What follows belongs to an exercise in optimizing a design on an open flow for small area; a production flow would make more cautious choices.
The RTL was checked by simulation tests, not by an equivalence proof against the original design.
Not every run is shown, and edits may drop behaviour that the tests do not exercise. The clock port is modelled as an ideal driver; clocking choices that lean on that would not hold on a real chip.

==> flow/design.v, too long to show whole: its modules and the start of the top module <==
// module agc_core: 16698 lines
module agc_core(
    input wire clk,
    input wire rst,
    input wire BLKUPL_n,
    input wire BMGXM,
    input wire BMGXP,
    input wire BMGYM,
    input wire BMGYP,
    input wire BMGZM,
    input wire BMGZP,
    input wire CAURST,
    input wire CDUFAL,
    input wire CDUXM,
    input wire CDUXP,
    input wire CDUYM,
    input wire CDUYP,
    input wire CDUZM,
    input wire CDUZP,
    input wire CTLSAT,
    input wire DBLTST,
    input wire DKBSNC,
    input wire DKEND,
    input wire DKSTRT,
    input wire DOSCAL,
    input wire FLTOUT,
    input wire FREFUN,
    input wire GATEX_n,
    input wire GATEY_n,
    input wire GATEZ_n,
    input wire GCAPCL,
    input wire GUIREL,
    input wire HOLFUN,
    input wire IMUCAG,
    input wire IMUFAL,
    input wire IMUOPR,
    input wire IN3008,
    input wire IN3212,
    input wire IN3213,
    input wire IN3214,
    input wire IN3216,
    input wire IN3301,
    input wire ISSTOR,
    input wire LEMATT,
    input wire LFTOFF,
    input wire LRIN0,
    input wire LRIN1,
    input wire LRRLSC,
    input wire LVDAGD,
    input wire MAINRS,
    input wire MAMU,
    input wire MANmP,
    input wire MANmR,
    input wire MANmY,
    input wire MANpP,
    input wire MANpR,
    input wire MANpY,
    input wire MARK,
    input wire MDT01,
    input wire MDT02,
    input wire MDT03,
    input wire MDT04,
    input wire MDT05,
    input wire MDT06,
    input wire MDT07,
    input wire MDT08,
    input wire MDT09,
    input wire MDT10,
  // ...
==> flow/run.sh <==
#!/bin/bash
# synth_recipe.tcl (not shown) runs the flow's synth.tcl, then flattens the netlist and writes it again
# the make line also repeats each setting of config.mk as NAME=value (left out here)
make -C /OpenROAD-flow-scripts/flow DESIGN_CONFIG=/design/flow/config.mk WORK_HOME=/design/flow/orfs CLKGATE_MAP_FILE= SYNTH_SCRIPT=/design/flow/synth_recipe.tcl finish
==> flow/config.mk <==
export PLATFORM = sky130hd
export DESIGN_NAME = agc_core
export DESIGN_NICKNAME = agc_core
export VERILOG_FILES = /design/flow/design.v
export SDC_FILE = /design/flow/constraint.sdc
export NUM_CORES = 8
export LEC_CHECK = 0
export CAP_MARGIN = 20
export CORE_MARGIN = 2
export CORE_UTILIZATION = 45
export SLEW_MARGIN = 20
==> flow/constraint.sdc <==
create_clock -name core_clock -period 10.0 [get_ports {clk}]
set_input_delay 2.0000 -clock core_clock [delete_from_list [all_inputs] [get_ports {clk}]]
set_output_delay 2.0000 -clock core_clock [all_outputs]
set_load 0.01 [all_outputs]
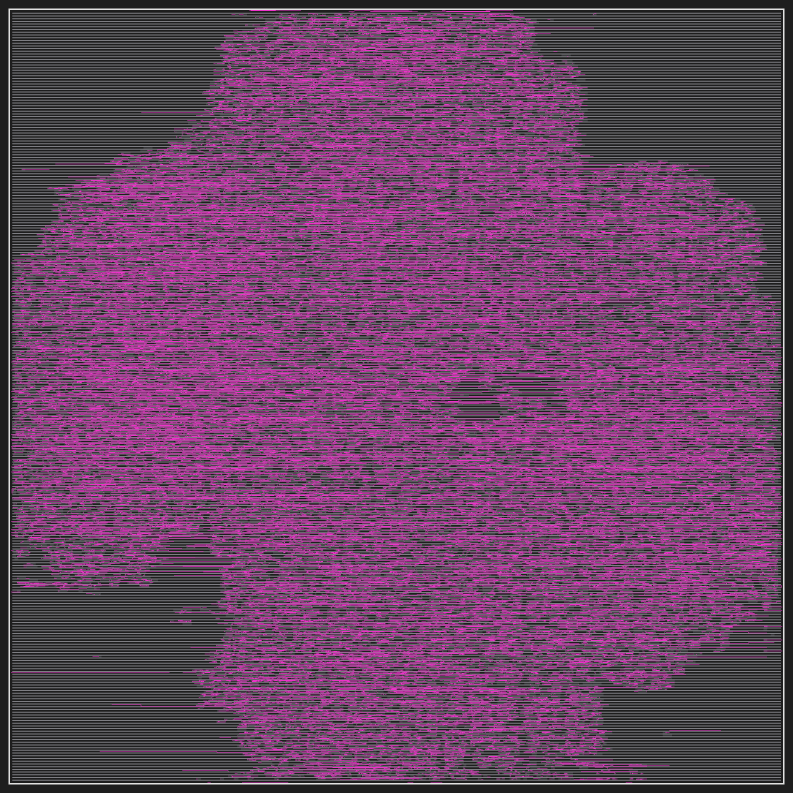
Fig. 1. M1 wires (run 1).
Scale: 1 px per µm. Supply wires on this layer in grey. Cells faint in the background.
share of all routed wire = 47%
wire length on this layer = 294 mm
longest straight run = 216 µm
main direction = horizontal
nets with wire on the layer = 17998

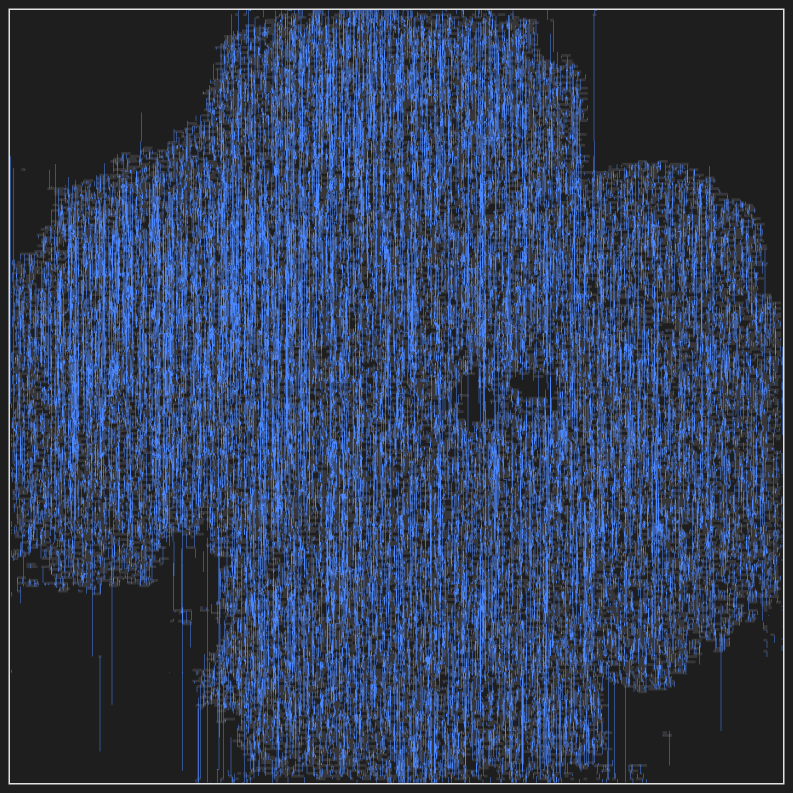
Fig. 2. M2 wires (run 1).
Scale: 1 px per µm. Cells faint in the background.
nets with wire on the layer = 15609
wire length on this layer = 292 mm
main direction = vertical
share of all routed wire = 47%
longest straight run = 329 µm

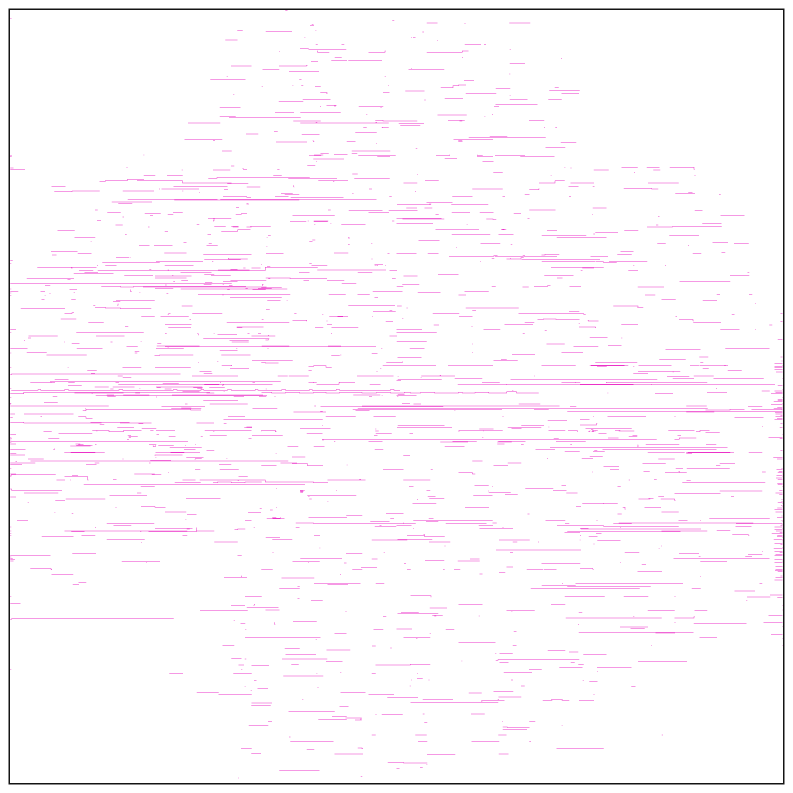
Fig. 3. M3 wires (run 1).
Scale: 1 px per µm.
nets with wire on the layer = 657
main direction = horizontal
share of all routed wire = 4.4%

==> flow_summary_export.csv, run 1 <==
group,metric,value,unit
sta,rsz0062_at_grt,"false",
sta,setup_viol,0,
synthesis,synth.area.top_cells,"dfrtp_1 65%, dfstp_2 16%, inv_1 5.7%",
clock_tree,clk-insertion-delay-late,1.13,ns
route,drt_first_pass_iters,5,
die,die_w,773,µm
min_path,hold_depth,0,
setup_path,worstRegToRegCells,2,
finish,largest_reg_flops,5,
setup_path,cp_max_fo,2,
route,drc,0,
die,die_h,773,µm
setup_path,r2r_setup_slack,7.72,ns
flow_run,cap_viol_max_count,0,
synthesis,yosys.area.top_type,"dfrtp_1",
synthesis,synth.top_cell.area_share,0.654,
route,vias,137462,
grt,antenna_found_initial,62,
sta,max_freq,176,MHz
clock_tree,clockBufferDepth,4,
setup_path,cp.required,8.00,ns
route,wirelength,627,mm
route,ant_nets,0,
clock_tree,cts_buffers,817,
die,io_pins,364,
grt,track_usage,0.211,
clock_tree,cts_root_buf,"clkbuf_16",
outcome,status,"finished clean",
sta,worst_slew_pin_slew,1.15,ns
route,drtIter0Drc,9880,
synthesis,syn-instance-count,17249,
setup_path,end_kind,"output port",
synthesis,yosysMostFrequentCell,"dfrtp_1",
setup_path,crit_arrival,3.69,ns
route,vias_per_cell,5.11,
finish,final_cell_mix,"6929 x dfrtp_1, 4044 x inv_1, 2000 x a211oi_1",
sta,hold_ws,0.306,ns
grt,grt_pass1_vias,141993,
grt,grt_max_degree,199,
clock_tree,post_cts_resized,0,
finish,instances_no_fill,26914,
grt,grt_overflow,0,
clock_tree,clk_pin_slew,0.06,ns
die,rows,282,
==> run 1: per-stage QoR <==
| stage | instance area, µm² | worst slack (ns) |
|---|---|---|
| after floorplan | 266000 | -110.94 |
| after CTS | 308000 | 4.16 |
| after global placement | 280000 | 4.18 |
| after detailed placement | 280000 | 4.18 |
| final | 309000 | 4.31 |
| after global routing | 309000 | 4.25 |
==> run 1: worst max-delay path, cell delays in order <==
cell	delay [ns]
clkdlybuf4s50_1	0.99
inv_1	0.12
clkdlybuf4s50_1	0.54
==> run 1: area by class of cell <==
class                           count  area [µm²]
Antenna cell                       34        85.1
Clock buffer                     1272       24400
Clock inverter                    281        3950
Fill cell                       47501      281000
Inverter                         4045       15200
Multi-Input combinational cell   4326       32100
Sequential cell                  8615      218000
Tap cell                         7810        9770
Timing Repair Buffer              531        5470
==> run 1: layer usage <==
layer / vias up / share of wire / wire length [µm] / track usage
met3: 829 / 0.044 / 27400 / 0.0332
met2: 2323 / 0.47 / 292000 / 0.326
met4: 4 / 0.022 / 14100 / 0.0471
met5: - / 0.000048 / 30 / 0
li1: 60479 / - / - / -
met1: 73827 / 0.47 / 294000 / 0.319
## Run 2: large edit since run 1, in outline
flow/design.v: 16700 -> 20725 lines; modules unchanged: 0
  agc_core: edited, 16698 -> 20723 lines
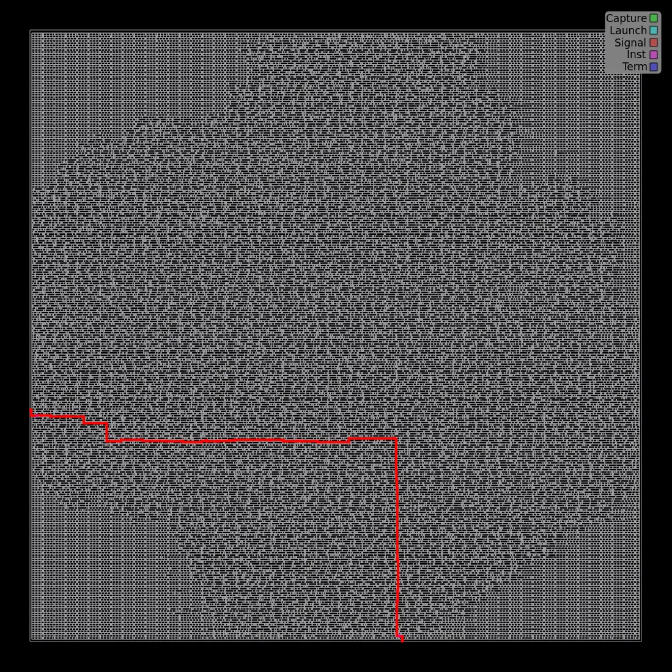
Fig. 4. Worst path highlighted (run 2).
Core Util, Final: 0.526
post-route minimum period: 6.02 ns
Finished Layout Cells: 26746
final worst slack: 3.98 ns

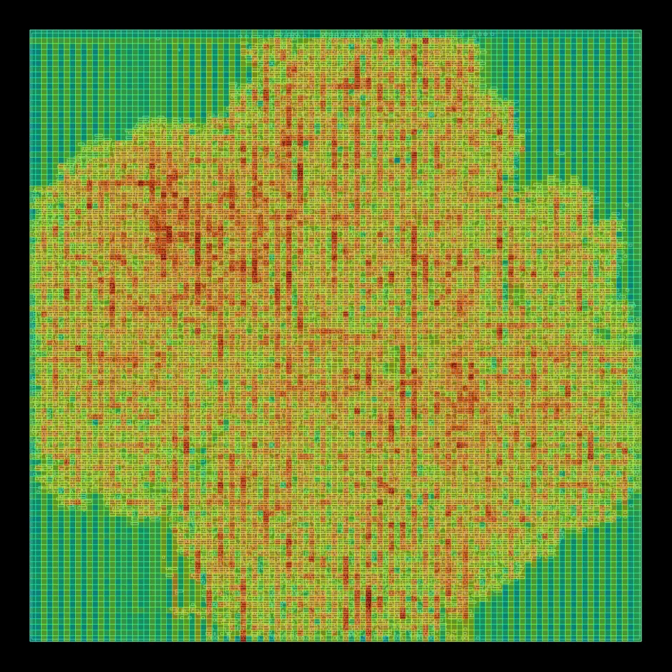
Fig. 5. Congestion heat map (run 2).
M2 GR Usage: 0.321
grt met3 use: 0.0279
busiest grt layer: met2

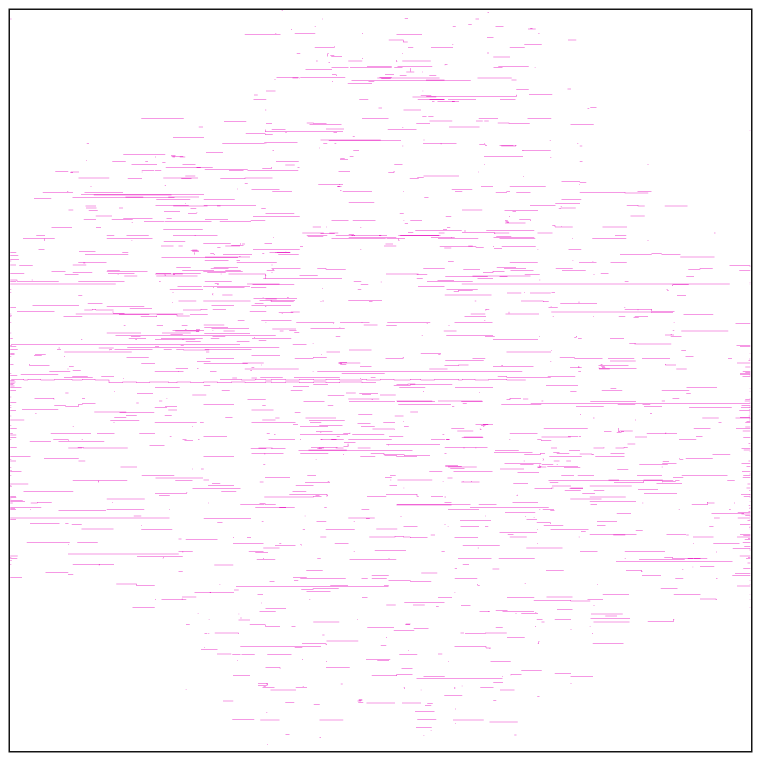
Fig. 6. M3 wires (run 2).
Scale: 1 px per µm.
nets with wire on the layer = 721
main direction = horizontal
longest straight run = 268 µm

==> run 2 against run 1 <==
Clock skew shrank 0.0034 ns. Worst setup slack worse by 0.33 ns. Hold slack improved by 0.014 ns. Design area decreased by 7.9%. Largest cell class unchanged. Highest routed layer unchanged.
==> flow_summary_export.csv, run 2 <==
group,metric,value,unit
min_path,hold_depth,0,
clock_tree,clk-insertion-delay-late,1.13,ns
route,highest_layer,"met5",
setup_path,r2r_setup_slack,7.97,ns
grt,track_usage,0.208,
die,rows,270,
grt,grt_max_degree,162,
grt,grt_pass1_vias,132982,
route,wirelength,578,mm
setup_path,cp.required,8.00,ns
grt,antenna_found_initial,54,
synthesis,synth.area.top_cells,"dfxtp_1 38%, dfrtp_1 33%, dfstp_2 8.5%",
sta,rsz0062_at_grt,"false",
die,die_w,741,µm
outcome,status,"finished clean",
setup_path,crit_arrival,4.02,ns
clock_tree,cts_root_buf,"clkbuf_16",
finish,largest_reg_flops,5,
sta,setup_viol,0,
route,drt_first_pass_iters,5,
sta,max_freq,166,MHz
setup_path,worstRegToRegCells,2,
die,die_h,741,µm
synthesis,yosys.area.top_type,"dfxtp_1",
clock_tree,post_cts_resized,0,
sta,hold_ws,0.320,ns
placement,dp_slack,3.98,ns
finish,design_area,0.284,mm²
route,wl_met2,261,mm
finish,final_cell_mix,"4586 x dfxtp_1, 3856 x inv_1, 3222 x dfrtp_1",
synthesis,synth.top_cell.area_share,0.377,
route,met3_length,24.8,mm
## run 2: changes by cell type after synthesis, sizes merged, moves of 11 or more
cell and delta:
nor2 +556, nand2 +88, dfxtp +4607, nor3 +28, dfrtp -3730, a211oi -13
clkbuf +13, buf +61, a221oi -11, nor2b +34, dfstp -875, inv -188
a31oi +14
## run 2: kinds of logic (layout without fill, tap and decap cells)
kind of cell / after synthesis / in the layout / share of synthesized area
muxes: 1 / 1 / 0.0000410
DFF: 8617 / 8617 / 0.792
AOI/OAI and AO/OA: 3906 / 3906 / 0.121
xor gates and xnor gates: 1 / 1 / 0.0000358
adders and majority gates: 2 / 2 / 0.000102
and+or+nand+nor: 1125 / 1125 / 0.0209
buffers and inverters: 4194 / 5864 / 0.0655
other: 0 / 22 / 0
## run 2: final cells by class
cell class | instances | area, µm²
clock inverter | 247 | 3340
tap | 7208 | 9020
multi-input combinational | 5035 | 34800
sequential | 8617 | 194000
timing repair buffer | 485 | 4800
clock buffer | 1275 | 24100
fill | 44439 | 257000
antenna | 22 | 55.1
inverter | 3857 | 14500
## run 2: worst max-delay path: stages
cell             delay, ns
clkdlybuf4s50_1       0.88
inv_1                 0.49
clkdlybuf4s50_1       0.61
==> run 3: too many edits to list; what changed since run 2 <==
flow/design.v: 20725 -> 19863 lines; modules unchanged: 0
  agc_core: edited, 20723 -> 19861 lines
--- a/flow/config.mk
+++ b/flow/config.mk
@@ -9,3 +9,4 @@
 export CORE_MARGIN = 2
 export CORE_UTILIZATION = 45
+export CTS_BUF_LIST = sky130_fd_sc_hd__clkbuf_4
 export SLEW_MARGIN = 20
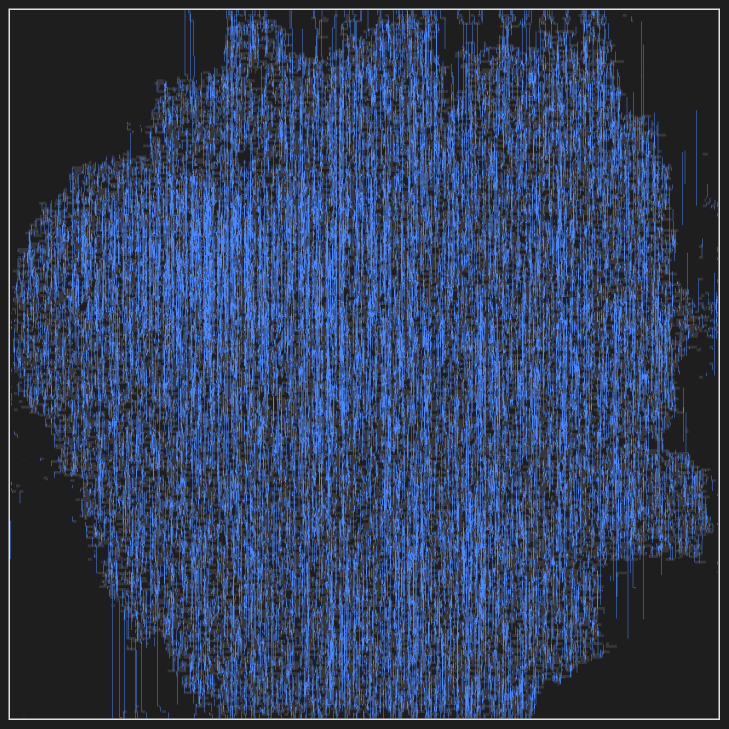
Fig. 7. M2 wires (run 3).
Scale: 1 px per µm. Cells faint in the background.
nets with wire on the layer = 15754
main direction = vertical
longest straight run = 349 µm
share of all routed wire = 46%
wire length on this layer = 260 mm

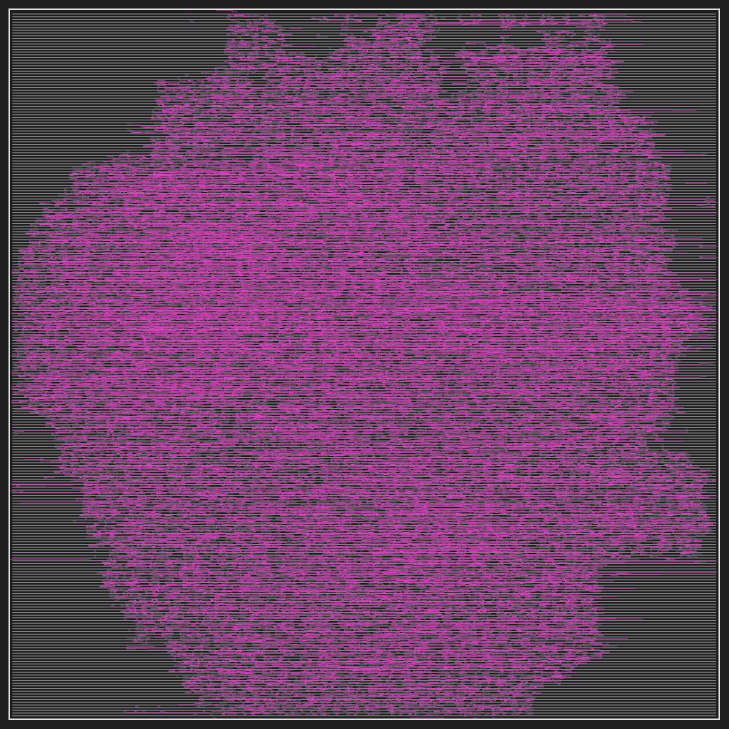
Fig. 8. M1 wires (run 3).
Scale: 1 px per µm. Supply wires on this layer in grey. Cells faint in the background.
nets with wire on the layer = 18227
main direction = horizontal
longest straight run = 241 µm

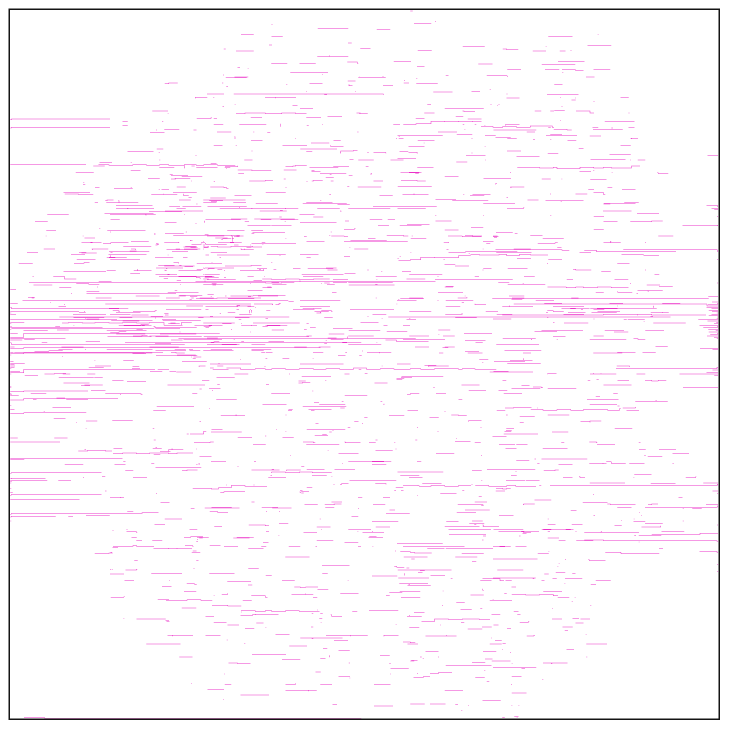
Fig. 9. M3 wires (run 3).
Scale: 1 px per µm.
main direction = horizontal
longest straight run = 317 µm

==> run 3 against run 2 <==
Still clean on timing, DRC and antenna. Sequential share of layout area down 0.29 points. Critical path depth up 1. Count of clock-buffer cells in the layout up 1780. Core utilization about the same. Worst setup slack worse by 0.12 ns. Via count down 1.2%. Non-clock buffer count down 11. Register-to-register slack worse by 0.23 ns. Die area down 8.6%. Flip-flop and latch count down 747. First-iteration DRC count down 8.6%. Largest cell class unchanged.
==> flow_summary_export.csv, run 3 <==
group,metric,value,unit
outcome,status,"finished clean",
clock_tree,cts_root_buf,"clkbuf_4",
setup_path,end_kind,"output port",
route,ant_nets,0,
sta,worst_slew_pin_slew,1.14,ns
setup_path,path_cells,"inv_1 > nor3_1 > nand3_1 > clkdlybuf4s50_1",
synthesis,yosysMostFrequentCell,"dfxtp_1",
placement,dp_slack,3.91,ns
setup_path,cp_max_fo,2,
synthesis,synth_top_family_by_area,"compound AO/OA/AOI/OAI gates",
sta,max_freq,163,MHz
grt,antenna_found_initial,47,
clock_tree,clockBufferDepth,5,
synthesis,synth.top_cell.area_share,0.395,
setup_path,critical_path_depth,4,
synthesis,synthXorXnorAreaFrac,0.0000392,
finish,ff_latch_area,0.176,mm²
finish,fill_cells,42115,
synthesis,yosys.area.top_type,"dfxtp_1",
route,vias,131278,
sta,setup_viol,0,
setup_path,worstRegToRegCells,3,
route,drtIter0Drc,8442,
die,die_h,709,µm
grt,grt_overflow,0,
run 3: cell type report:
class | instances | share of cell area
antenna | 49 | 0.000473
clock buffer | 3055 | 0.0884
clock inverter | 440 | 0.00795
inverter | 3179 | 0.0461
multi-input combinational | 5228 | 0.129
sequential | 7870 | 0.678
tap | 6500 | 0.0314
timing repair buffer | 474 | 0.0180
run 3: cell families (layout without fill, tap and decap cells):
logic type / after synthesis / after routing
other: 0 / 49
AOI/OAI and AO/OA: 3331 / 3331
buffers and inverters: 3555 / 7148
xor gates and xnor gates: 1 / 1
muxes: 1 / 1
adders and majority gates: 2 / 2
DFF: 7870 / 7870
and+or+nand+nor: 1893 / 1893
run 3: routing by layer:
metal / GRT usage / routed length (µm)
met3: 0.0519 / 28900
met1: 0.314 / 260000
met5: 0 / 92
met2: 0.347 / 260000
met4: 0.0836 / 13800
==> inputs of run 4 (changes only) <==
--- a/flow/config.mk
+++ b/flow/config.mk
@@ -9,4 +9,3 @@
 export CORE_MARGIN = 2
 export CORE_UTILIZATION = 45
-export CTS_BUF_LIST = sky130_fd_sc_hd__clkbuf_4
 export SLEW_MARGIN = 20
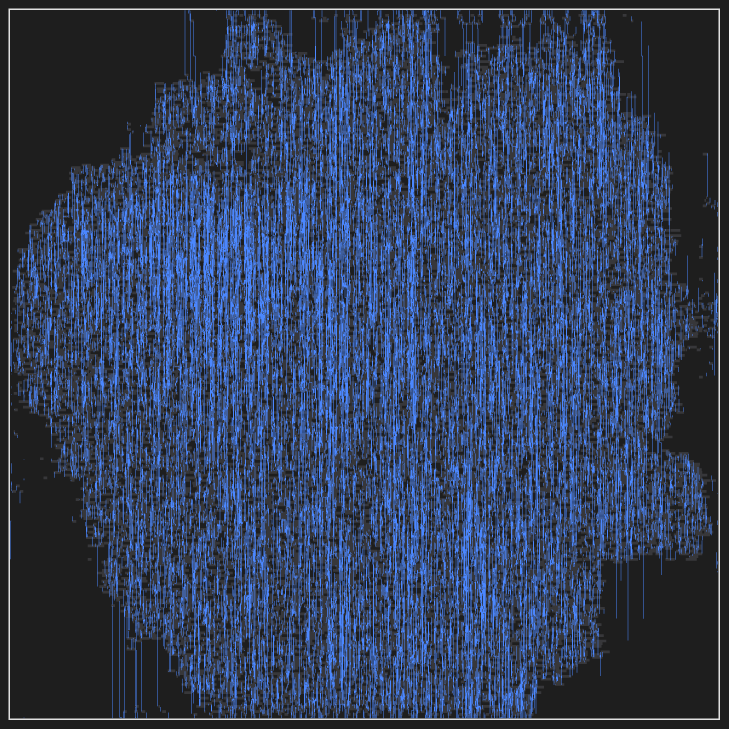
Fig. 10. M2 wires (run 4).
Scale: 1 px per µm. Cells faint in the background.
share of all routed wire = 45%
wire length on this layer = 252 mm
longest straight run = 375 µm

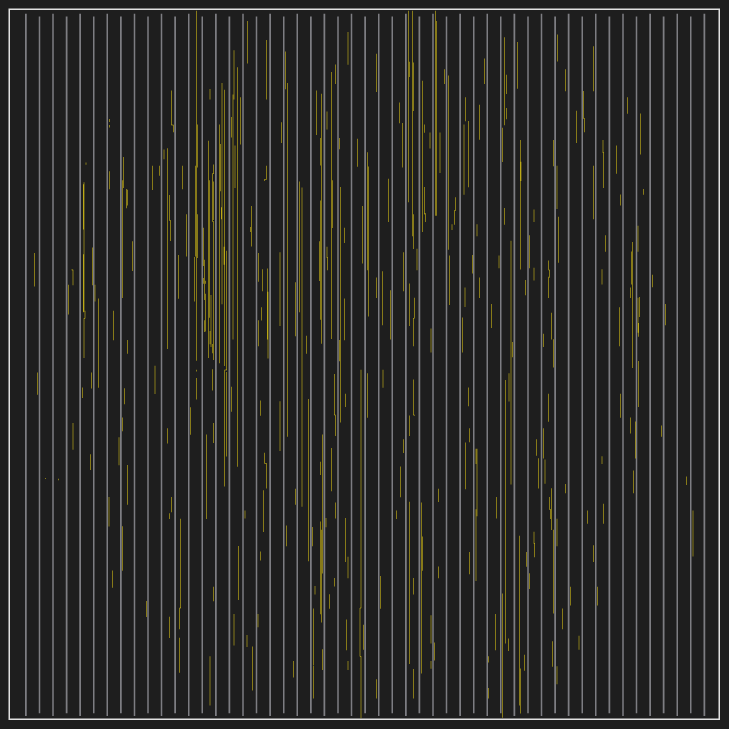
Fig. 11. The metal 4 layer (run 4).
Scale: 1 px per µm. Supply wires on this layer in grey.
wire length on this layer = 16300 µm
longest straight run = 399 µm
nets with wire on the layer = 144
share of all routed wire = 2.9%

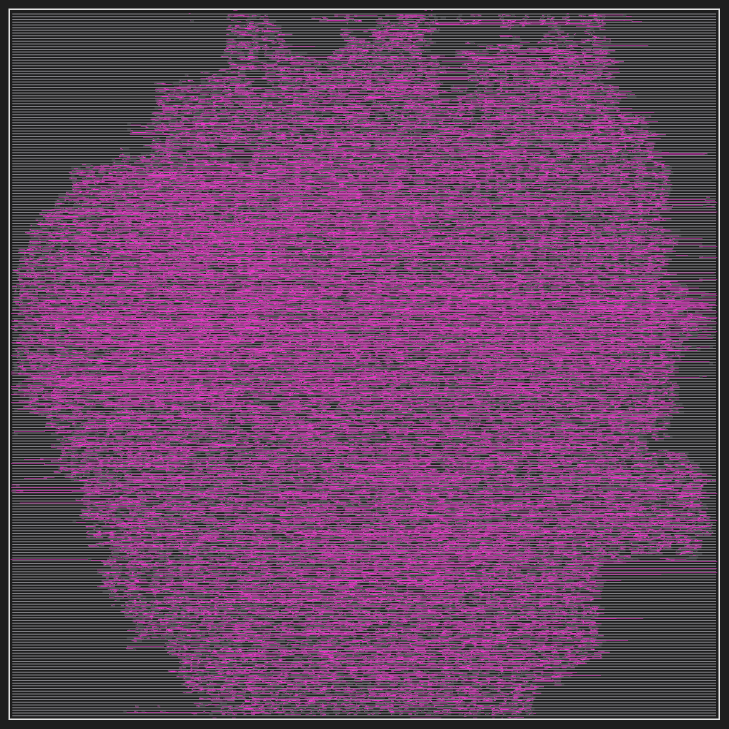
Fig. 12. M1 wires (run 4).
Scale: 1 px per µm. Supply wires on this layer in grey. Cells faint in the background.
longest straight run = 214 µm
share of all routed wire = 47%

==> run 4 against run 3 <==
Fmax increased by 2.0%. Via count shrank 5.4%.
==> flow_summary_export.csv, run 4 <==
group,metric,value,unit
route,drt_first_pass_iters,5,
setup_path,critical_path_depth,4,
route,ant_nets,0,
grt,track_usage,0.219,
clock_tree,clk-insertion-delay-late,1.07,ns
grt,grt_max_degree,172,
clock_tree,clk_pin_slew,0.06,ns
min_path,hold_depth,0,
clock_tree,cts_buffers,739,
grt,grt_use_met1,0.319,
synthesis,yosys.area.top_type,"dfxtp_1",
route,drtIter0Drc,9310,
setup_path,cp.required,8.00,ns
setup_path,worstRegToRegCells,3,
outcome,status,"finished clean",
sta,max_freq,166,MHz
synthesis,synth-adder-area-share,0.000112,
sta,period_minus_slack,6.01,ns
synthesis,synthSimpleGateAreaFrac,0.0378,
clock_tree,cts_root_buf,"clkbuf_16",
synthesis,synth_top_family_by_area,"compound AO/OA/AOI/OAI gates",
route,wl_met1,259,mm
die,rows,258,
grt,antenna_found_initial,50,
route,drc,0,
grt,met3_usage,0.0343,
grt,use_met2,0.341,
setup_path,r2r_setup_slack,7.72,ns
sta,worst_slew_pin_slew,1.17,ns
## run 4: changes by cell type in the layout (fill, tap and decap cells not counted), moves of 18 or more
cell and delta:
clkinv_16 +18, clkbuf_1 +240, clkbuf_8 +181, bufinv_16 +20
clkbuf_16 +751, clkinv_1 -375, clkbuf_4 -3055, clkinv_2 +98
inv_6 +25
## run 4: metrics by stage
step	utilization	cells	hold WS (ns)	setup slack, ns
finish	0.525	24696	0.302	3.99
global route	0.525	24666	0.330	3.96
CTS	0.525	24654	0.301	3.91
floorplan	-	16653	0.321	-3.70
detailed placement	0.474	23251	0.348	3.91
global placement	0.474	23250	0.344	3.86
## run 4: final cells by class
class / instances / area [µm²]
Clock inverter: 231 / 2730
Timing Repair Buffer: 474 / 4680
Antenna cell: 42 / 105
Multi-Input combinational cell: 5228 / 33600
Clock buffer: 1172 / 22200
Sequential cell: 7870 / 176000
Fill cell: 40865 / 235000
Tap cell: 6500 / 8130
Inverter: 3179 / 12000
==> inputs of run 5 (changes only) <==
--- a/flow/config.mk
+++ b/flow/config.mk
@@ -9,3 +9,6 @@
 export CORE_MARGIN = 2
 export CORE_UTILIZATION = 45
+export CTS_BUF_LIST = sky130_fd_sc_hd__clkbuf_8
+export CTS_CLUSTER_DIAMETER = 50
+export CTS_CLUSTER_SIZE = 14
 export SLEW_MARGIN = 20
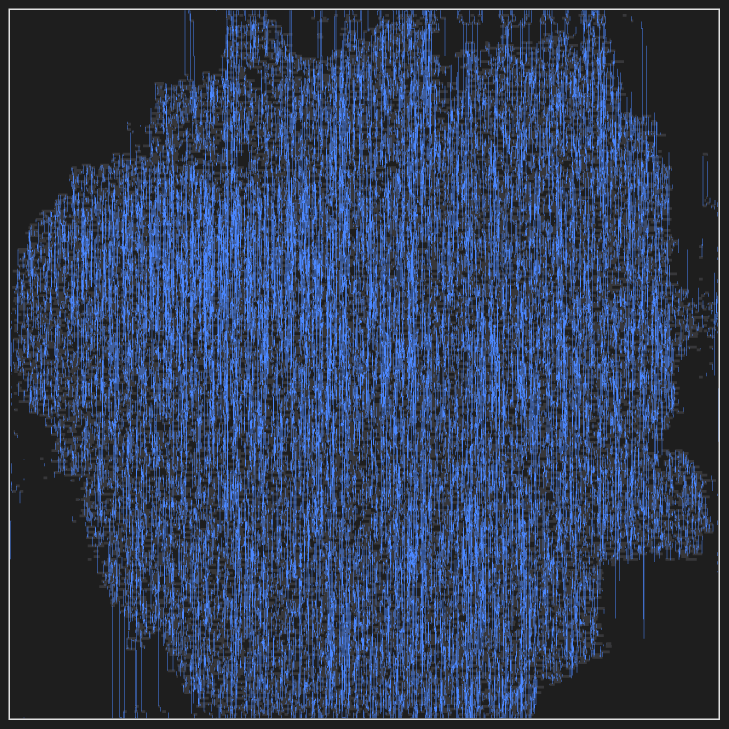
Fig. 13. M2 wires (run 5).
Scale: 1 px per µm. Cells faint in the background.
nets with wire on the layer = 14498
longest straight run = 322 µm

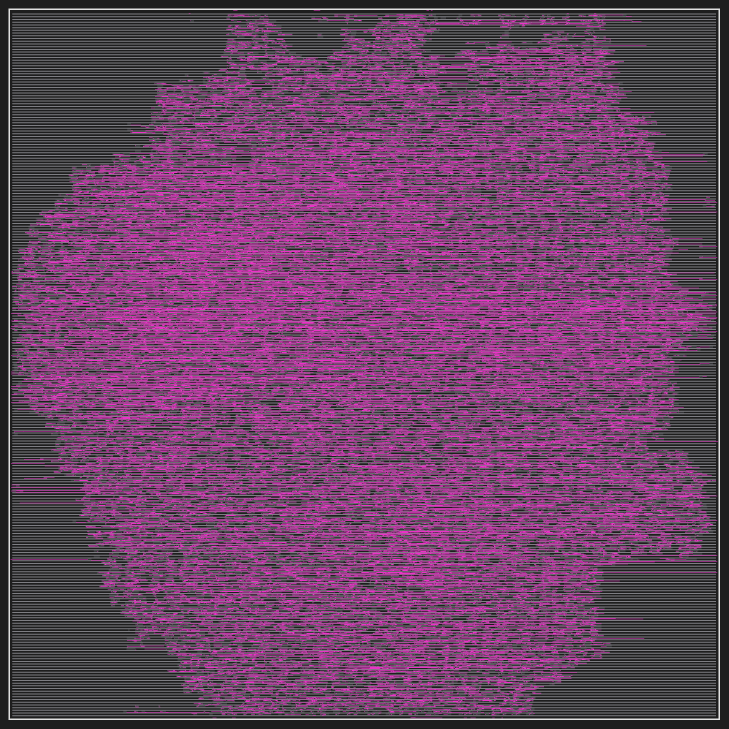
Fig. 14. M1 wires (run 5).
Scale: 1 px per µm. Supply wires on this layer in grey. Cells faint in the background.
main direction = horizontal
wire length on this layer = 257 mm

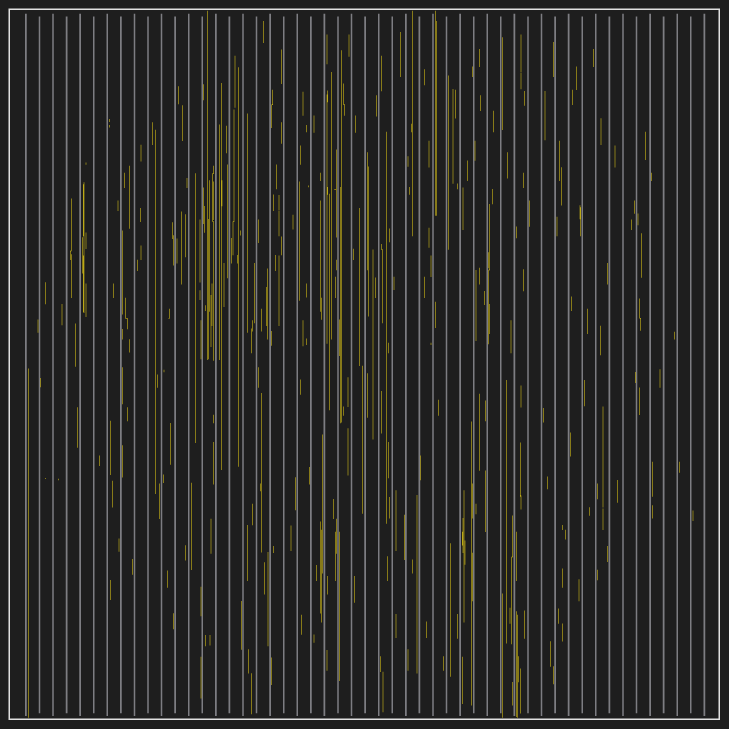
Fig. 15. The metal 4 layer (run 5).
Scale: 1 px per µm. Supply wires on this layer in grey.
longest straight run = 399 µm
nets with wire on the layer = 145
main direction = vertical

==> run 5 against run 4 <==
Core utilization fell by 2.5 points. Register-to-register slack about the same. Non-clock buffer count unchanged. First-iteration DRC count fell by 4.1%. Count of clock-buffer cells in the layout fell by 467. Global-route usage is 0.21 points lower. Flip-flop and latch count unchanged. Fmax is 0.15% lower. Hold slack better by 0.027 ns.
==> flow_summary_export.csv, run 5 <==
group,metric,value,unit
synthesis,synth-adder-area-share,0.000112,
finish,design_area,0.247,mm²
synthesis,syn-instance-count,16653,
route,vias,123115,
die,rows,258,
route,wirelength,549,mm
route,wl_met1,257,mm
outcome,status,"finished clean",
placement,place_area,0.234,mm²
finish,multi_input_area,0.0336,mm²
grt,grt_use_met1,0.317,
grt,antenna_found_initial,52,
setup_path,crit_path_frequent_cell,"clkdlybuf4s50_1",
route,drc,0,
sta,worst_slew_pin_slew,1.13,ns
synthesis,yosys.area.top_type,"dfxtp_1",
clock_tree,cts_root_buf,"clkbuf_8",
setup_path,path_delay_family,"buffers and inverters",
setup_path,path_cells,"clkdlybuf4s50_1 > inv_1 > o221ai_1 > clkdlybuf4s50_1",
setup_path,crit_arrival,4.02,ns
die,die_h,709,µm
sta,worst_slack,3.98,ns
route,wl_met2,247,mm
route,ant_nets,0,
placement,placed_cells,23251,
[run 5: cell count changes in the layout (fill, tap and decap cells not counted), moves of 25 or more]
cell and change:
bufinv_16 -25, clkbuf_16 -751, clkinv_2 -96, clkbuf_8 +524, clkbuf_1 -240, inv_1 +424
[run 5: area by class of cell]
type	instances	area share
multi-input cells	5228	0.136
clock buffers	705	0.0393
flip-flops and latches	7870	0.713
well taps	6500	0.0330
repair buffers	474	0.0190
inverters	3179	0.0485
clock inverters	538	0.0112
diodes	39	0.000395
[run 5: cell families (layout without fill, tap and decap cells)]
kind of cell    after synthesis  in the layout
simple gates               1893           1893
mux                           1              1
buf+inv                    3555           4896
other cells                   0             39
fa+ha+maj                     2              2
compound gates             3331           3331
flops                      7870           7870
xor+xnor                      1              1
[run 5: worst reg2reg max path: cells and delay by family (launching register included)]
kind            cells  cell delay (ns)
flops               1             0.80
compound gates      1             0.17
simple gates        2             1.14
==> inputs of run 6 (changes only) <==
--- a/flow/config.mk
+++ b/flow/config.mk
@@ -9,6 +9,6 @@
 export CORE_MARGIN = 2
 export CORE_UTILIZATION = 45
-export CTS_BUF_LIST = sky130_fd_sc_hd__clkbuf_8
-export CTS_CLUSTER_DIAMETER = 50
-export CTS_CLUSTER_SIZE = 14
+export CTS_BUF_LIST = sky130_fd_sc_hd__clkbuf_16
+export CTS_CLUSTER_DIAMETER = 60
+export CTS_CLUSTER_SIZE = 24
 export SLEW_MARGIN = 20
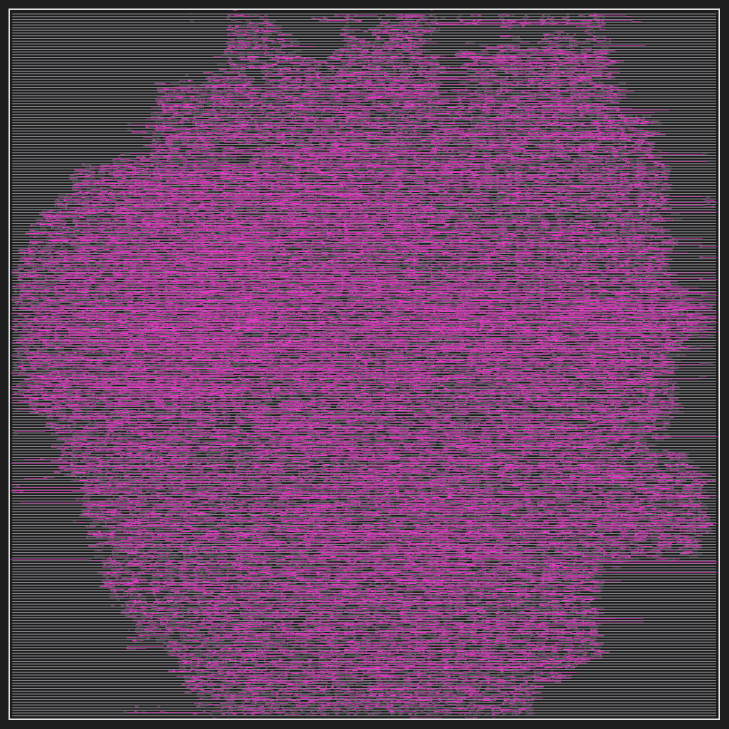
Fig. 16. M1 wires (run 6).
Scale: 1 px per µm. Supply wires on this layer in grey. Cells faint in the background.
share of all routed wire = 47%
longest straight run = 239 µm

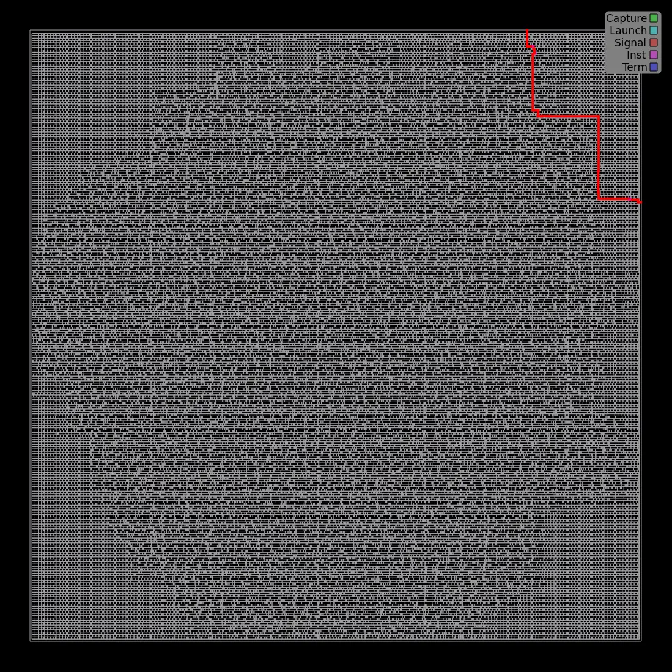
Fig. 17. Worst path highlighted (run 6).
setup TNS: 0 ns
post-route minimum period: 5.86 ns
Finished Layout Cells: 24128
final worst slack: 4.14 ns

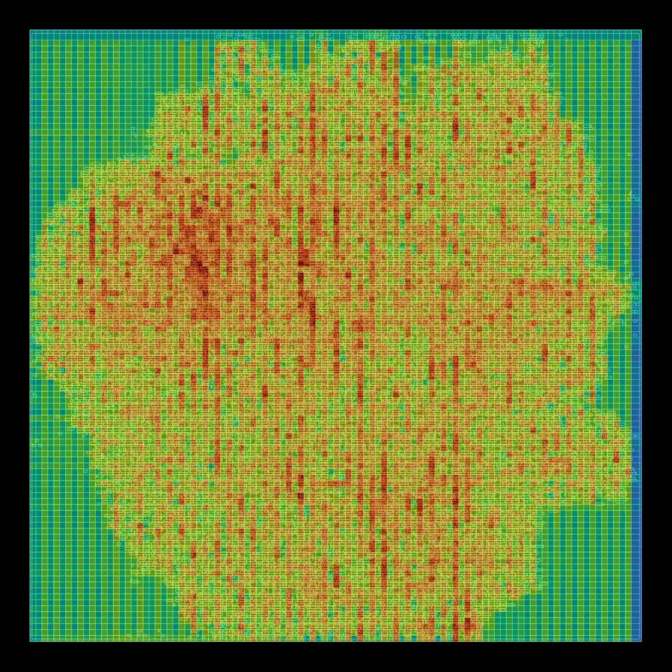
Fig. 18. Congestion heat map (run 6).
WL/cell: 22.5 µm
Total Routing Usage GR: 0.215
M2 GR Usage: 0.335
Core Util, Final: 0.505
grt met3 use: 0.0330

==> run 6 against run 5 <==
Still clean on timing, DRC and antenna. Global-route usage is 0.20 points lower. Flip-flop and latch count unchanged. Cell count shrank 1.7%. Core utilization up 0.54 points. First-iteration DRC count rose by 4.3%. Critical path depth unchanged. Design area increased by 1.1%. Non-clock buffer count is the same. Fmax is 2.8% higher. Area after synthesis did not move. Critical endpoint unchanged.
==> flow_summary_export.csv, run 6 <==
group,metric,value,unit
die,die_w,709,µm
clock_tree,clk-insertion-delay-late,1.07,ns
route,wirelength,544,mm
finish,multi_input_gates,5228,
finish,antenna_cells,36,
setup_path,end_kind,"output port",
setup_path,worstRegToRegCells,3,
finish,final_cell_mix,"4381 x dfxtp_1, 3246 x inv_1, 2677 x dfrtp_1",
synthesis,syn-instance-count,16653,
finish,largest_reg_flops,5,
setup_path,crit_arrival,3.86,ns
route,ant_nets,0,
clock_tree,cts_root_buf,"clkbuf_16",
die,rows,258,
finish,design_area,0.249,mm²
setup_path,cp.required,8.00,ns
sta,rsz0062_at_grt,"false",
setup_path,crit_path_max_incr_delay,0.69,ns
finish,seq_cells,7870,
finish,clockNetworkAreaShare,0.0608,
sta,setup_viol,0,
outcome,status,"finished clean",
finish,bufAreaShareNonClock,0.0188,
route,drt_first_pass_iters,5,
route,vias_per_cell,5.05,
sta,worst_slew_pin_slew,1.16,ns
setup_path,critical_path_depth,4,
finish,n_all_inverters,3179,
grt,antenna_found_initial,49,
route,drc,0,
finish,fill_cells,41864,
sta,hold_ws,0.324,ns
setup_path,crit_path_frequent_cell,"clkdlybuf4s50_1",
placement,dp_slack,3.91,ns
min_path,hold_depth,1,
finish,seq_share,0.705,
grt,grt_overflow,0,
die,io_pins,364,
route,drtIter0Drc,9313,
synthesis,yosys.area.top_type,"dfxtp_1",
placement,placed_cells,23251,
grt,grt_max_degree,172,
setup_path,path_cells,"clkdlybuf4s50_1 > inv_1 > o221ai_1 > clkdlybuf4s50_1",
grt,grt_pass1_vias,119730,
route,vias,121845,
clock_tree,cts_buffers,444,
finish,ff_latch_area,0.176,mm²
clock_tree,clk_pin_slew,0.09,ns
run 6: cell types whose count changed in the layout (fill, tap and decap cells not counted), moves of 28 or more:
cell | before | now
clkinv_1 | 0 | 37
clkinv_4 | 3 | 39
clkbuf_8 | 705 | 0
clkbuf_16 | 0 | 450
inv_6 | 17 | 45
inv_1 | 3602 | 3246
run 6: logic make-up (layout without fill, tap and decap cells):
| group | count (synthesis) | count (layout) | synth area share |
|---|---|---|---|
| AO/OA/AOI/OAI | 3331 | 3331 | 0.112 |
| flip-flops | 7870 | 7870 | 0.787 |
| AND/OR/NAND/NOR | 1893 | 1893 | 0.0378 |
| buffers and inverters | 3555 | 4494 | 0.0623 |
| other | 0 | 36 | 0 |
| multiplexers | 1 | 1 | 0.0000448 |
| adder cells (fa/ha/maj) | 2 | 2 | 0.000112 |
| XOR/XNOR | 1 | 1 | 0.0000392 |
run 6: routing by layer:
layer | track usage | share of wire | wire, µm | up-vias
li1 | - | - | - | 56806
met1 | 0.316 | 0.47 | 256000 | 62434
met2 | 0.335 | 0.45 | 247000 | 1968
met3 | 0.0330 | 0.047 | 25400 | 621
met4 | 0.0528 | 0.027 | 14700 | 16
met5 | 0 | 0.00018 | 96 | -
==> run 7: too many edits to list; what changed since run 6 <==
flow/design.v: 19863 -> 19863 lines; modules unchanged: 0
  agc_core: edited, 19861 -> 19861 lines
--- a/flow/config.mk
+++ b/flow/config.mk
@@ -9,6 +9,6 @@
 export CORE_MARGIN = 2
 export CORE_UTILIZATION = 45
-export CTS_BUF_LIST = sky130_fd_sc_hd__clkbuf_16
-export CTS_CLUSTER_DIAMETER = 60
-export CTS_CLUSTER_SIZE = 24
+export CTS_BUF_LIST = sky130_fd_sc_hd__clkbuf_8
+export CTS_CLUSTER_DIAMETER = 50
+export CTS_CLUSTER_SIZE = 14
 export SLEW_MARGIN = 20
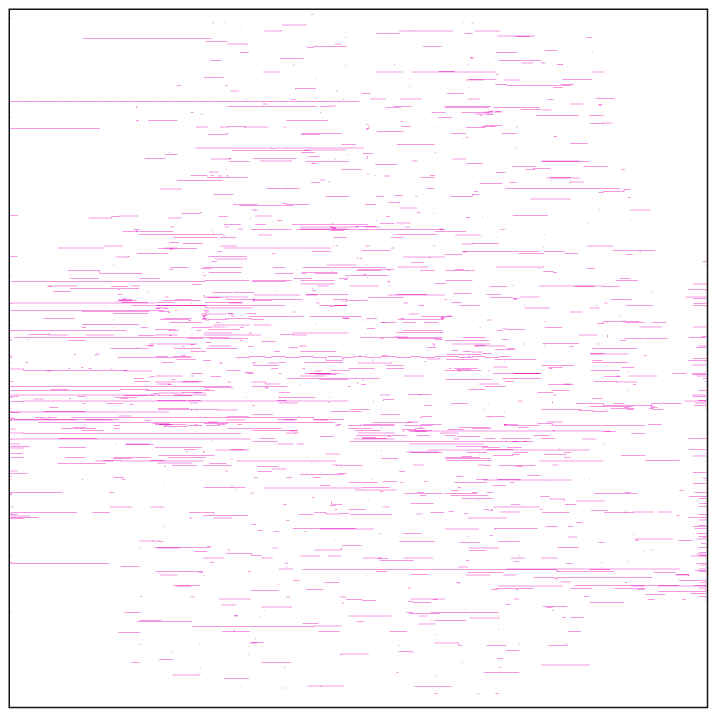
Fig. 19. M3 wires (run 7).
Scale: 1 px per µm.
longest straight run = 325 µm
main direction = horizontal
share of all routed wire = 5.0%
nets with wire on the layer = 708

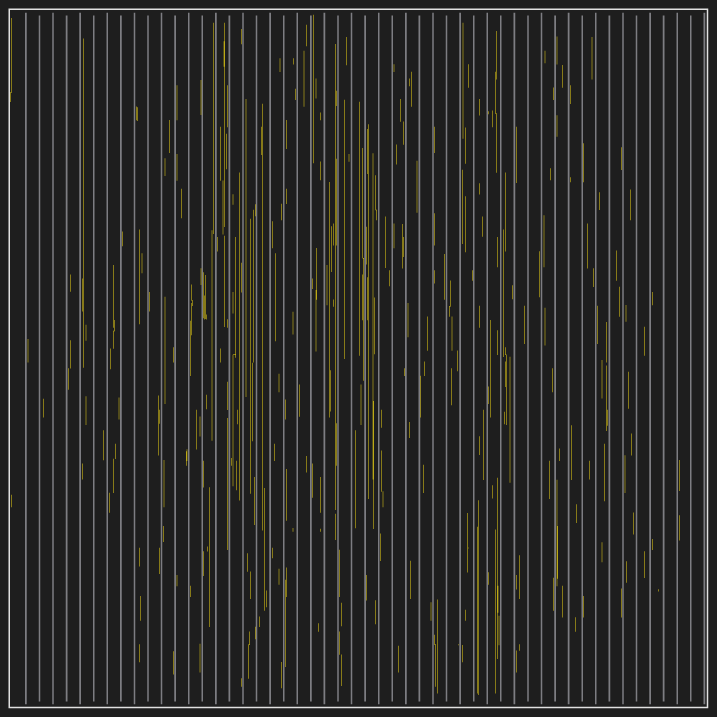
Fig. 20. The metal 4 layer (run 7).
Scale: 1 px per µm. Supply wires on this layer in grey.
share of all routed wire = 2.7%
main direction = vertical
wire length on this layer = 14800 µm
nets with wire on the layer = 130
longest straight run = 466 µm

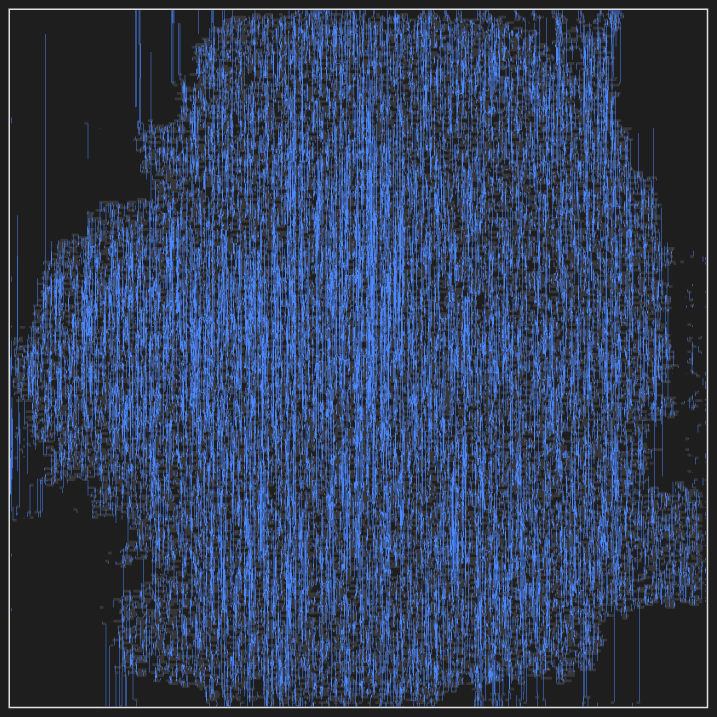
Fig. 21. M2 wires (run 7).
Scale: 1 px per µm. Cells faint in the background.
main direction = vertical
longest straight run = 337 µm
wire length on this layer = 247 mm
nets with wire on the layer = 14714

==> run 7 against run 6 <==
Still clean on timing, DRC and antenna. Count of clock-buffer cells in the layout up 253. Die area down 3.3%. Cell count up 1.9%.
==> flow_summary_export.csv, run 7 <==
group,metric,value,unit
setup_path,r2r_setup_slack,7.80,ns
setup_path,cp.required,8.00,ns
clock_tree,clk-insertion-delay-late,1.29,ns
setup_path,path_cells,"clkdlybuf4s50_1 > inv_1 > o221ai_1 > clkdlybuf4s50_1",
setup_path,slowest_stage,"clkdlybuf4s50_1",
finish,multi_input_area,0.0405,mm²
die,die_w,697,µm
finish,area_dominant_class,"registers",
clock_tree,clockBufferDepth,4,
synthesis,synthMuxAreaShare,0.0000464,
setup_path,crit_path_max_incr_delay,0.66,ns
synthesis,synth_top_family_by_area,"compound AO/OA/AOI/OAI gates",
finish,fill_cells,41737,
grt,grt_max_degree,148,
finish,antenna_cells,44,
route,drt_first_pass_iters,5,
synthesis,synth.top_cell.area_share,0.611,
route,post_drt_wl_per_cell,22.0,µm
route,vias,122720,
synthesis,synth.area.top_cells,"dfxtp_1 61%, dfrtp_1 14%, inv_1 4.1%",
finish,multi_input_gates,6247,
finish,multi_input_area_share,0.170,
sta,period_minus_slack,5.68,ns
synthesis,synth-adder-area-share,0.000116,
synthesis,synthSimpleGateAreaFrac,0.0838,
clock_tree,cts_root_buf,"clkbuf_8",
placement,placed_cells,23365,
synthesis,syn-instance-count,16994,
die,nWellTaps,6400,
finish,seq_share,0.688,
finish,n_clock_buffer,703,
grt,track_usage,0.219,
finish,n_all_inverters,2390,
setup_path,crit_arrival,3.68,ns
clock_tree,post_cts_resized,0,
setup_path,end_kind,"output port",
sta,fin_tns_setup,0,ns
route,vias_per_cell,4.99,
synthesis,synthXorXnorAreaFrac,0.0000406,
setup_path,path_delay_family,"buffers and inverters",
outcome,status,"finished clean",
sta,max_freq,176,MHz
route,wirelength,542,mm
sta,worst_slew_pin_slew,1.18,ns
synthesis,synth-compound-area-share,0.104,
grt,grt_pass1_vias,119380,
setup_path,critical_path_depth,4,
[run 7: stage by stage]
step / worst slack (ns) / utilization / hold WS [ns] / cell area [µm²]
4_1_cts: 4.18 / 0.499 / 0.272 / 239000
3_5_place_dp: 4.26 / 0.473 / 0.337 / 226000
5_1_grt: 4.25 / 0.499 / 0.298 / 239000
6_report: 4.32 / 0.499 / 0.300 / 239000
3_3_place_gp: 4.27 / 0.473 / 0.332 / 226000
2_1_floorplan: 0.208 / - / 0.321 / 216000
[run 7: layer usage]
layer / vias up / GRT usage / wire (µm) / share of wire
li1: 58676 / - / - / -
met4: 8 / 0.0605 / 14800 / 0.027
met5: - / 0 / 55 / 0.00010
met1: 60962 / 0.310 / 254000 / 0.47
met3: 754 / 0.0359 / 26900 / 0.050
met2: 2320 / 0.349 / 247000 / 0.45
[run 7: logic make-up (layout without fill, tap and decap cells)]
| family | after synthesis | after routing |
|---|---|---|
| flip-flops | 7870 | 7870 |
| AO/OA/AOI/OAI | 2707 | 2707 |
| other | 0 | 44 |
| adder cells (fa/ha/maj) | 2 | 2 |
| buffers and inverters | 2877 | 4023 |
| multiplexers | 1 | 1 |
| AND/OR/NAND/NOR | 3536 | 3536 |
| XOR/XNOR | 1 | 1 |
==> inputs of run 8 (changes only) <==
==> flow/flow/run.sh (new file) <==
#!/bin/bash
# Own layout flow: the standard flow (standard.sh, unchanged synthesis),
# with two placement/CTS arguments changed:
#  - port buffers use the smallest buffer (buf_1) instead of the default pick;
#  - clock tree synthesis without dummy loads, with the clustering settings below.
# Every tool's output goes to flow.log here; ORFS keeps its per-step logs in orfs/logs.
set -euo pipefail
cd "$(dirname "$0")/.."
CTS="-sink_clustering_enable -repair_clock_nets -dont_use_dummy_load"
CTS="$CTS -buf_list sky130_fd_sc_hd__clkbuf_8 -sink_clustering_size 18 -sink_clustering_max_diameter 40"
bash standard.sh "CTS_ARGS=$CTS" "BUFFER_PORTS_ARGS=-buffer_cell sky130_fd_sc_hd__buf_1" finish > flow.log 2>&1
==> flow/standard.sh (new file) <==
#!/bin/bash
# synth_recipe.tcl (not shown) runs the flow's synth.tcl, then flattens the netlist and writes it again
# the make line also repeats each setting of config.mk as NAME=value (left out here)
make -C /OpenROAD-flow-scripts/flow DESIGN_CONFIG=/design/flow/config.mk WORK_HOME=/design/flow/orfs CLKGATE_MAP_FILE= SYNTH_SCRIPT=/design/flow/synth_recipe.tcl "${@:-finish}"
removed: flow/run.sh
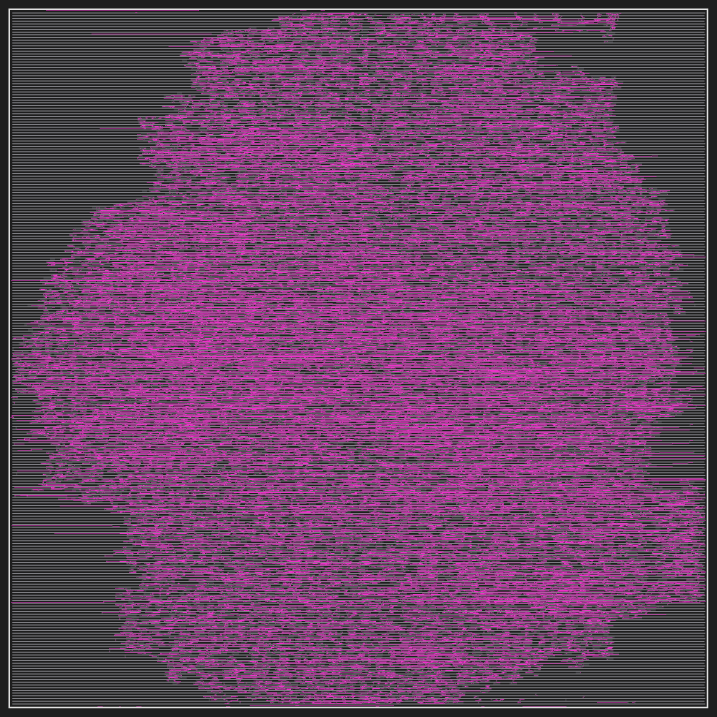
Fig. 22. M1 wires (run 8).
Scale: 1 px per µm. Supply wires on this layer in grey. Cells faint in the background.
longest straight run = 312 µm
share of all routed wire = 46%

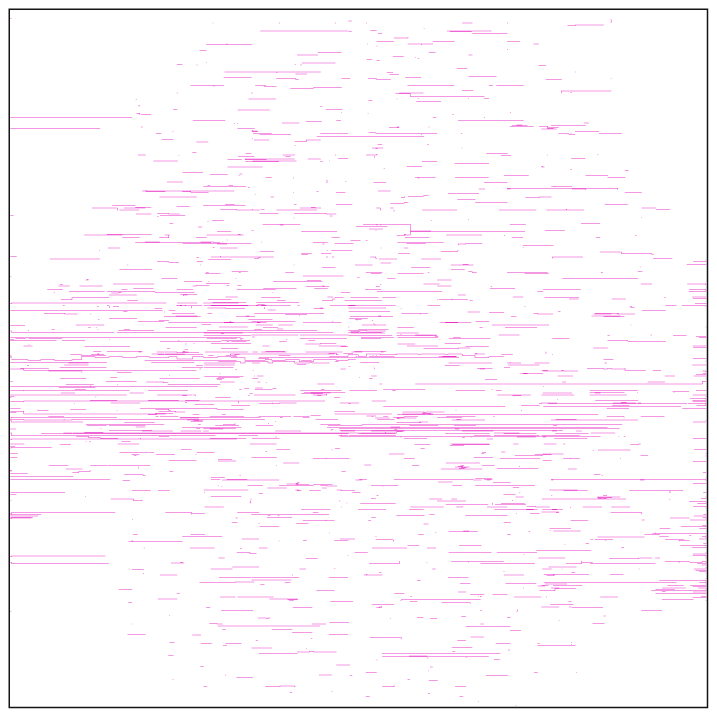
Fig. 23. M3 wires (run 8).
Scale: 1 px per µm.
share of all routed wire = 5.7%
wire length on this layer = 30.6 mm
nets with wire on the layer = 730

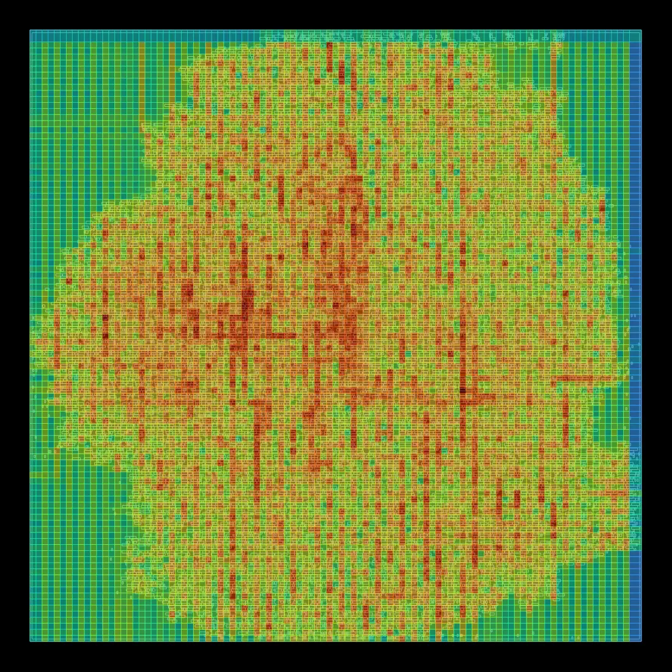
Fig. 24. Congestion heat map (run 8).
grt met3 use: 0.0411
Core Util, Final: 0.490
Total Routing Usage GR: 0.218
GR Util met1: 0.306

==> run 8 against run 7 <==
Wire length is 0.58% lower. Fmax up 6.6%. Global-route usage shrank 0.15 points. Clock skew up 0.048 ns. First-iteration DRC count is 4.5% lower. Sequential share of layout area increased by 1.2 points. Largest cell class unchanged. Design area down 1.8%. Synthesized cell count unchanged. Cell count decreased by 1.7%. Critical endpoint is now MWL04. Highest routed layer unchanged. Die area unchanged.
==> flow_summary_export.csv, run 8 <==
group,metric,value,unit
outcome,status,"finished clean",
die,die_w,697,µm
setup_path,end_kind,"output port",
finish,ff_latch_area,0.164,mm²
route,wl_met1,249,mm
setup_path,slowest_stage,"nor3_1",
route,post_drt_wl_per_cell,22.3,µm
placement,placed_cells,23371,
clock_tree,clk-insertion-delay-late,1.28,ns
route,vias_per_cell,5.05,
route,drc,0,
sta,worst_slew_pin_slew,1.16,ns
setup_path,cp_max_fo,2,
finish,final_cell_mix,"6576 x dfxtp_1, 2387 x inv_1, 1203 x dfrtp_1",
clock_tree,post_cts_resized,0,
sta,rsz0062_at_grt,"false",
setup_path,crit_arrival,3.32,ns
setup_path,path_delay_family,"simple AND/OR/NAND/NOR gates",
die,rows,254,
route,wirelength,539,mm
setup_path,r2r_setup_slack,7.70,ns
sta,period_minus_slack,5.32,ns
sta,fin_tns_setup,0,ns
route,drtIter0Drc,8416,
route,ant_nets,0,
die,io_pins,364,
setup_path,path_buf_inv,2,
route,highest_layer,"met5",
flow_run,cap_viol_max_count,0,
grt,grt_pass1_vias,118455,
route,vias,121940,
synthesis,yosysMostFrequentCell,"dfxtp_1",
min_path,hold_depth,0,
grt,grt_overflow,0,
synthesis,synth.top_cell.area_share,0.611,
placement,dp_slack,4.89,ns
sta,max_freq,188,MHz
setup_path,cp.required,8.00,ns
clock_tree,clk_pin_slew,0.12,ns
die,die_h,697,µm
setup_path,crit_path_max_incr_delay,0.74,ns
grt,antenna_found_initial,70,
setup_path,path_cells,"inv_1 > nor3_1 > nand3_1 > buf_1",
finish,fill_cells,42156,
setup_path,worstRegToRegCells,4,
sta,worst_slack,4.68,ns
## run 8: kinds of logic after synthesis
group	share of synthesized area
buffers and inverters	0.0525
AOI/OAI and AO/OA	0.104
adders and majority gates	0.000116
muxes	0.0000464
xor gates and xnor gates	0.0000406
DFF	0.760
and+or+nand+nor	0.0838
## run 8: area by class of cell
class	instances	share of cell area
diodes	49	0.000523
clock buffers	748	0.0439
inverters	2390	0.0383
multi-input cells	6247	0.173
flip-flops and latches	7870	0.700
well taps	6400	0.0342
repair buffers	464	0.0100
## run 8: worst reg2reg max path, stage by stage, from the launching register on
cell and delay [ns]:
dfxtp_1 0.29, buf_4 0.35, or2_4 0.50, buf_4 0.78
a2111oi_0 0.25
## run 8: stage by stage
step                hold WS (ns)  cell area [µm²]
floorplan                  0.321           216000
global placement           0.334           224000
detailed placement         0.336           224000
CTS                        0.239           234000
global route               0.240           234000
finish                     0.258           234000
==> inputs of run 9 (changes only) <==
--- a/flow/flow/run.sh
+++ b/flow/flow/run.sh
@@ -8,4 +8,4 @@
 cd "$(dirname "$0")/.."
 CTS="-sink_clustering_enable -repair_clock_nets -dont_use_dummy_load"
-CTS="$CTS -buf_list sky130_fd_sc_hd__clkbuf_8 -sink_clustering_size 18 -sink_clustering_max_diameter 40"
+CTS="$CTS -buf_list sky130_fd_sc_hd__clkbuf_8 -sink_clustering_size 14 -sink_clustering_max_diameter 50"
 bash standard.sh "CTS_ARGS=$CTS" "BUFFER_PORTS_ARGS=-buffer_cell sky130_fd_sc_hd__buf_1" finish > flow.log 2>&1
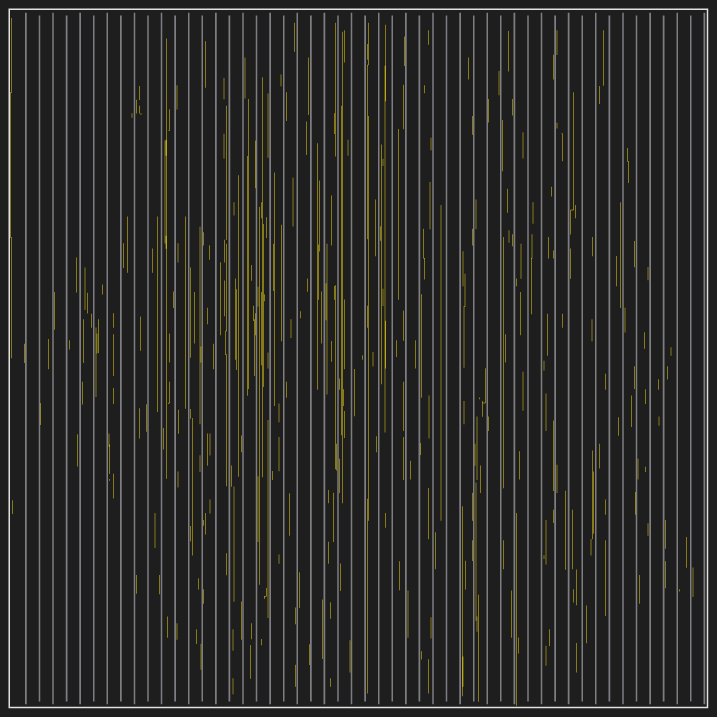
Fig. 25. The metal 4 layer (run 9).
Scale: 1 px per µm. Supply wires on this layer in grey.
main direction = vertical
share of all routed wire = 3.1%
wire length on this layer = 16800 µm
longest straight run = 471 µm
nets with wire on the layer = 139

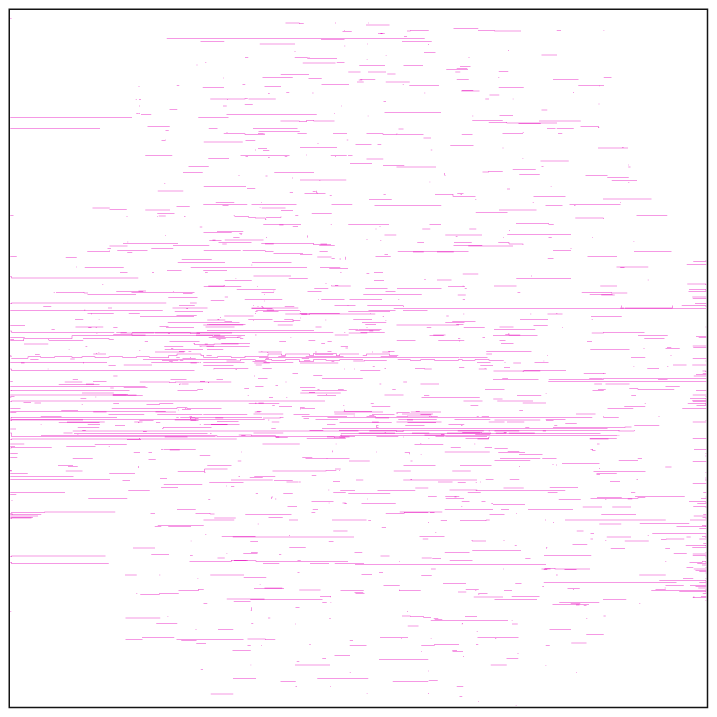
Fig. 26. M3 wires (run 9).
Scale: 1 px per µm.
nets with wire on the layer = 658
main direction = horizontal
share of all routed wire = 5.1%
wire length on this layer = 27.6 mm

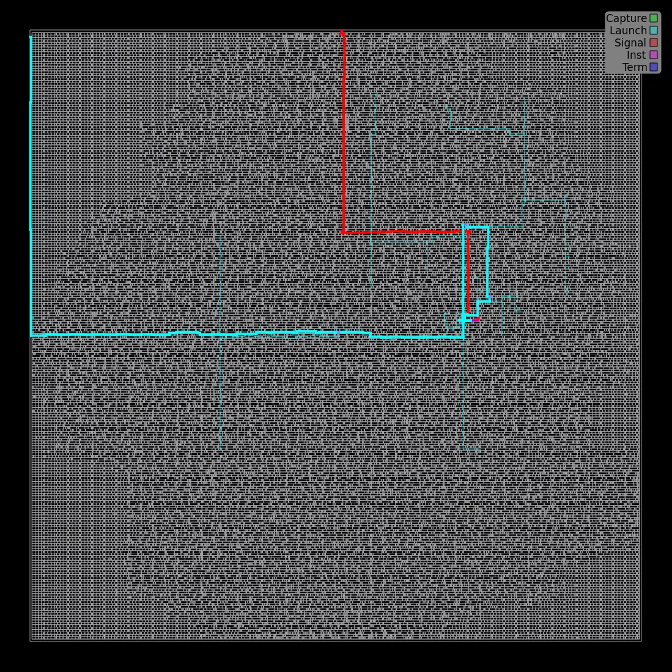
Fig. 27. Worst path highlighted (run 9).
Core Util, Final: 0.488
post-route minimum period: 5.21 ns
final worst slack: 4.79 ns
Finished Layout Cells: 24095

==> run 9 against run 8 <==
Register-to-register slack got worse by 0.09 ns. Count of clock-buffer cells in the layout is 85 lower. Via count decreased by 0.24%. Critical endpoint unchanged. Area after synthesis unchanged. Fmax grew 2.2%. Core utilization shrank 0.24 points. Largest cell class unchanged. Die area did not move. First-iteration DRC count down 4.2%.
==> flow_summary_export.csv, run 9 <==
group,metric,value,unit
finish,multi_input_area,0.0405,mm²
setup_path,cp.required,8.00,ns
sta,fin_tns_setup,0,ns
route,vias_per_cell,5.05,
route,post_drt_wl_per_cell,22.3,µm
setup_path,path_cells,"inv_1 > nor3_1 > nand3_1 > buf_1",
min_path,hold_depth,0,
grt,grt_pass1_vias,117993,
clock_tree,clockBufferDepth,4,
setup_path,cp_max_fo,2,
setup_path,end_kind,"output port",
setup_path,critical_path_depth,4,
clock_tree,cts_root_buf,"clkbuf_8",
setup_path,slowest_stage,"nor3_1",
route,drt_first_pass_iters,5,
grt,grt_overflow,0,
finish,design_area,0.233,mm²
sta,max_freq,192,MHz
sta,rsz0062_at_grt,"false",
finish,final_cell_mix,"6576 x dfxtp_1, 2387 x inv_1, 1203 x dfrtp_1",
setup_path,path_delay_family,"simple AND/OR/NAND/NOR gates",
placement,dp_slack,4.89,ns
grt,grt_max_degree,138,
grt,track_usage,0.218,
die,io_pins,364,
route,ant_nets,0,
sta,setup_viol,0,
setup_path,r2r_setup_slack,7.61,ns
clock_tree,clk_pin_slew,0.09,ns
clock_tree,post_cts_resized,0,
grt,antenna_found_initial,55,
synthesis,synth.area.top_cells,"dfxtp_1 61%, dfrtp_1 14%, inv_1 4.1%",
setup_path,crit_arrival,3.21,ns
route,vias,121647,
die,die_w,697,µm
sta,worst_slew_pin_slew,1.16,ns
setup_path,crit_path_max_incr_delay,0.73,ns
route,drc,0,
outcome,status,"finished clean",
sta,hold_ws,0.289,ns
placement,place_area,0.224,mm²
finish,fill_cells,42198,
finish,ff_latch_area,0.164,mm²
## run 9: cell counts after synthesis
No cell type changed its count.
## run 9: layout make-up
| cell class | count | share of cell area |
|---|---|---|
| Sequential cell | 7870 | 0.704 |
| Multi-Input combinational cell | 6247 | 0.174 |
| Clock buffer | 663 | 0.0391 |
| Inverter | 2390 | 0.0385 |
| Tap cell | 6400 | 0.0343 |
| Timing Repair Buffer | 464 | 0.0101 |
| Antenna cell | 61 | 0.000655 |
## run 9: kinds of logic (layout without fill, tap and decap cells)
| family | Yosys count | count (layout) | share of synthesized area |
|---|---|---|---|
| buf+inv | 2877 | 3517 | 0.0525 |
| other cells | 0 | 61 | 0 |
| xor+xnor | 1 | 1 | 0.0000406 |
| flops | 7870 | 7870 | 0.760 |
| fa+ha+maj | 2 | 2 | 0.000116 |
| simple gates | 3536 | 3536 | 0.0838 |
| compound gates | 2707 | 2707 | 0.104 |
| mux | 1 | 1 | 0.0000464 |
## run 9: metal layers
metal | share of wire | global-route usage
met1 | 0.47 | 0.308
met2 | 0.45 | 0.341
met3 | 0.051 | 0.0380
met4 | 0.031 | 0.0672
met5 | 0.00015 | 0
==> run 10: too many edits to list; what changed since run 9 <==
flow/design.v: 19863 -> 19748 lines; modules unchanged: 0
  agc_core: edited, 19861 -> 19746 lines
--- a/flow/config.mk
+++ b/flow/config.mk
@@ -6,9 +6,7 @@
 export NUM_CORES = 8
 export LEC_CHECK = 0
+export ABC_AREA = 1
 export CAP_MARGIN = 20
 export CORE_MARGIN = 2
 export CORE_UTILIZATION = 45
-export CTS_BUF_LIST = sky130_fd_sc_hd__clkbuf_8
-export CTS_CLUSTER_DIAMETER = 50
-export CTS_CLUSTER_SIZE = 14
 export SLEW_MARGIN = 20
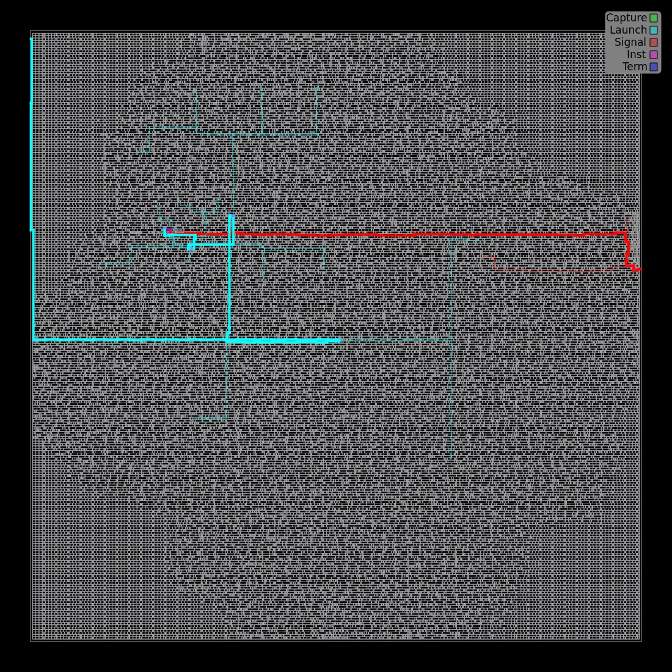
Fig. 28. Worst path highlighted (run 10).
Finished Layout Cells: 25753
Core Util, Final: 0.487
final worst slack: 4.84 ns
post-route minimum period: 5.16 ns

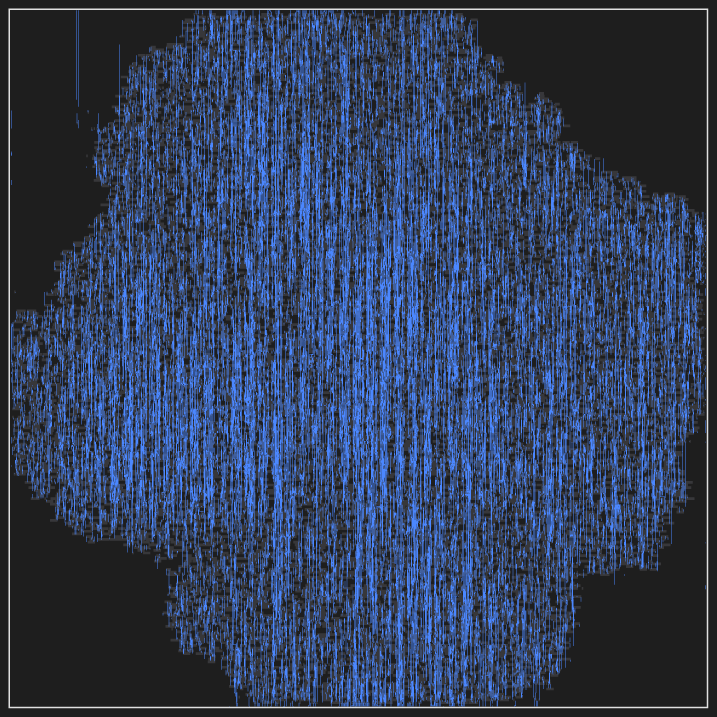
Fig. 29. M2 wires (run 10).
Scale: 1 px per µm. Cells faint in the background.
longest straight run = 310 µm
wire length on this layer = 242 mm
nets with wire on the layer = 15912

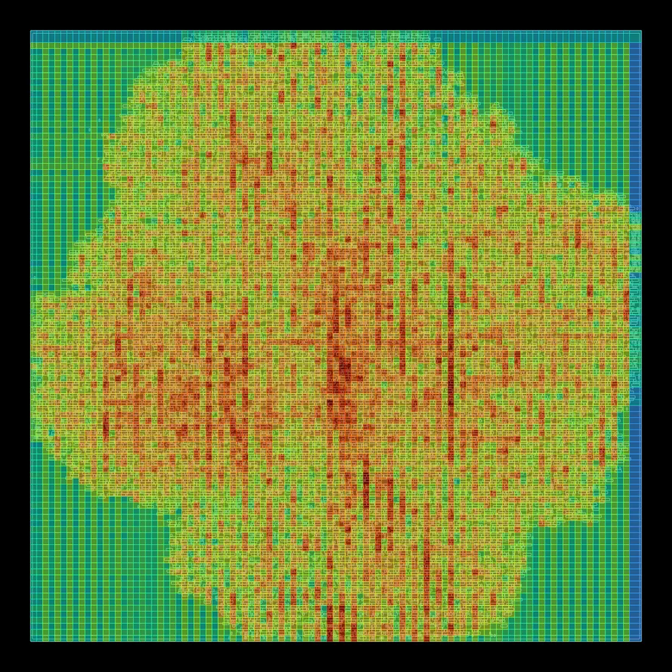
Fig. 30. Congestion heat map (run 10).
GR Util met1: 0.318
grt met3 use: 0.0319
Total Routing Usage GR: 0.220
WL/cell: 21.1 µm

==> run 10 against run 9 <==
Still clean on timing, DRC and antenna. Hold slack got worse by 0.035 ns. Wire length is 1.2% higher. Fmax grew 0.94%. Core utilization fell by 0.054 points. Cell count rose by 6.9%. Register-to-register slack lost 0.06 ns. Largest cell class unchanged.
==> flow_summary_export.csv, run 10 <==
group,metric,value,unit
outcome,status,"finished clean",
setup_path,end_kind,"output port",
synthesis,synth.top_cell.area_share,0.601,
clock_tree,clk_pin_slew,0.09,ns
route,vias,126304,
route,ant_nets,0,
synthesis,yosys.area.top_type,"dfxtp_1",
route,wirelength,544,mm
sta,hold_ws,0.254,ns
clock_tree,clk-insertion-delay-late,1.31,ns
setup_path,crit_arrival,3.16,ns
synthesis,yosysMostFrequentCell,"dfxtp_1",
finish,fill_cells,42980,
route,wl_met1,258,mm
finish,area_dominant_class,"registers",
synthesis,synthSimpleGateAreaFrac,0.0789,
setup_path,path_buf_inv,2,
synthesis,synth.area.top_cells,"dfxtp_1 60%, dfrtp_1 14%, inv_1 6.0%",
sta,rsz0062_at_grt,"false",
finish,ff_latch_area,0.162,mm²
finish,n_clock_buffer,655,
finish,antenna_cells,32,
min_path,hold_depth,0,
setup_path,cp_max_fo,16,
die,die_w,697,µm
finish,final_cell_mix,"6481 x dfxtp_1, 3443 x inv_1, 1723 x nor2_1",
finish,buffers,457,
setup_path,crit_path_max_incr_delay,0.84,ns
route,drtIter0Drc,9039,
sta,max_freq,194,MHz
clock_tree,post_cts_resized,0,
synthesis,synth-compound-area-share,0.0997,
finish,multi_input_area_share,0.166,
finish,seq_share,0.695,
finish,multi_input_gates,6993,
die,rows,254,
synthesis,synthMuxAreaShare,0,
finish,largest_reg_flops,5,
placement,dp_slack,4.83,ns
route,wl_met2,242,mm
synthesis,syn-instance-count,18614,
synthesis,synth-adder-area-share,0.000116,
-- run 10: cell count changes after synthesis, sizes merged, moves of 193 or more --
cell,delta
o21ai,+193
nor3,-560
nor2b,-784
a211oi,+945
nor2,+732
inv,+1058
a2111oi,-896
a21oi,+297
nand3,+319
nand2,+674
-- run 10: metal layers --
metal,track usage,up-vias
met5,0,-
met4,0.0653,18
met3,0.0319,794
met2,0.344,2469
met1,0.318,61976
li1,-,61047
-- run 10: metrics by stage --
| stage | utilization | instance area (µm²) | cells |
|---|---|---|---|
| after floorplan | - | 216000 | 18614 |
| after global placement | 0.468 | 224000 | 25066 |
| after detailed placement | 0.468 | 224000 | 25066 |
| after CTS | 0.487 | 233000 | 25721 |
| after global routing | 0.487 | 233000 | 25729 |
| final | 0.487 | 233000 | 25753 |
-- run 10: cells by family (layout without fill, tap and decap cells) --
group	Yosys count	after routing
xor gates and xnor gates	1	1
adders and majority gates	2	2
other	0	32
buffers and inverters	3854	4561
DFF	7767	7767
AOI/OAI and AO/OA	3086	3086
and+or+nand+nor	3904	3904
==> inputs of run 11 (changes only) <==
--- a/flow/config.mk
+++ b/flow/config.mk
@@ -6,5 +6,4 @@
 export NUM_CORES = 8
 export LEC_CHECK = 0
-export ABC_AREA = 1
 export CAP_MARGIN = 20
 export CORE_MARGIN = 2
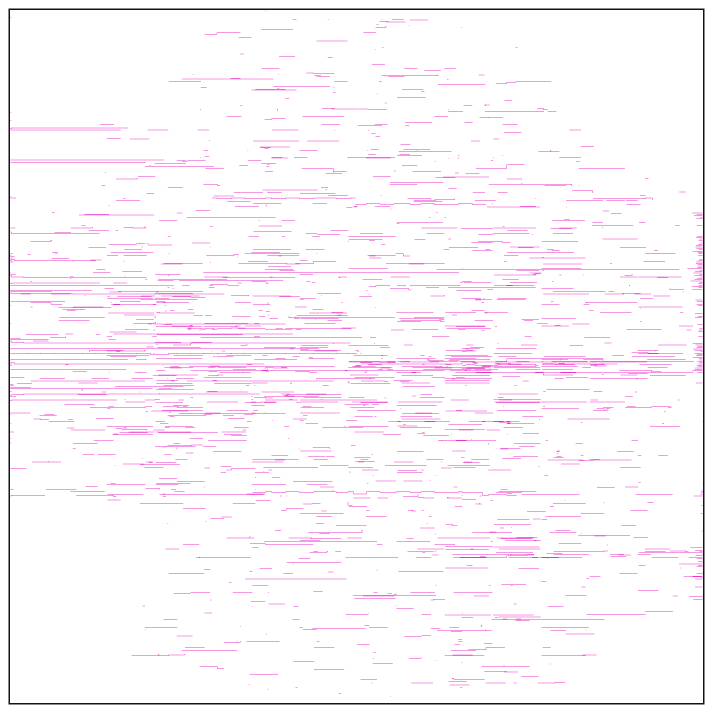
Fig. 31. M3 wires (run 11).
Scale: 1 px per µm.
nets with wire on the layer = 823
wire length on this layer = 32.7 mm
share of all routed wire = 5.9%

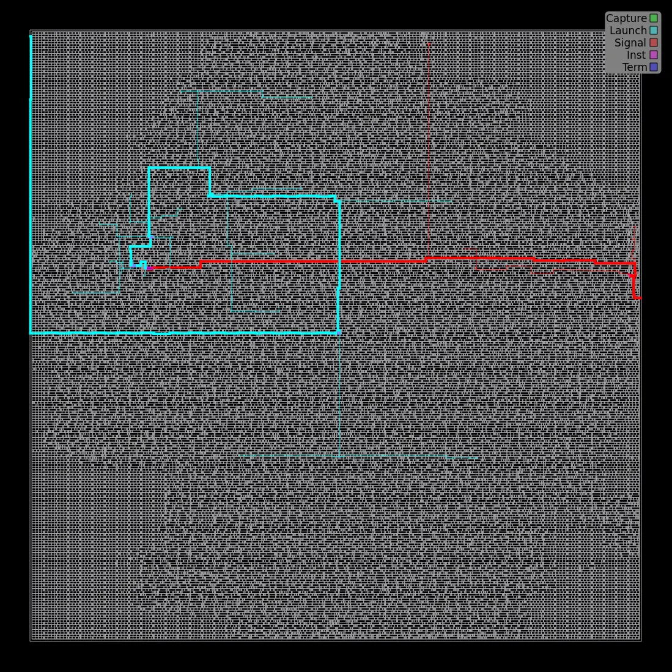
Fig. 32. Worst path highlighted (run 11).
Core Util, Final: 0.487
post-route minimum period: 5.49 ns
Finished Layout Cells: 23827
final worst slack: 4.51 ns

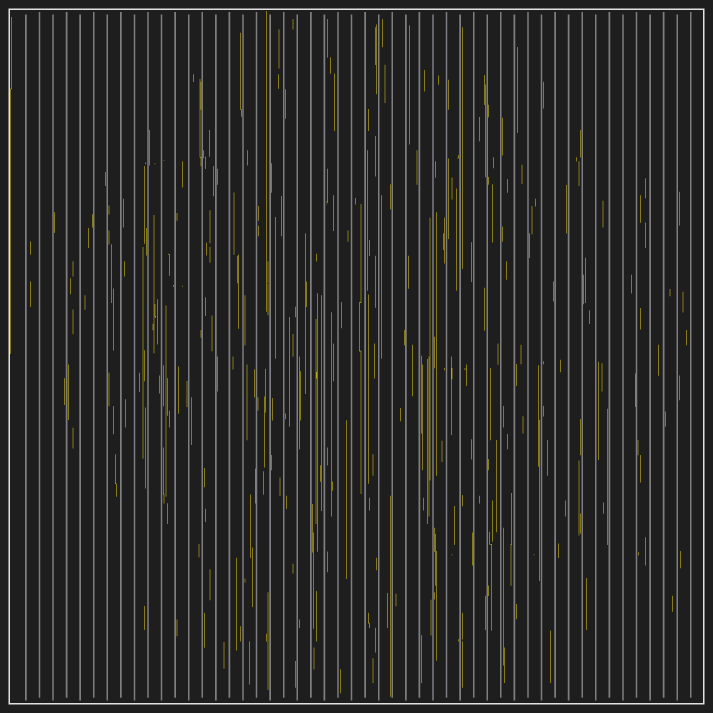
Fig. 33. The metal 4 layer (run 11).
Scale: 1 px per µm. Supply wires on this layer in grey.
routed wire length: 552 mm
via count: 122120

==> run 11 against run 10 <==
Fmax fell by 6.1%. Flip-flop and latch count did not move. Die area fell by 1.1%. Still clean. Sequential share of layout area rose by 0.72 points. Cell count fell by 7.5%. Highest routed layer unchanged. Non-clock buffer count rose by 41. Via count fell by 3.3%. Critical path type unchanged. Critical path depth fell by 2. Register-to-register slack got worse by 0.16 ns. Synthesized cell count fell by 9.3%.
==> flow_summary_export.csv, run 11 <==
group,metric,value,unit
route,vias_per_cell,5.13,
finish,largest_reg_flops,5,
setup_path,path_buf_inv,1,
grt,grt_max_degree,148,
synthesis,synth.area.top_cells,"dfxtp_1 61%, dfrtp_1 14%, inv_1 4.1%",
synthesis,synth-compound-area-share,0.103,
finish,final_cell_mix,"6475 x dfxtp_1, 2334 x inv_1, 1203 x dfrtp_1",
sta,setup_viol,0,
grt,grt_use_met1,0.325,
synthesis,yosysMostFrequentCell,"dfxtp_1",
synthesis,synth_top_family_by_area,"compound AO/OA/AOI/OAI gates",
grt,track_usage,0.225,
route,wl_met2,250,mm
setup_path,worstRegToRegCells,2,
sta,worst_slew_pin_slew,1.17,ns
clock_tree,clk-insertion-delay-late,1.33,ns
die,io_pins,364,
synthesis,synthMuxAreaShare,0.0000469,
outcome,status,"finished clean",
grt,met3_usage,0.0377,
min_path,hold_depth,0,
sta,rsz0062_at_grt,"false",
route,ant_nets,0,
synthesis,synth.top_cell.area_share,0.607,
grt,grt_pass1_vias,117511,
grt,grt.busiest_layer,"met2",
synthesis,synth-adder-area-share,0.000117,
synthesis,yosys.area.top_type,"dfxtp_1",
setup_path,path_delay_family,"flip-flops",
clock_tree,clockBufferDepth,4,
[run 11: cell count changes after synthesis, sizes merged, moves of 296 or more]
cell	change
a2111oi	+878
a211oi	-950
a21oi	-296
inv	-1113
nand2	-668
nand3	-320
nor2	-652
nor2b	+738
nor3	+544
[run 11: through the flow]
stage	area, µm²	utilization	hold slack (ns)	setup WS, ns
6_report	231000	0.487	0.311	4.51
5_1_grt	231000	0.486	0.312	4.39
4_1_cts	231000	0.486	0.300	4.43
3_5_place_dp	221000	0.467	0.332	4.64
3_3_place_gp	221000	0.467	0.322	4.70
2_1_floorplan	214000	-	0.321	0.217
[run 11: cells by family (layout without fill, tap and decap cells)]
| family | count (synthesis) | in the layout |
|---|---|---|
| buffers and inverters | 2830 | 3490 |
| and+or+nand+nor | 3615 | 3615 |
| adders and majority gates | 2 | 2 |
| AOI/OAI and AO/OA | 2675 | 2675 |
| DFF | 7767 | 7767 |
| muxes | 1 | 1 |
| other | 0 | 29 |
| xor gates and xnor gates | 1 | 1 |
[run 11: final cells by class]
class	count	area (µm²)
antenna	29	72.6
tap	6247	7820
fill	41808	243000
timing repair buffer	498	2530
inverter	2335	8780
sequential	7767	162000
multi-input combinational	6294	40300
clock buffer	657	9040
==> inputs of run 12 (changes only) <==
--- a/flow/flow/run.sh
+++ b/flow/flow/run.sh
@@ -8,4 +8,4 @@
 cd "$(dirname "$0")/.."
 CTS="-sink_clustering_enable -repair_clock_nets -dont_use_dummy_load"
-CTS="$CTS -buf_list sky130_fd_sc_hd__clkbuf_8 -sink_clustering_size 14 -sink_clustering_max_diameter 50"
+CTS="$CTS -buf_list sky130_fd_sc_hd__clkbuf_8 -sink_clustering_size 17 -sink_clustering_max_diameter 60"
 bash standard.sh "CTS_ARGS=$CTS" "BUFFER_PORTS_ARGS=-buffer_cell sky130_fd_sc_hd__buf_1" finish > flow.log 2>&1
--- a/flow/config.mk
+++ b/flow/config.mk
@@ -8,4 +8,4 @@
 export CAP_MARGIN = 20
 export CORE_MARGIN = 2
-export CORE_UTILIZATION = 45
+export CORE_UTILIZATION = 65
 export SLEW_MARGIN = 20
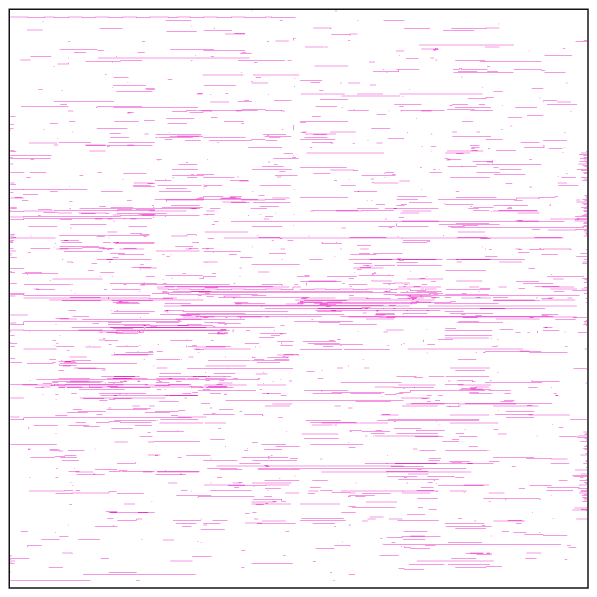
Fig. 34. M3 wires (run 12).
Scale: 1 px per µm.
share of all routed wire = 6.4%
wire length on this layer = 33.7 mm
longest straight run = 340 µm

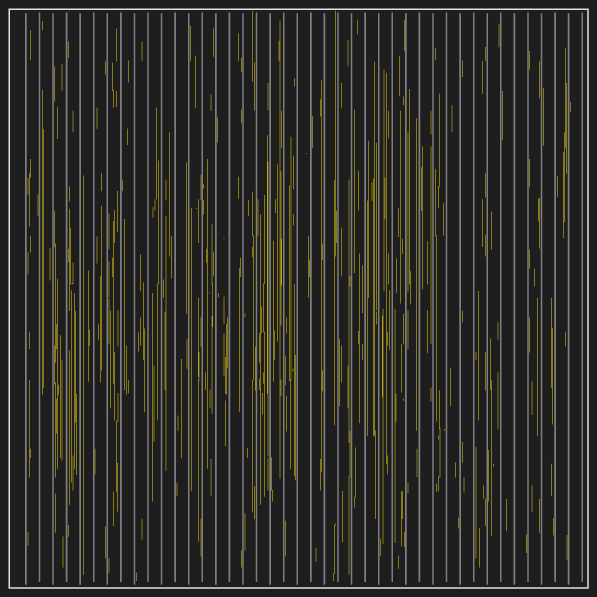
Fig. 35. The metal 4 layer (run 12).
Scale: 1 px per µm. Supply wires on this layer in grey.
longest straight run = 458 µm
main direction = vertical
nets with wire on the layer = 188
wire length on this layer = 22.7 mm

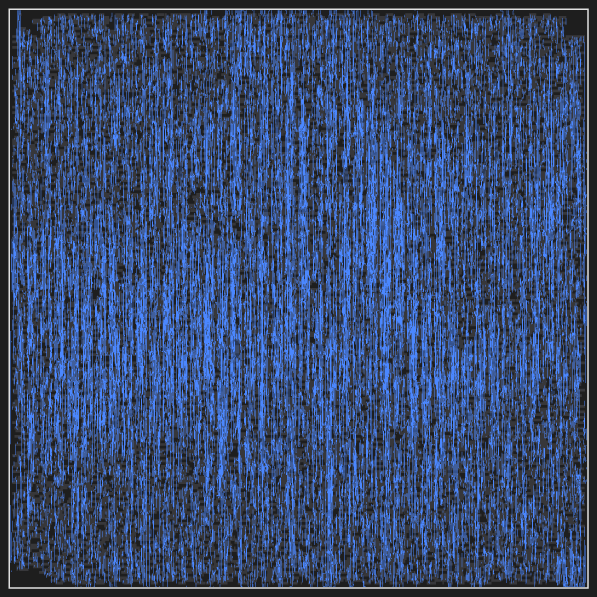
Fig. 36. M2 wires (run 12).
Scale: 1 px per µm. Cells faint in the background.
routed wire length: 528 mm
M2 GR Usage: 0.470
via count: 121500

==> run 12 against run 11 <==
Still clean. Critical path depth stayed put. Core utilization is 21 points higher. Worst setup slack improved by 0.39 ns. Cell count fell by 8.6%. Design area fell by 1.8%. Area after synthesis stayed put. Via count is 0.51% lower. Hold slack improved by 0.026 ns. Non-clock buffer count is 33 lower.
==> flow_summary_export.csv, run 12 <==
group,metric,value,unit
setup_path,cp_max_fo,17,
clock_tree,clockBufferDepth,4,
synthesis,synth.area.top_cells,"dfxtp_1 61%, dfrtp_1 14%, inv_1 4.1%",
route,drtIter0Drc,9576,
route,drc,0,
finish,instances_no_fill,21786,
finish,final_util,0.692,
grt,grt_use_met1,0.460,
sta,setup_viol,0,
finish,design_area,0.226,mm²
placement,placed_cells,21207,
clock_tree,cts_root_buf,"clkbuf_8",
synthesis,synth.top_cell.area_share,0.607,
route,drt_first_pass_iters,6,
route,vias_per_cell,5.58,
placement,place_area,0.219,mm²
clock_tree,post_cts_resized,0,
grt,met3_usage,0.0553,
route,post_drt_wl_per_cell,24.3,µm
outcome,status,"finished clean",
grt,grt_max_degree,183,
finish,final_cell_mix,"6475 x dfxtp_1, 2334 x inv_1, 1202 x dfrtp_1",
grt,track_usage,0.315,
finish,largest_reg_flops,5,
grt,grt.busiest_layer,"met2",
setup_path,r2r_setup_slack,7.64,ns
die,die_h,577,µm
grt,grt_pass1_vias,116388,
grt,grt_overflow,0,
die,die_w,577,µm
setup_path,cp.required,8.00,ns
sta,worst_slack,4.90,ns
synthesis,yosysMostFrequentCell,"dfxtp_1",
setup_path,end_kind,"output port",
flow_run,cap_viol_max_count,0,
sta,period_minus_slack,5.10,ns
clock_tree,clk-insertion-delay-late,1.23,ns
==> run 12: layer usage <==
| layer | wire, µm | part of all wire |
|---|---|---|
| met1 | 242000 | 0.46 |
| met5 | 178 | 0.00034 |
| met2 | 230000 | 0.44 |
| met3 | 33700 | 0.064 |
| met4 | 22700 | 0.043 |
==> run 12: worst max-delay path, stage by stage (launching register included) <==
cell and delay (ns):
dfstp_2 1.00, o221ai_1 0.55, buf_1 0.26
==> run 12: layout make-up <==
| class | instances | area (µm²) |
|---|---|---|
| diodes | 46 | 115 |
| clock buffers | 533 | 7340 |
| fillers | 23737 | 101000 |
| inverters | 2335 | 8780 |
| multi-input cells | 6294 | 40300 |
| flip-flops and latches | 7767 | 162000 |
| well taps | 4346 | 5440 |
| repair buffers | 465 | 2340 |
==> run 12: cells by family after synthesis <==
kind of cell | after synthesis | share of synthesized area
multiplexers | 1 | 0.0000469
buffers and inverters | 2830 | 0.0530
adder cells (fa/ha/maj) | 2 | 0.000117
AO/OA/AOI/OAI | 2675 | 0.103
flip-flops | 7767 | 0.758
XOR/XNOR | 1 | 0.0000410
AND/OR/NAND/NOR | 3615 | 0.0856
==> inputs of run 13 (changes only) <==
--- a/flow/config.mk
+++ b/flow/config.mk
@@ -8,4 +8,4 @@
 export CAP_MARGIN = 20
 export CORE_MARGIN = 2
-export CORE_UTILIZATION = 65
+export CORE_UTILIZATION = 45
 export SLEW_MARGIN = 20
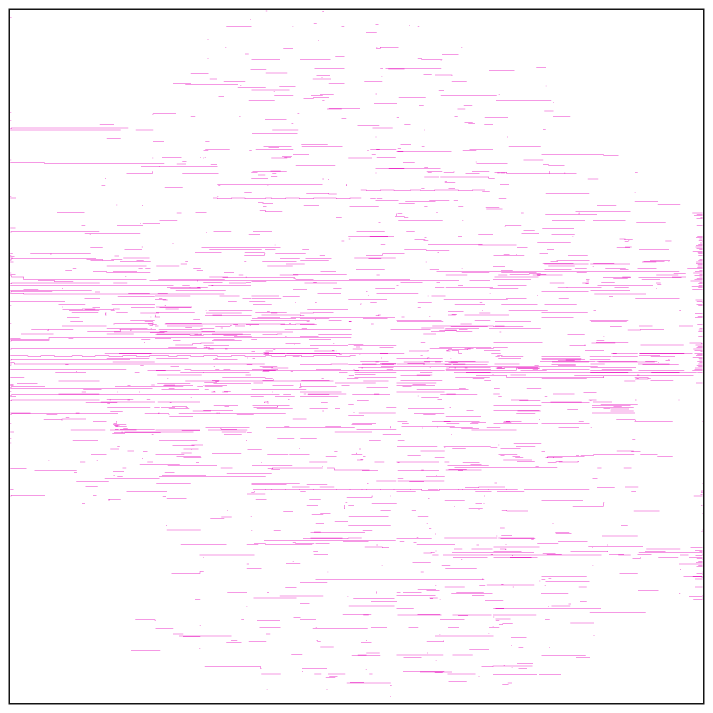
Fig. 37. M3 wires (run 13).
Scale: 1 px per µm.
wire length on this layer = 32.8 mm
longest straight run = 309 µm
main direction = horizontal
share of all routed wire = 5.9%

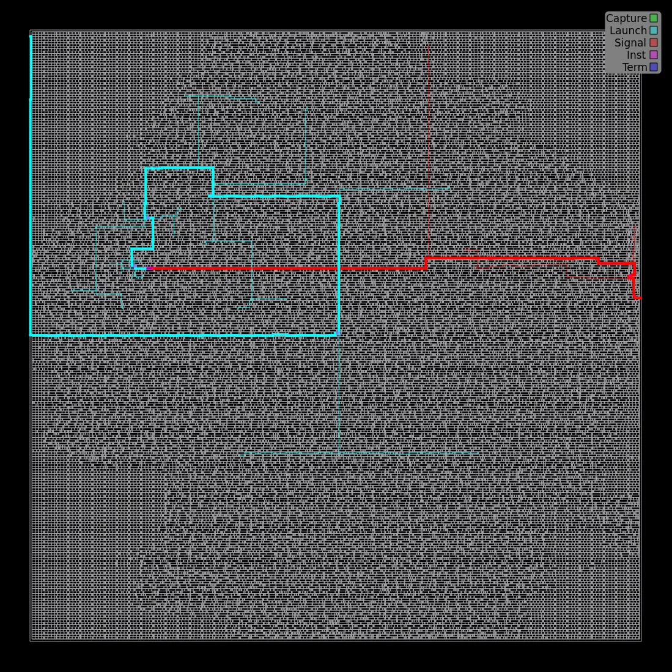
Fig. 38. Worst path highlighted (run 13).
Finished Layout Cells: 23718
Core Util, Final: 0.483
final worst slack: 4.46 ns
post-route minimum period: 5.54 ns

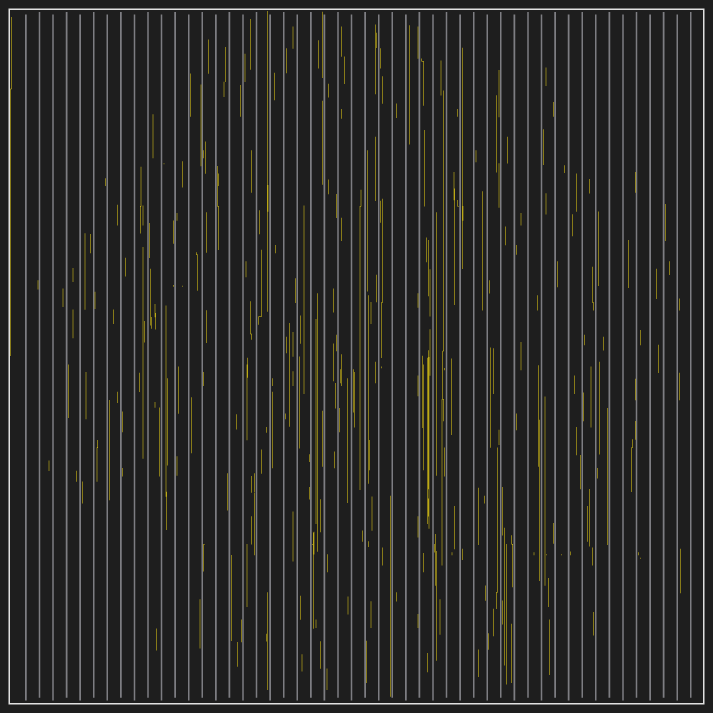
Fig. 39. The metal 4 layer (run 13).
Scale: 1 px per µm. Supply wires on this layer in grey.
nets with wire on the layer = 130
longest straight run = 301 µm
wire length on this layer = 13500 µm
share of all routed wire = 2.5%
main direction = vertical

==> run 13 against run 12 <==
Area after synthesis unchanged. Design area up 1.2%. Register-to-register slack worse by 0.30 ns. Non-clock buffer count up 33. Global-route usage down 9.1 points. Fmax down 7.8%. Hold slack worse by 0.047 ns.
==> flow_summary_export.csv, run 13 <==
group,metric,value,unit
route,drtIter0Drc,9032,
synthesis,synthSimpleGateAreaFrac,0.0856,
placement,dp_slack,4.64,ns
synthesis,yosys.area.top_type,"dfxtp_1",
sta,worst_slew_pin_slew,1.16,ns
route,vias,121384,
route,vias_per_cell,5.12,
route,wl_met1,256,mm
synthesis,syn-instance-count,16891,
die,rows,253,
sta,fin_tns_setup,0,ns
route,post_drt_wl_per_cell,23.2,µm
grt,met3_usage,0.0354,
die,io_pins,364,
synthesis,synth.area.top_cells,"dfxtp_1 61%, dfrtp_1 14%, inv_1 4.1%",
die,die_h,693,µm
setup_path,cp_max_fo,17,
finish,final_cell_mix,"6475 x dfxtp_1, 2334 x inv_1, 1203 x dfrtp_1",
clock_tree,clk_pin_slew,0.10,ns
route,met3_length,32.8,mm
route,drc,0,
grt,grt.busiest_layer,"met2",
outcome,status,"finished clean",
synthesis,synthMuxAreaShare,0.0000469,
synthesis,synth-compound-area-share,0.103,
sta,setup_viol,0,
flow_run,cap_viol_max_count,0,
setup_path,path_delay_family,"flip-flops",
synthesis,synthXorXnorAreaFrac,0.0000410,
setup_path,path_cells,"o221ai_1 > buf_1",
sta,rsz0062_at_grt,"false",
grt,grt_overflow,0,
setup_path,worstRegToRegCells,2,
synthesis,synth_top_family_by_area,"compound AO/OA/AOI/OAI gates",
route,highest_layer,"met5",
grt,antenna_found_initial,83,
run 13: changes by cell type in the layout (fill, tap and decap cells not counted), moves of 2 or more:
cell | before | now
nor4_1 | 107 | 105
buf_4 | 87 | 124
nor3_2 | 1 | 4
nor3_1 | 970 | 967
buf_12 | 16 | 11
diode_2 | 46 | 35
nor4_2 | 1 | 3
clkbuf_8 | 533 | 542
run 13: final cells by class:
type	count	area [µm²]	area share
Tap cell	6247	7820	0.0341
Multi-Input combinational cell	6294	40300	0.176
Clock buffer	542	7460	0.0326
Timing Repair Buffer	498	2530	0.0110
Sequential cell	7767	162000	0.707
Antenna cell	35	87.6	0.000382
Inverter	2335	8780	0.0383
run 13: through the flow:
stage | utilization | instance area, µm² | hold slack, ns | instances
finish | 0.483 | 229000 | 0.290 | 23718
global route | 0.483 | 229000 | 0.293 | 23691
CTS | 0.483 | 229000 | 0.301 | 23682
detailed placement | 0.467 | 221000 | 0.332 | 23140
global placement | 0.467 | 221000 | 0.322 | 23140
floorplan | - | 214000 | 0.321 | 16891
## Run 14: large edit since run 13, in outline
flow/design.v: 19748 -> 19341 lines; modules unchanged: 0
  agc_core: edited, 19746 -> 19339 lines
--- a/flow/flow/run.sh
+++ b/flow/flow/run.sh
@@ -8,4 +8,4 @@
 cd "$(dirname "$0")/.."
 CTS="-sink_clustering_enable -repair_clock_nets -dont_use_dummy_load"
-CTS="$CTS -buf_list sky130_fd_sc_hd__clkbuf_8 -sink_clustering_size 17 -sink_clustering_max_diameter 60"
+CTS="$CTS -buf_list sky130_fd_sc_hd__clkbuf_16 -sink_clustering_size 32 -sink_clustering_max_diameter 80"
 bash standard.sh "CTS_ARGS=$CTS" "BUFFER_PORTS_ARGS=-buffer_cell sky130_fd_sc_hd__buf_1" finish > flow.log 2>&1
--- a/flow/config.mk
+++ b/flow/config.mk
@@ -8,4 +8,4 @@
 export CAP_MARGIN = 20
 export CORE_MARGIN = 2
-export CORE_UTILIZATION = 45
+export CORE_UTILIZATION = 65
 export SLEW_MARGIN = 20
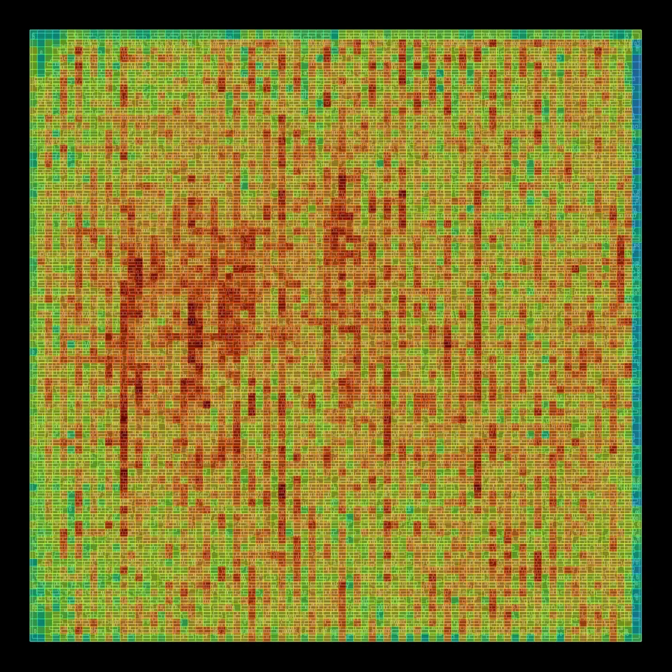
Fig. 40. Congestion heat map (run 14).
M2 GR Usage: 0.485
grt met3 use: 0.0401

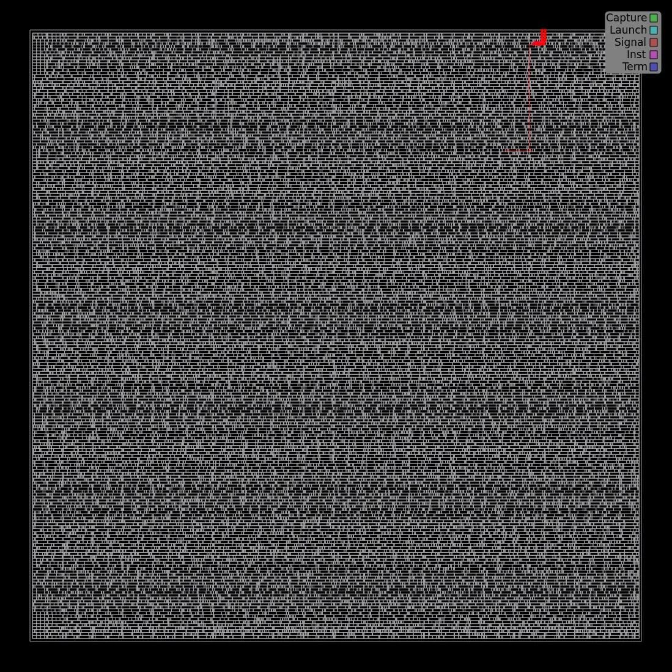
Fig. 41. Worst path highlighted (run 14).
post-route minimum period: 4.82 ns
final worst slack: 5.18 ns
Core Util, Final: 0.690
Finished Layout Cells: 20391

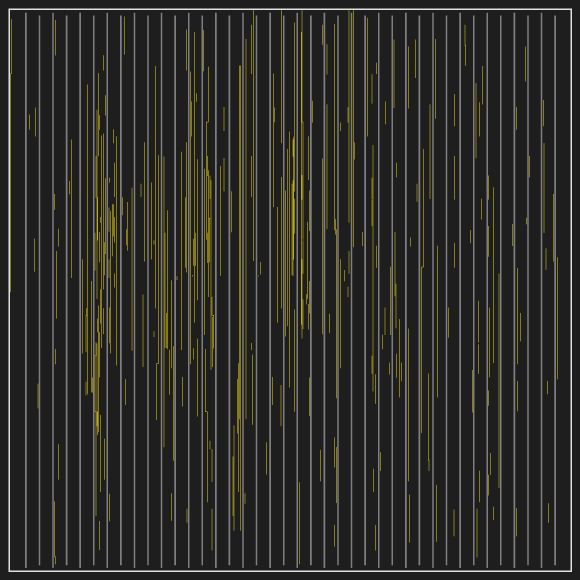
Fig. 42. The metal 4 layer (run 14).
Scale: 1 px per µm. Supply wires on this layer in grey.
via count: 115994
routed wire length: 494 mm

==> run 14 against run 13 <==
Critical path type is now input pin to output port. Global-route usage up 8.6 points. Still clean. First-iteration DRC count is 13% higher. Cell count is 14% lower.
==> flow_summary_export.csv, run 14 <==
group,metric,value,unit
outcome,status,"finished clean",
route,ant_nets,0,
finish,multi_input_gates,6090,
finish,bufAreaShareNonClock,0.0104,
clock_tree,post_cts_resized,0,
setup_path,worstRegToRegCells,2,
finish,largest_reg_flops,5,
setup_path,path_buf_inv,3,
finish,multi_input_area_share,0.177,
setup_path,cp_max_fo,3,
finish,antenna_cells,54,
setup_path,crit_path_max_incr_delay,0.48,ns
sta,fin_tns_setup,0,ns
clock_tree,clockBufferDepth,4,
die,rows,204,
sta,max_freq,207,MHz
route,drc,0,
finish,multi_input_area,0.0376,mm²
synthesis,synth.top_cell.area_share,0.614,
finish,area_dominant_class,"registers",
finish,n_clock_buffer,268,
setup_path,cp.required,8.00,ns
synthesis,syn-instance-count,16001,
clock_tree,cts_buffers,268,
placement,placed_cells,20068,
synthesis,yosysMostFrequentCell,"dfxtp_1",
finish,buffers,457,
finish,final_cell_mix,"6174 x dfxtp_1, 2035 x inv_1, 1158 x nor2_1",
finish,ff_latch_area,0.154,mm²
finish,n_all_inverters,2036,
die,die_w,560,µm
finish,seq_share,0.721,
setup_path,end_kind,"output port",
-- run 14: cell count changes after synthesis, sizes merged, moves of 19 or more --
cell,before,now
nor3,971,1057
o21ai,165,139
dfxtp,6482,6177
a221o,29,7
nor4,108,190
a211oi,557,520
nor2b,738,634
inv,2335,2036
a21oi,219,194
nor2,1102,1160
a2111oi,878,693
buf,313,332
o221ai,421,402
dfrtp,1203,1108
-- run 14: layer usage --
layer  wire length (µm)  vias up  share of wire  track usage
li1                   -    54071              -            -
met1             222000    58432           0.45        0.450
met2             225000     2883           0.46        0.485
met3              28200      602          0.057       0.0401
met4              18700        6          0.038        0.109
met5                 46        -       0.000093            0
-- run 14: cells by family after synthesis --
logic type | share of synthesized area
flops | 0.763
buf+inv | 0.0506
mux | 0.0000497
simple gates | 0.0922
xor+xnor | 0.0000435
compound gates | 0.0944
fa+ha+maj | 0.000124
-- run 14: stage by stage --
| step | instance area [µm²] | hold WS (ns) |
|---|---|---|
| global placement | 206000 | 0.337 |
| floorplan | 201000 | 0.321 |
| CTS | 213000 | 0.343 |
| detailed placement | 206000 | 0.338 |
| global route | 213000 | 0.342 |
| finish | 213000 | 0.336 |

==> screenshots <==
M2 wires.
Scale: 1 px per µm. Cells faint in the background.
picture 1
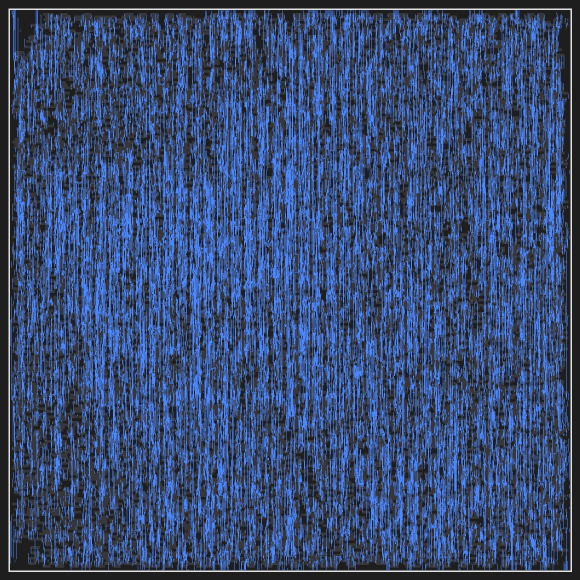
picture 2
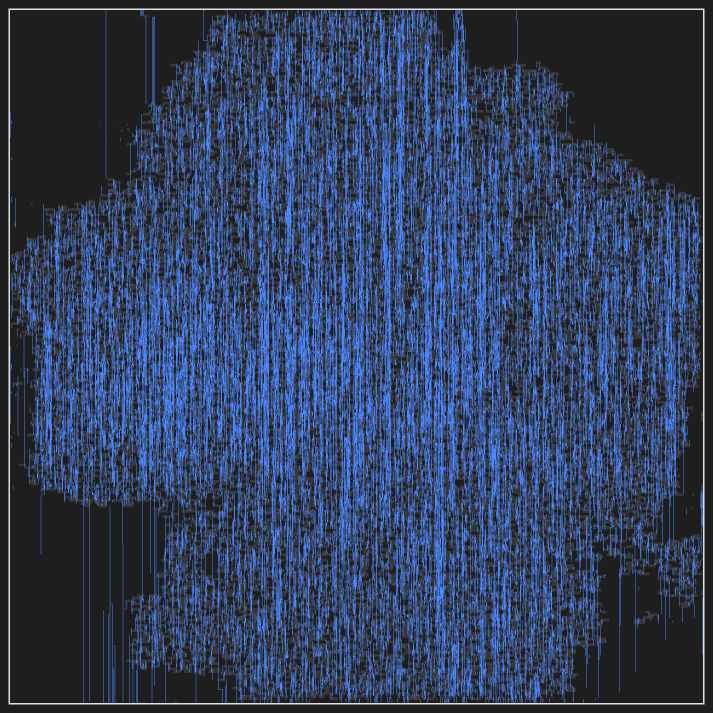
picture 3
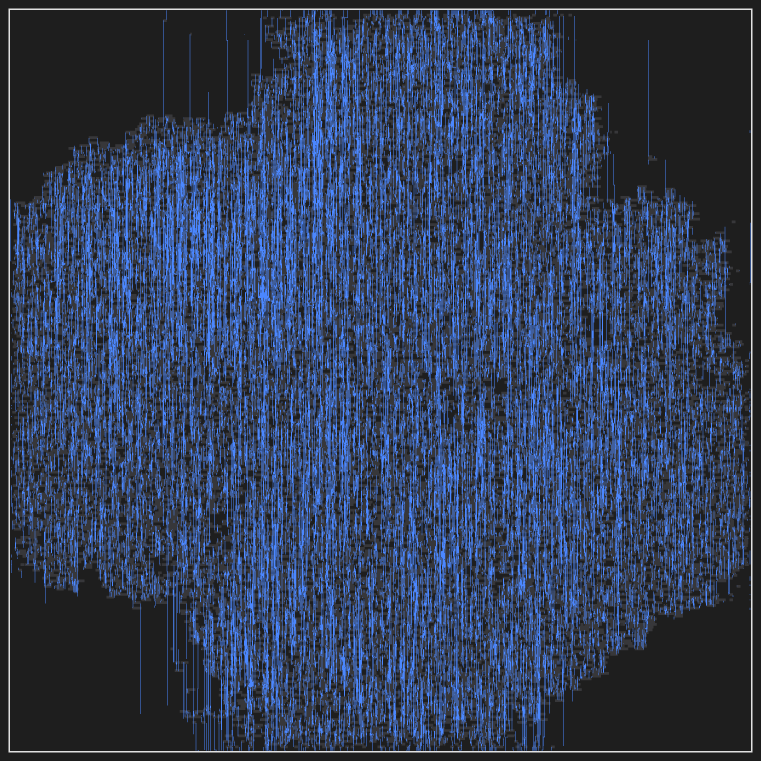
picture 4
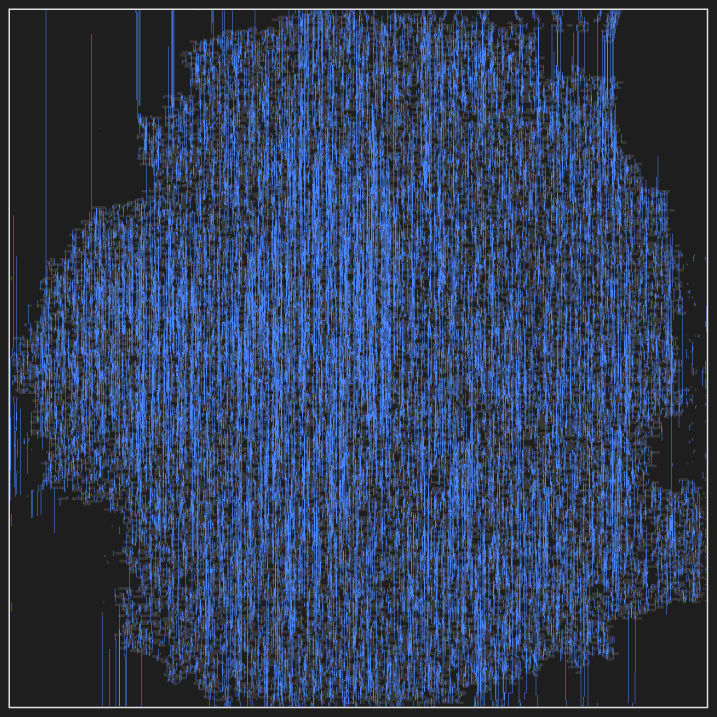
picture 5
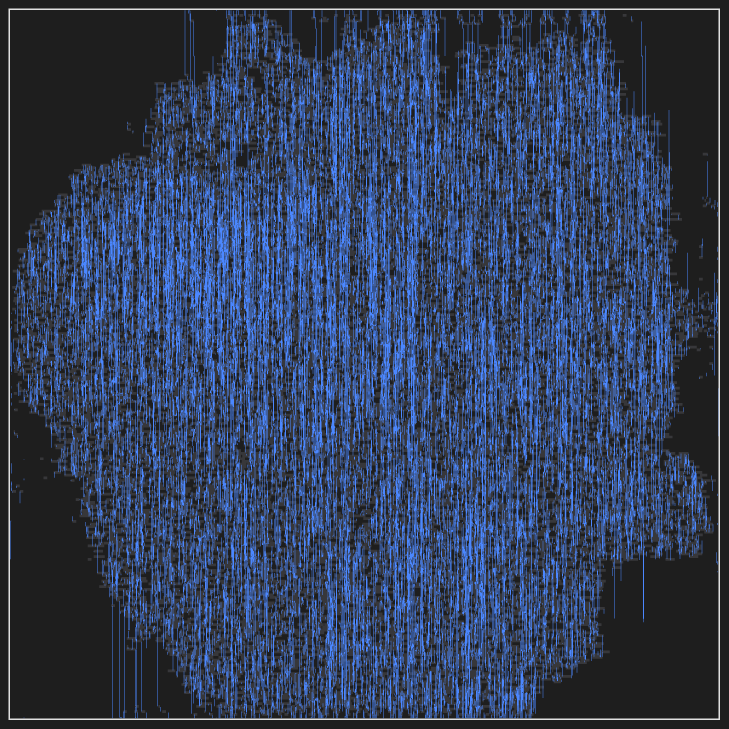
- smallest die: picture 1
| picture | from |
|---|---|
| picture 4 | run 8 |
| picture 1 | run 14 |
| picture 3 | run 2 |
| picture 5 | run 6 |
| picture 2 | run 13 |


## Gallery

M1 wires.
Scale: 1 px per µm. Supply wires on this layer in grey. Cells faint in the background.
panel A
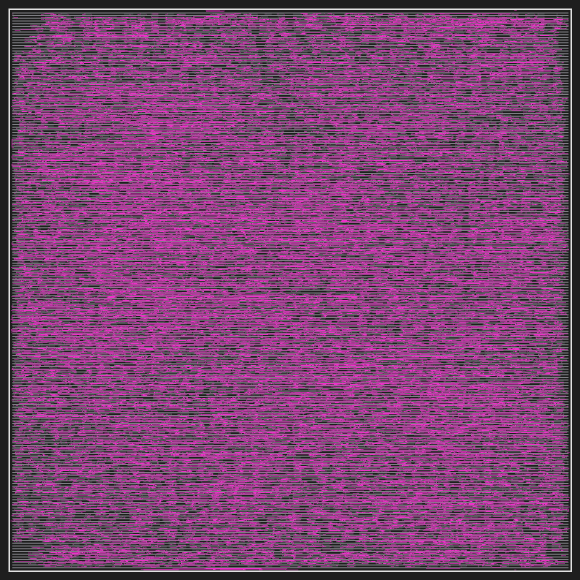
panel B
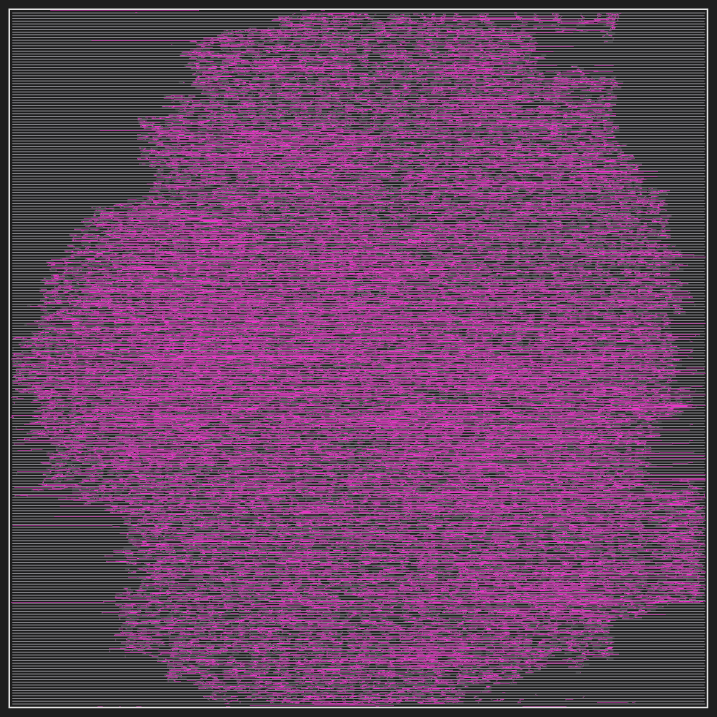
panel C
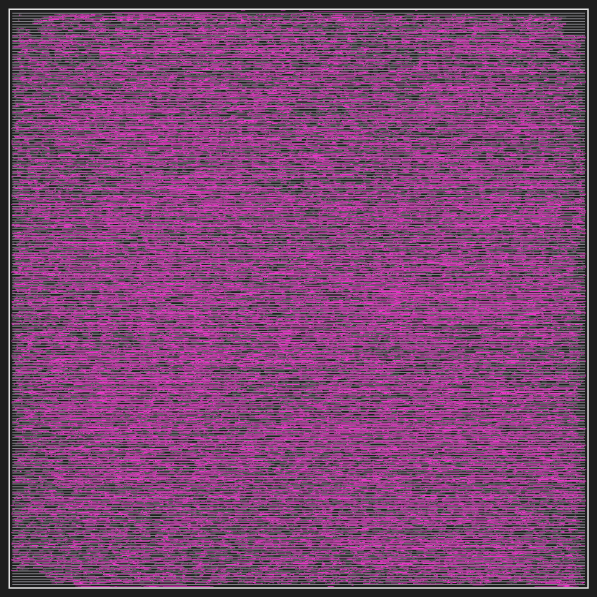
panel D
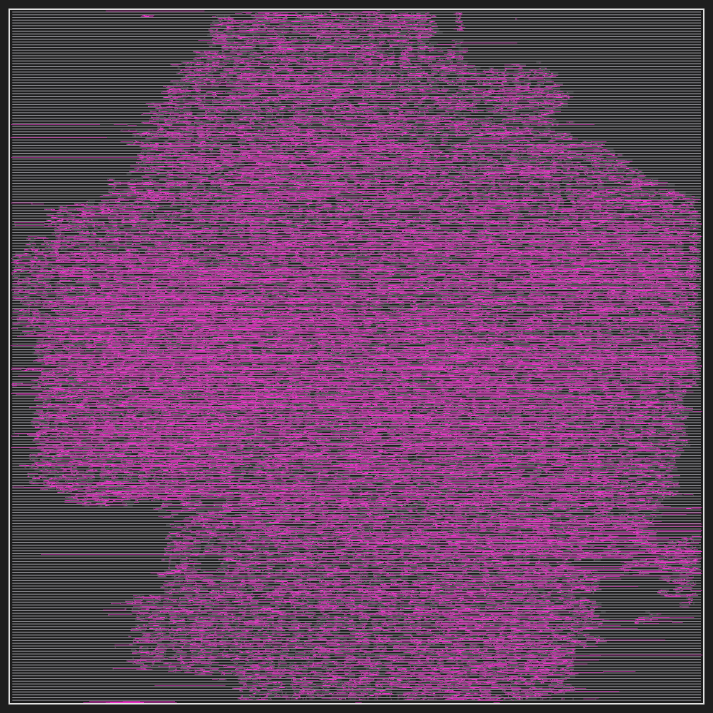
panel E
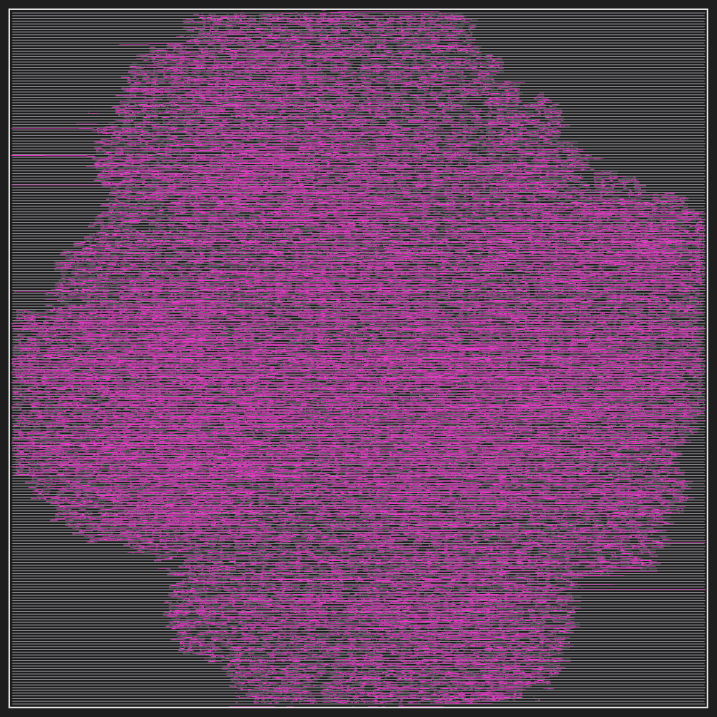
Run 14 is panel A.
Run 13 is panel D.
Run 12 is panel C.
Run 9 is panel B.
Run 10 is panel E.

Key to panel A:
longest straight run = 189 µm
main direction = horizontal

## afterwards: timing with drivers on the ports
No port has a modelled driver above. Below, the same layouts with a new extraction and two added sets of constraints.
Step 1 (the two cells are an assumption about what drives the block):
set clk [get_ports {clk}]
set_driving_cell -lib_cell sky130_fd_sc_hd__clkbuf_16 $clk
set_driving_cell -lib_cell sky130_fd_sc_hd__buf_2 [delete_from_list [all_inputs] $clk]
Step 2, shift: input delay + t, output delay - t, t = (earliest + latest rising clock arrival at the registers) / 2. This alone moves slack from input paths to output paths.
Three values: ideal ports, drivers, drivers and shift; two values: the first two.
| run | t, ns | setup slack, ns | hold WS [ns] | worst setup path at the end | clock arrival spread, ns |
|---|---|---|---|---|---|
| run 1 | 1.221 | 4.310 / 4.284 / 4.284 | 0.306 / 0.306 / 0.306 | input to output | 0.110 / 0.111 |
| run 2 | 1.200 | 3.982 / 3.956 / 3.956 | 0.320 / 0.320 / 0.320 | input to output | 0.107 / 0.108 |
| run 3 | 1.844 | 3.866 / 3.760 / 4.109 | 0.253 / 0.253 / 0.253 | input to output | 0.218 / 0.219 |
| run 4 | 1.155 | 3.988 / 3.954 / 3.954 | 0.302 / 0.302 / 0.302 | input to output | 0.089 / 0.089 |
| run 5 | 1.411 | 3.979 / 3.945 / 3.945 | 0.329 / 0.329 / 0.329 | input to output | 0.097 / 0.097 |
| run 6 | 1.147 | 4.142 / 4.108 / 4.108 | 0.324 / 0.324 / 0.324 | input to output | 0.098 / 0.099 |
| run 7 | 1.368 | 4.323 / 4.214 / 4.300 | 0.300 / 0.300 / 0.300 | input to output | 0.094 / 0.095 |
| run 8 | 1.351 | 4.677 / 4.556 / 4.822 | 0.258 / 0.258 / 0.258 | input to register | 0.202 / 0.201 |
| run 9 | 1.327 | 4.790 / 4.668 / 4.829 | 0.289 / 0.289 / 0.289 | input to register | 0.156 / 0.156 |
| run 10 | 1.349 | 4.838 / 4.713 / 4.681 | 0.254 / 0.254 / 0.254 | input to register | 0.187 / 0.187 |
| run 11 | 1.363 | 4.506 / 4.388 / 4.729 | 0.311 / 0.311 / 0.311 | input to register | 0.194 / 0.194 |
| run 12 | 1.303 | 4.895 / 4.791 / 4.421 | 0.337 / 0.337 / 0.337 | input to register | 0.070 / 0.070 |
| run 13 | 1.341 | 4.463 / 4.344 / 4.720 | 0.290 / 0.290 / 0.290 | input to register | 0.183 / 0.183 |
| run 14 | 1.032 | 5.180 / 5.082 / 4.659 | 0.336 / 0.336 / 0.336 | input to register | 0.052 / 0.053 |
After both steps setup and hold are still met in every run listed. The setup slack of run 14, which loses most, moves by -0.098 ns with the drivers and by -0.521 ns with both steps.
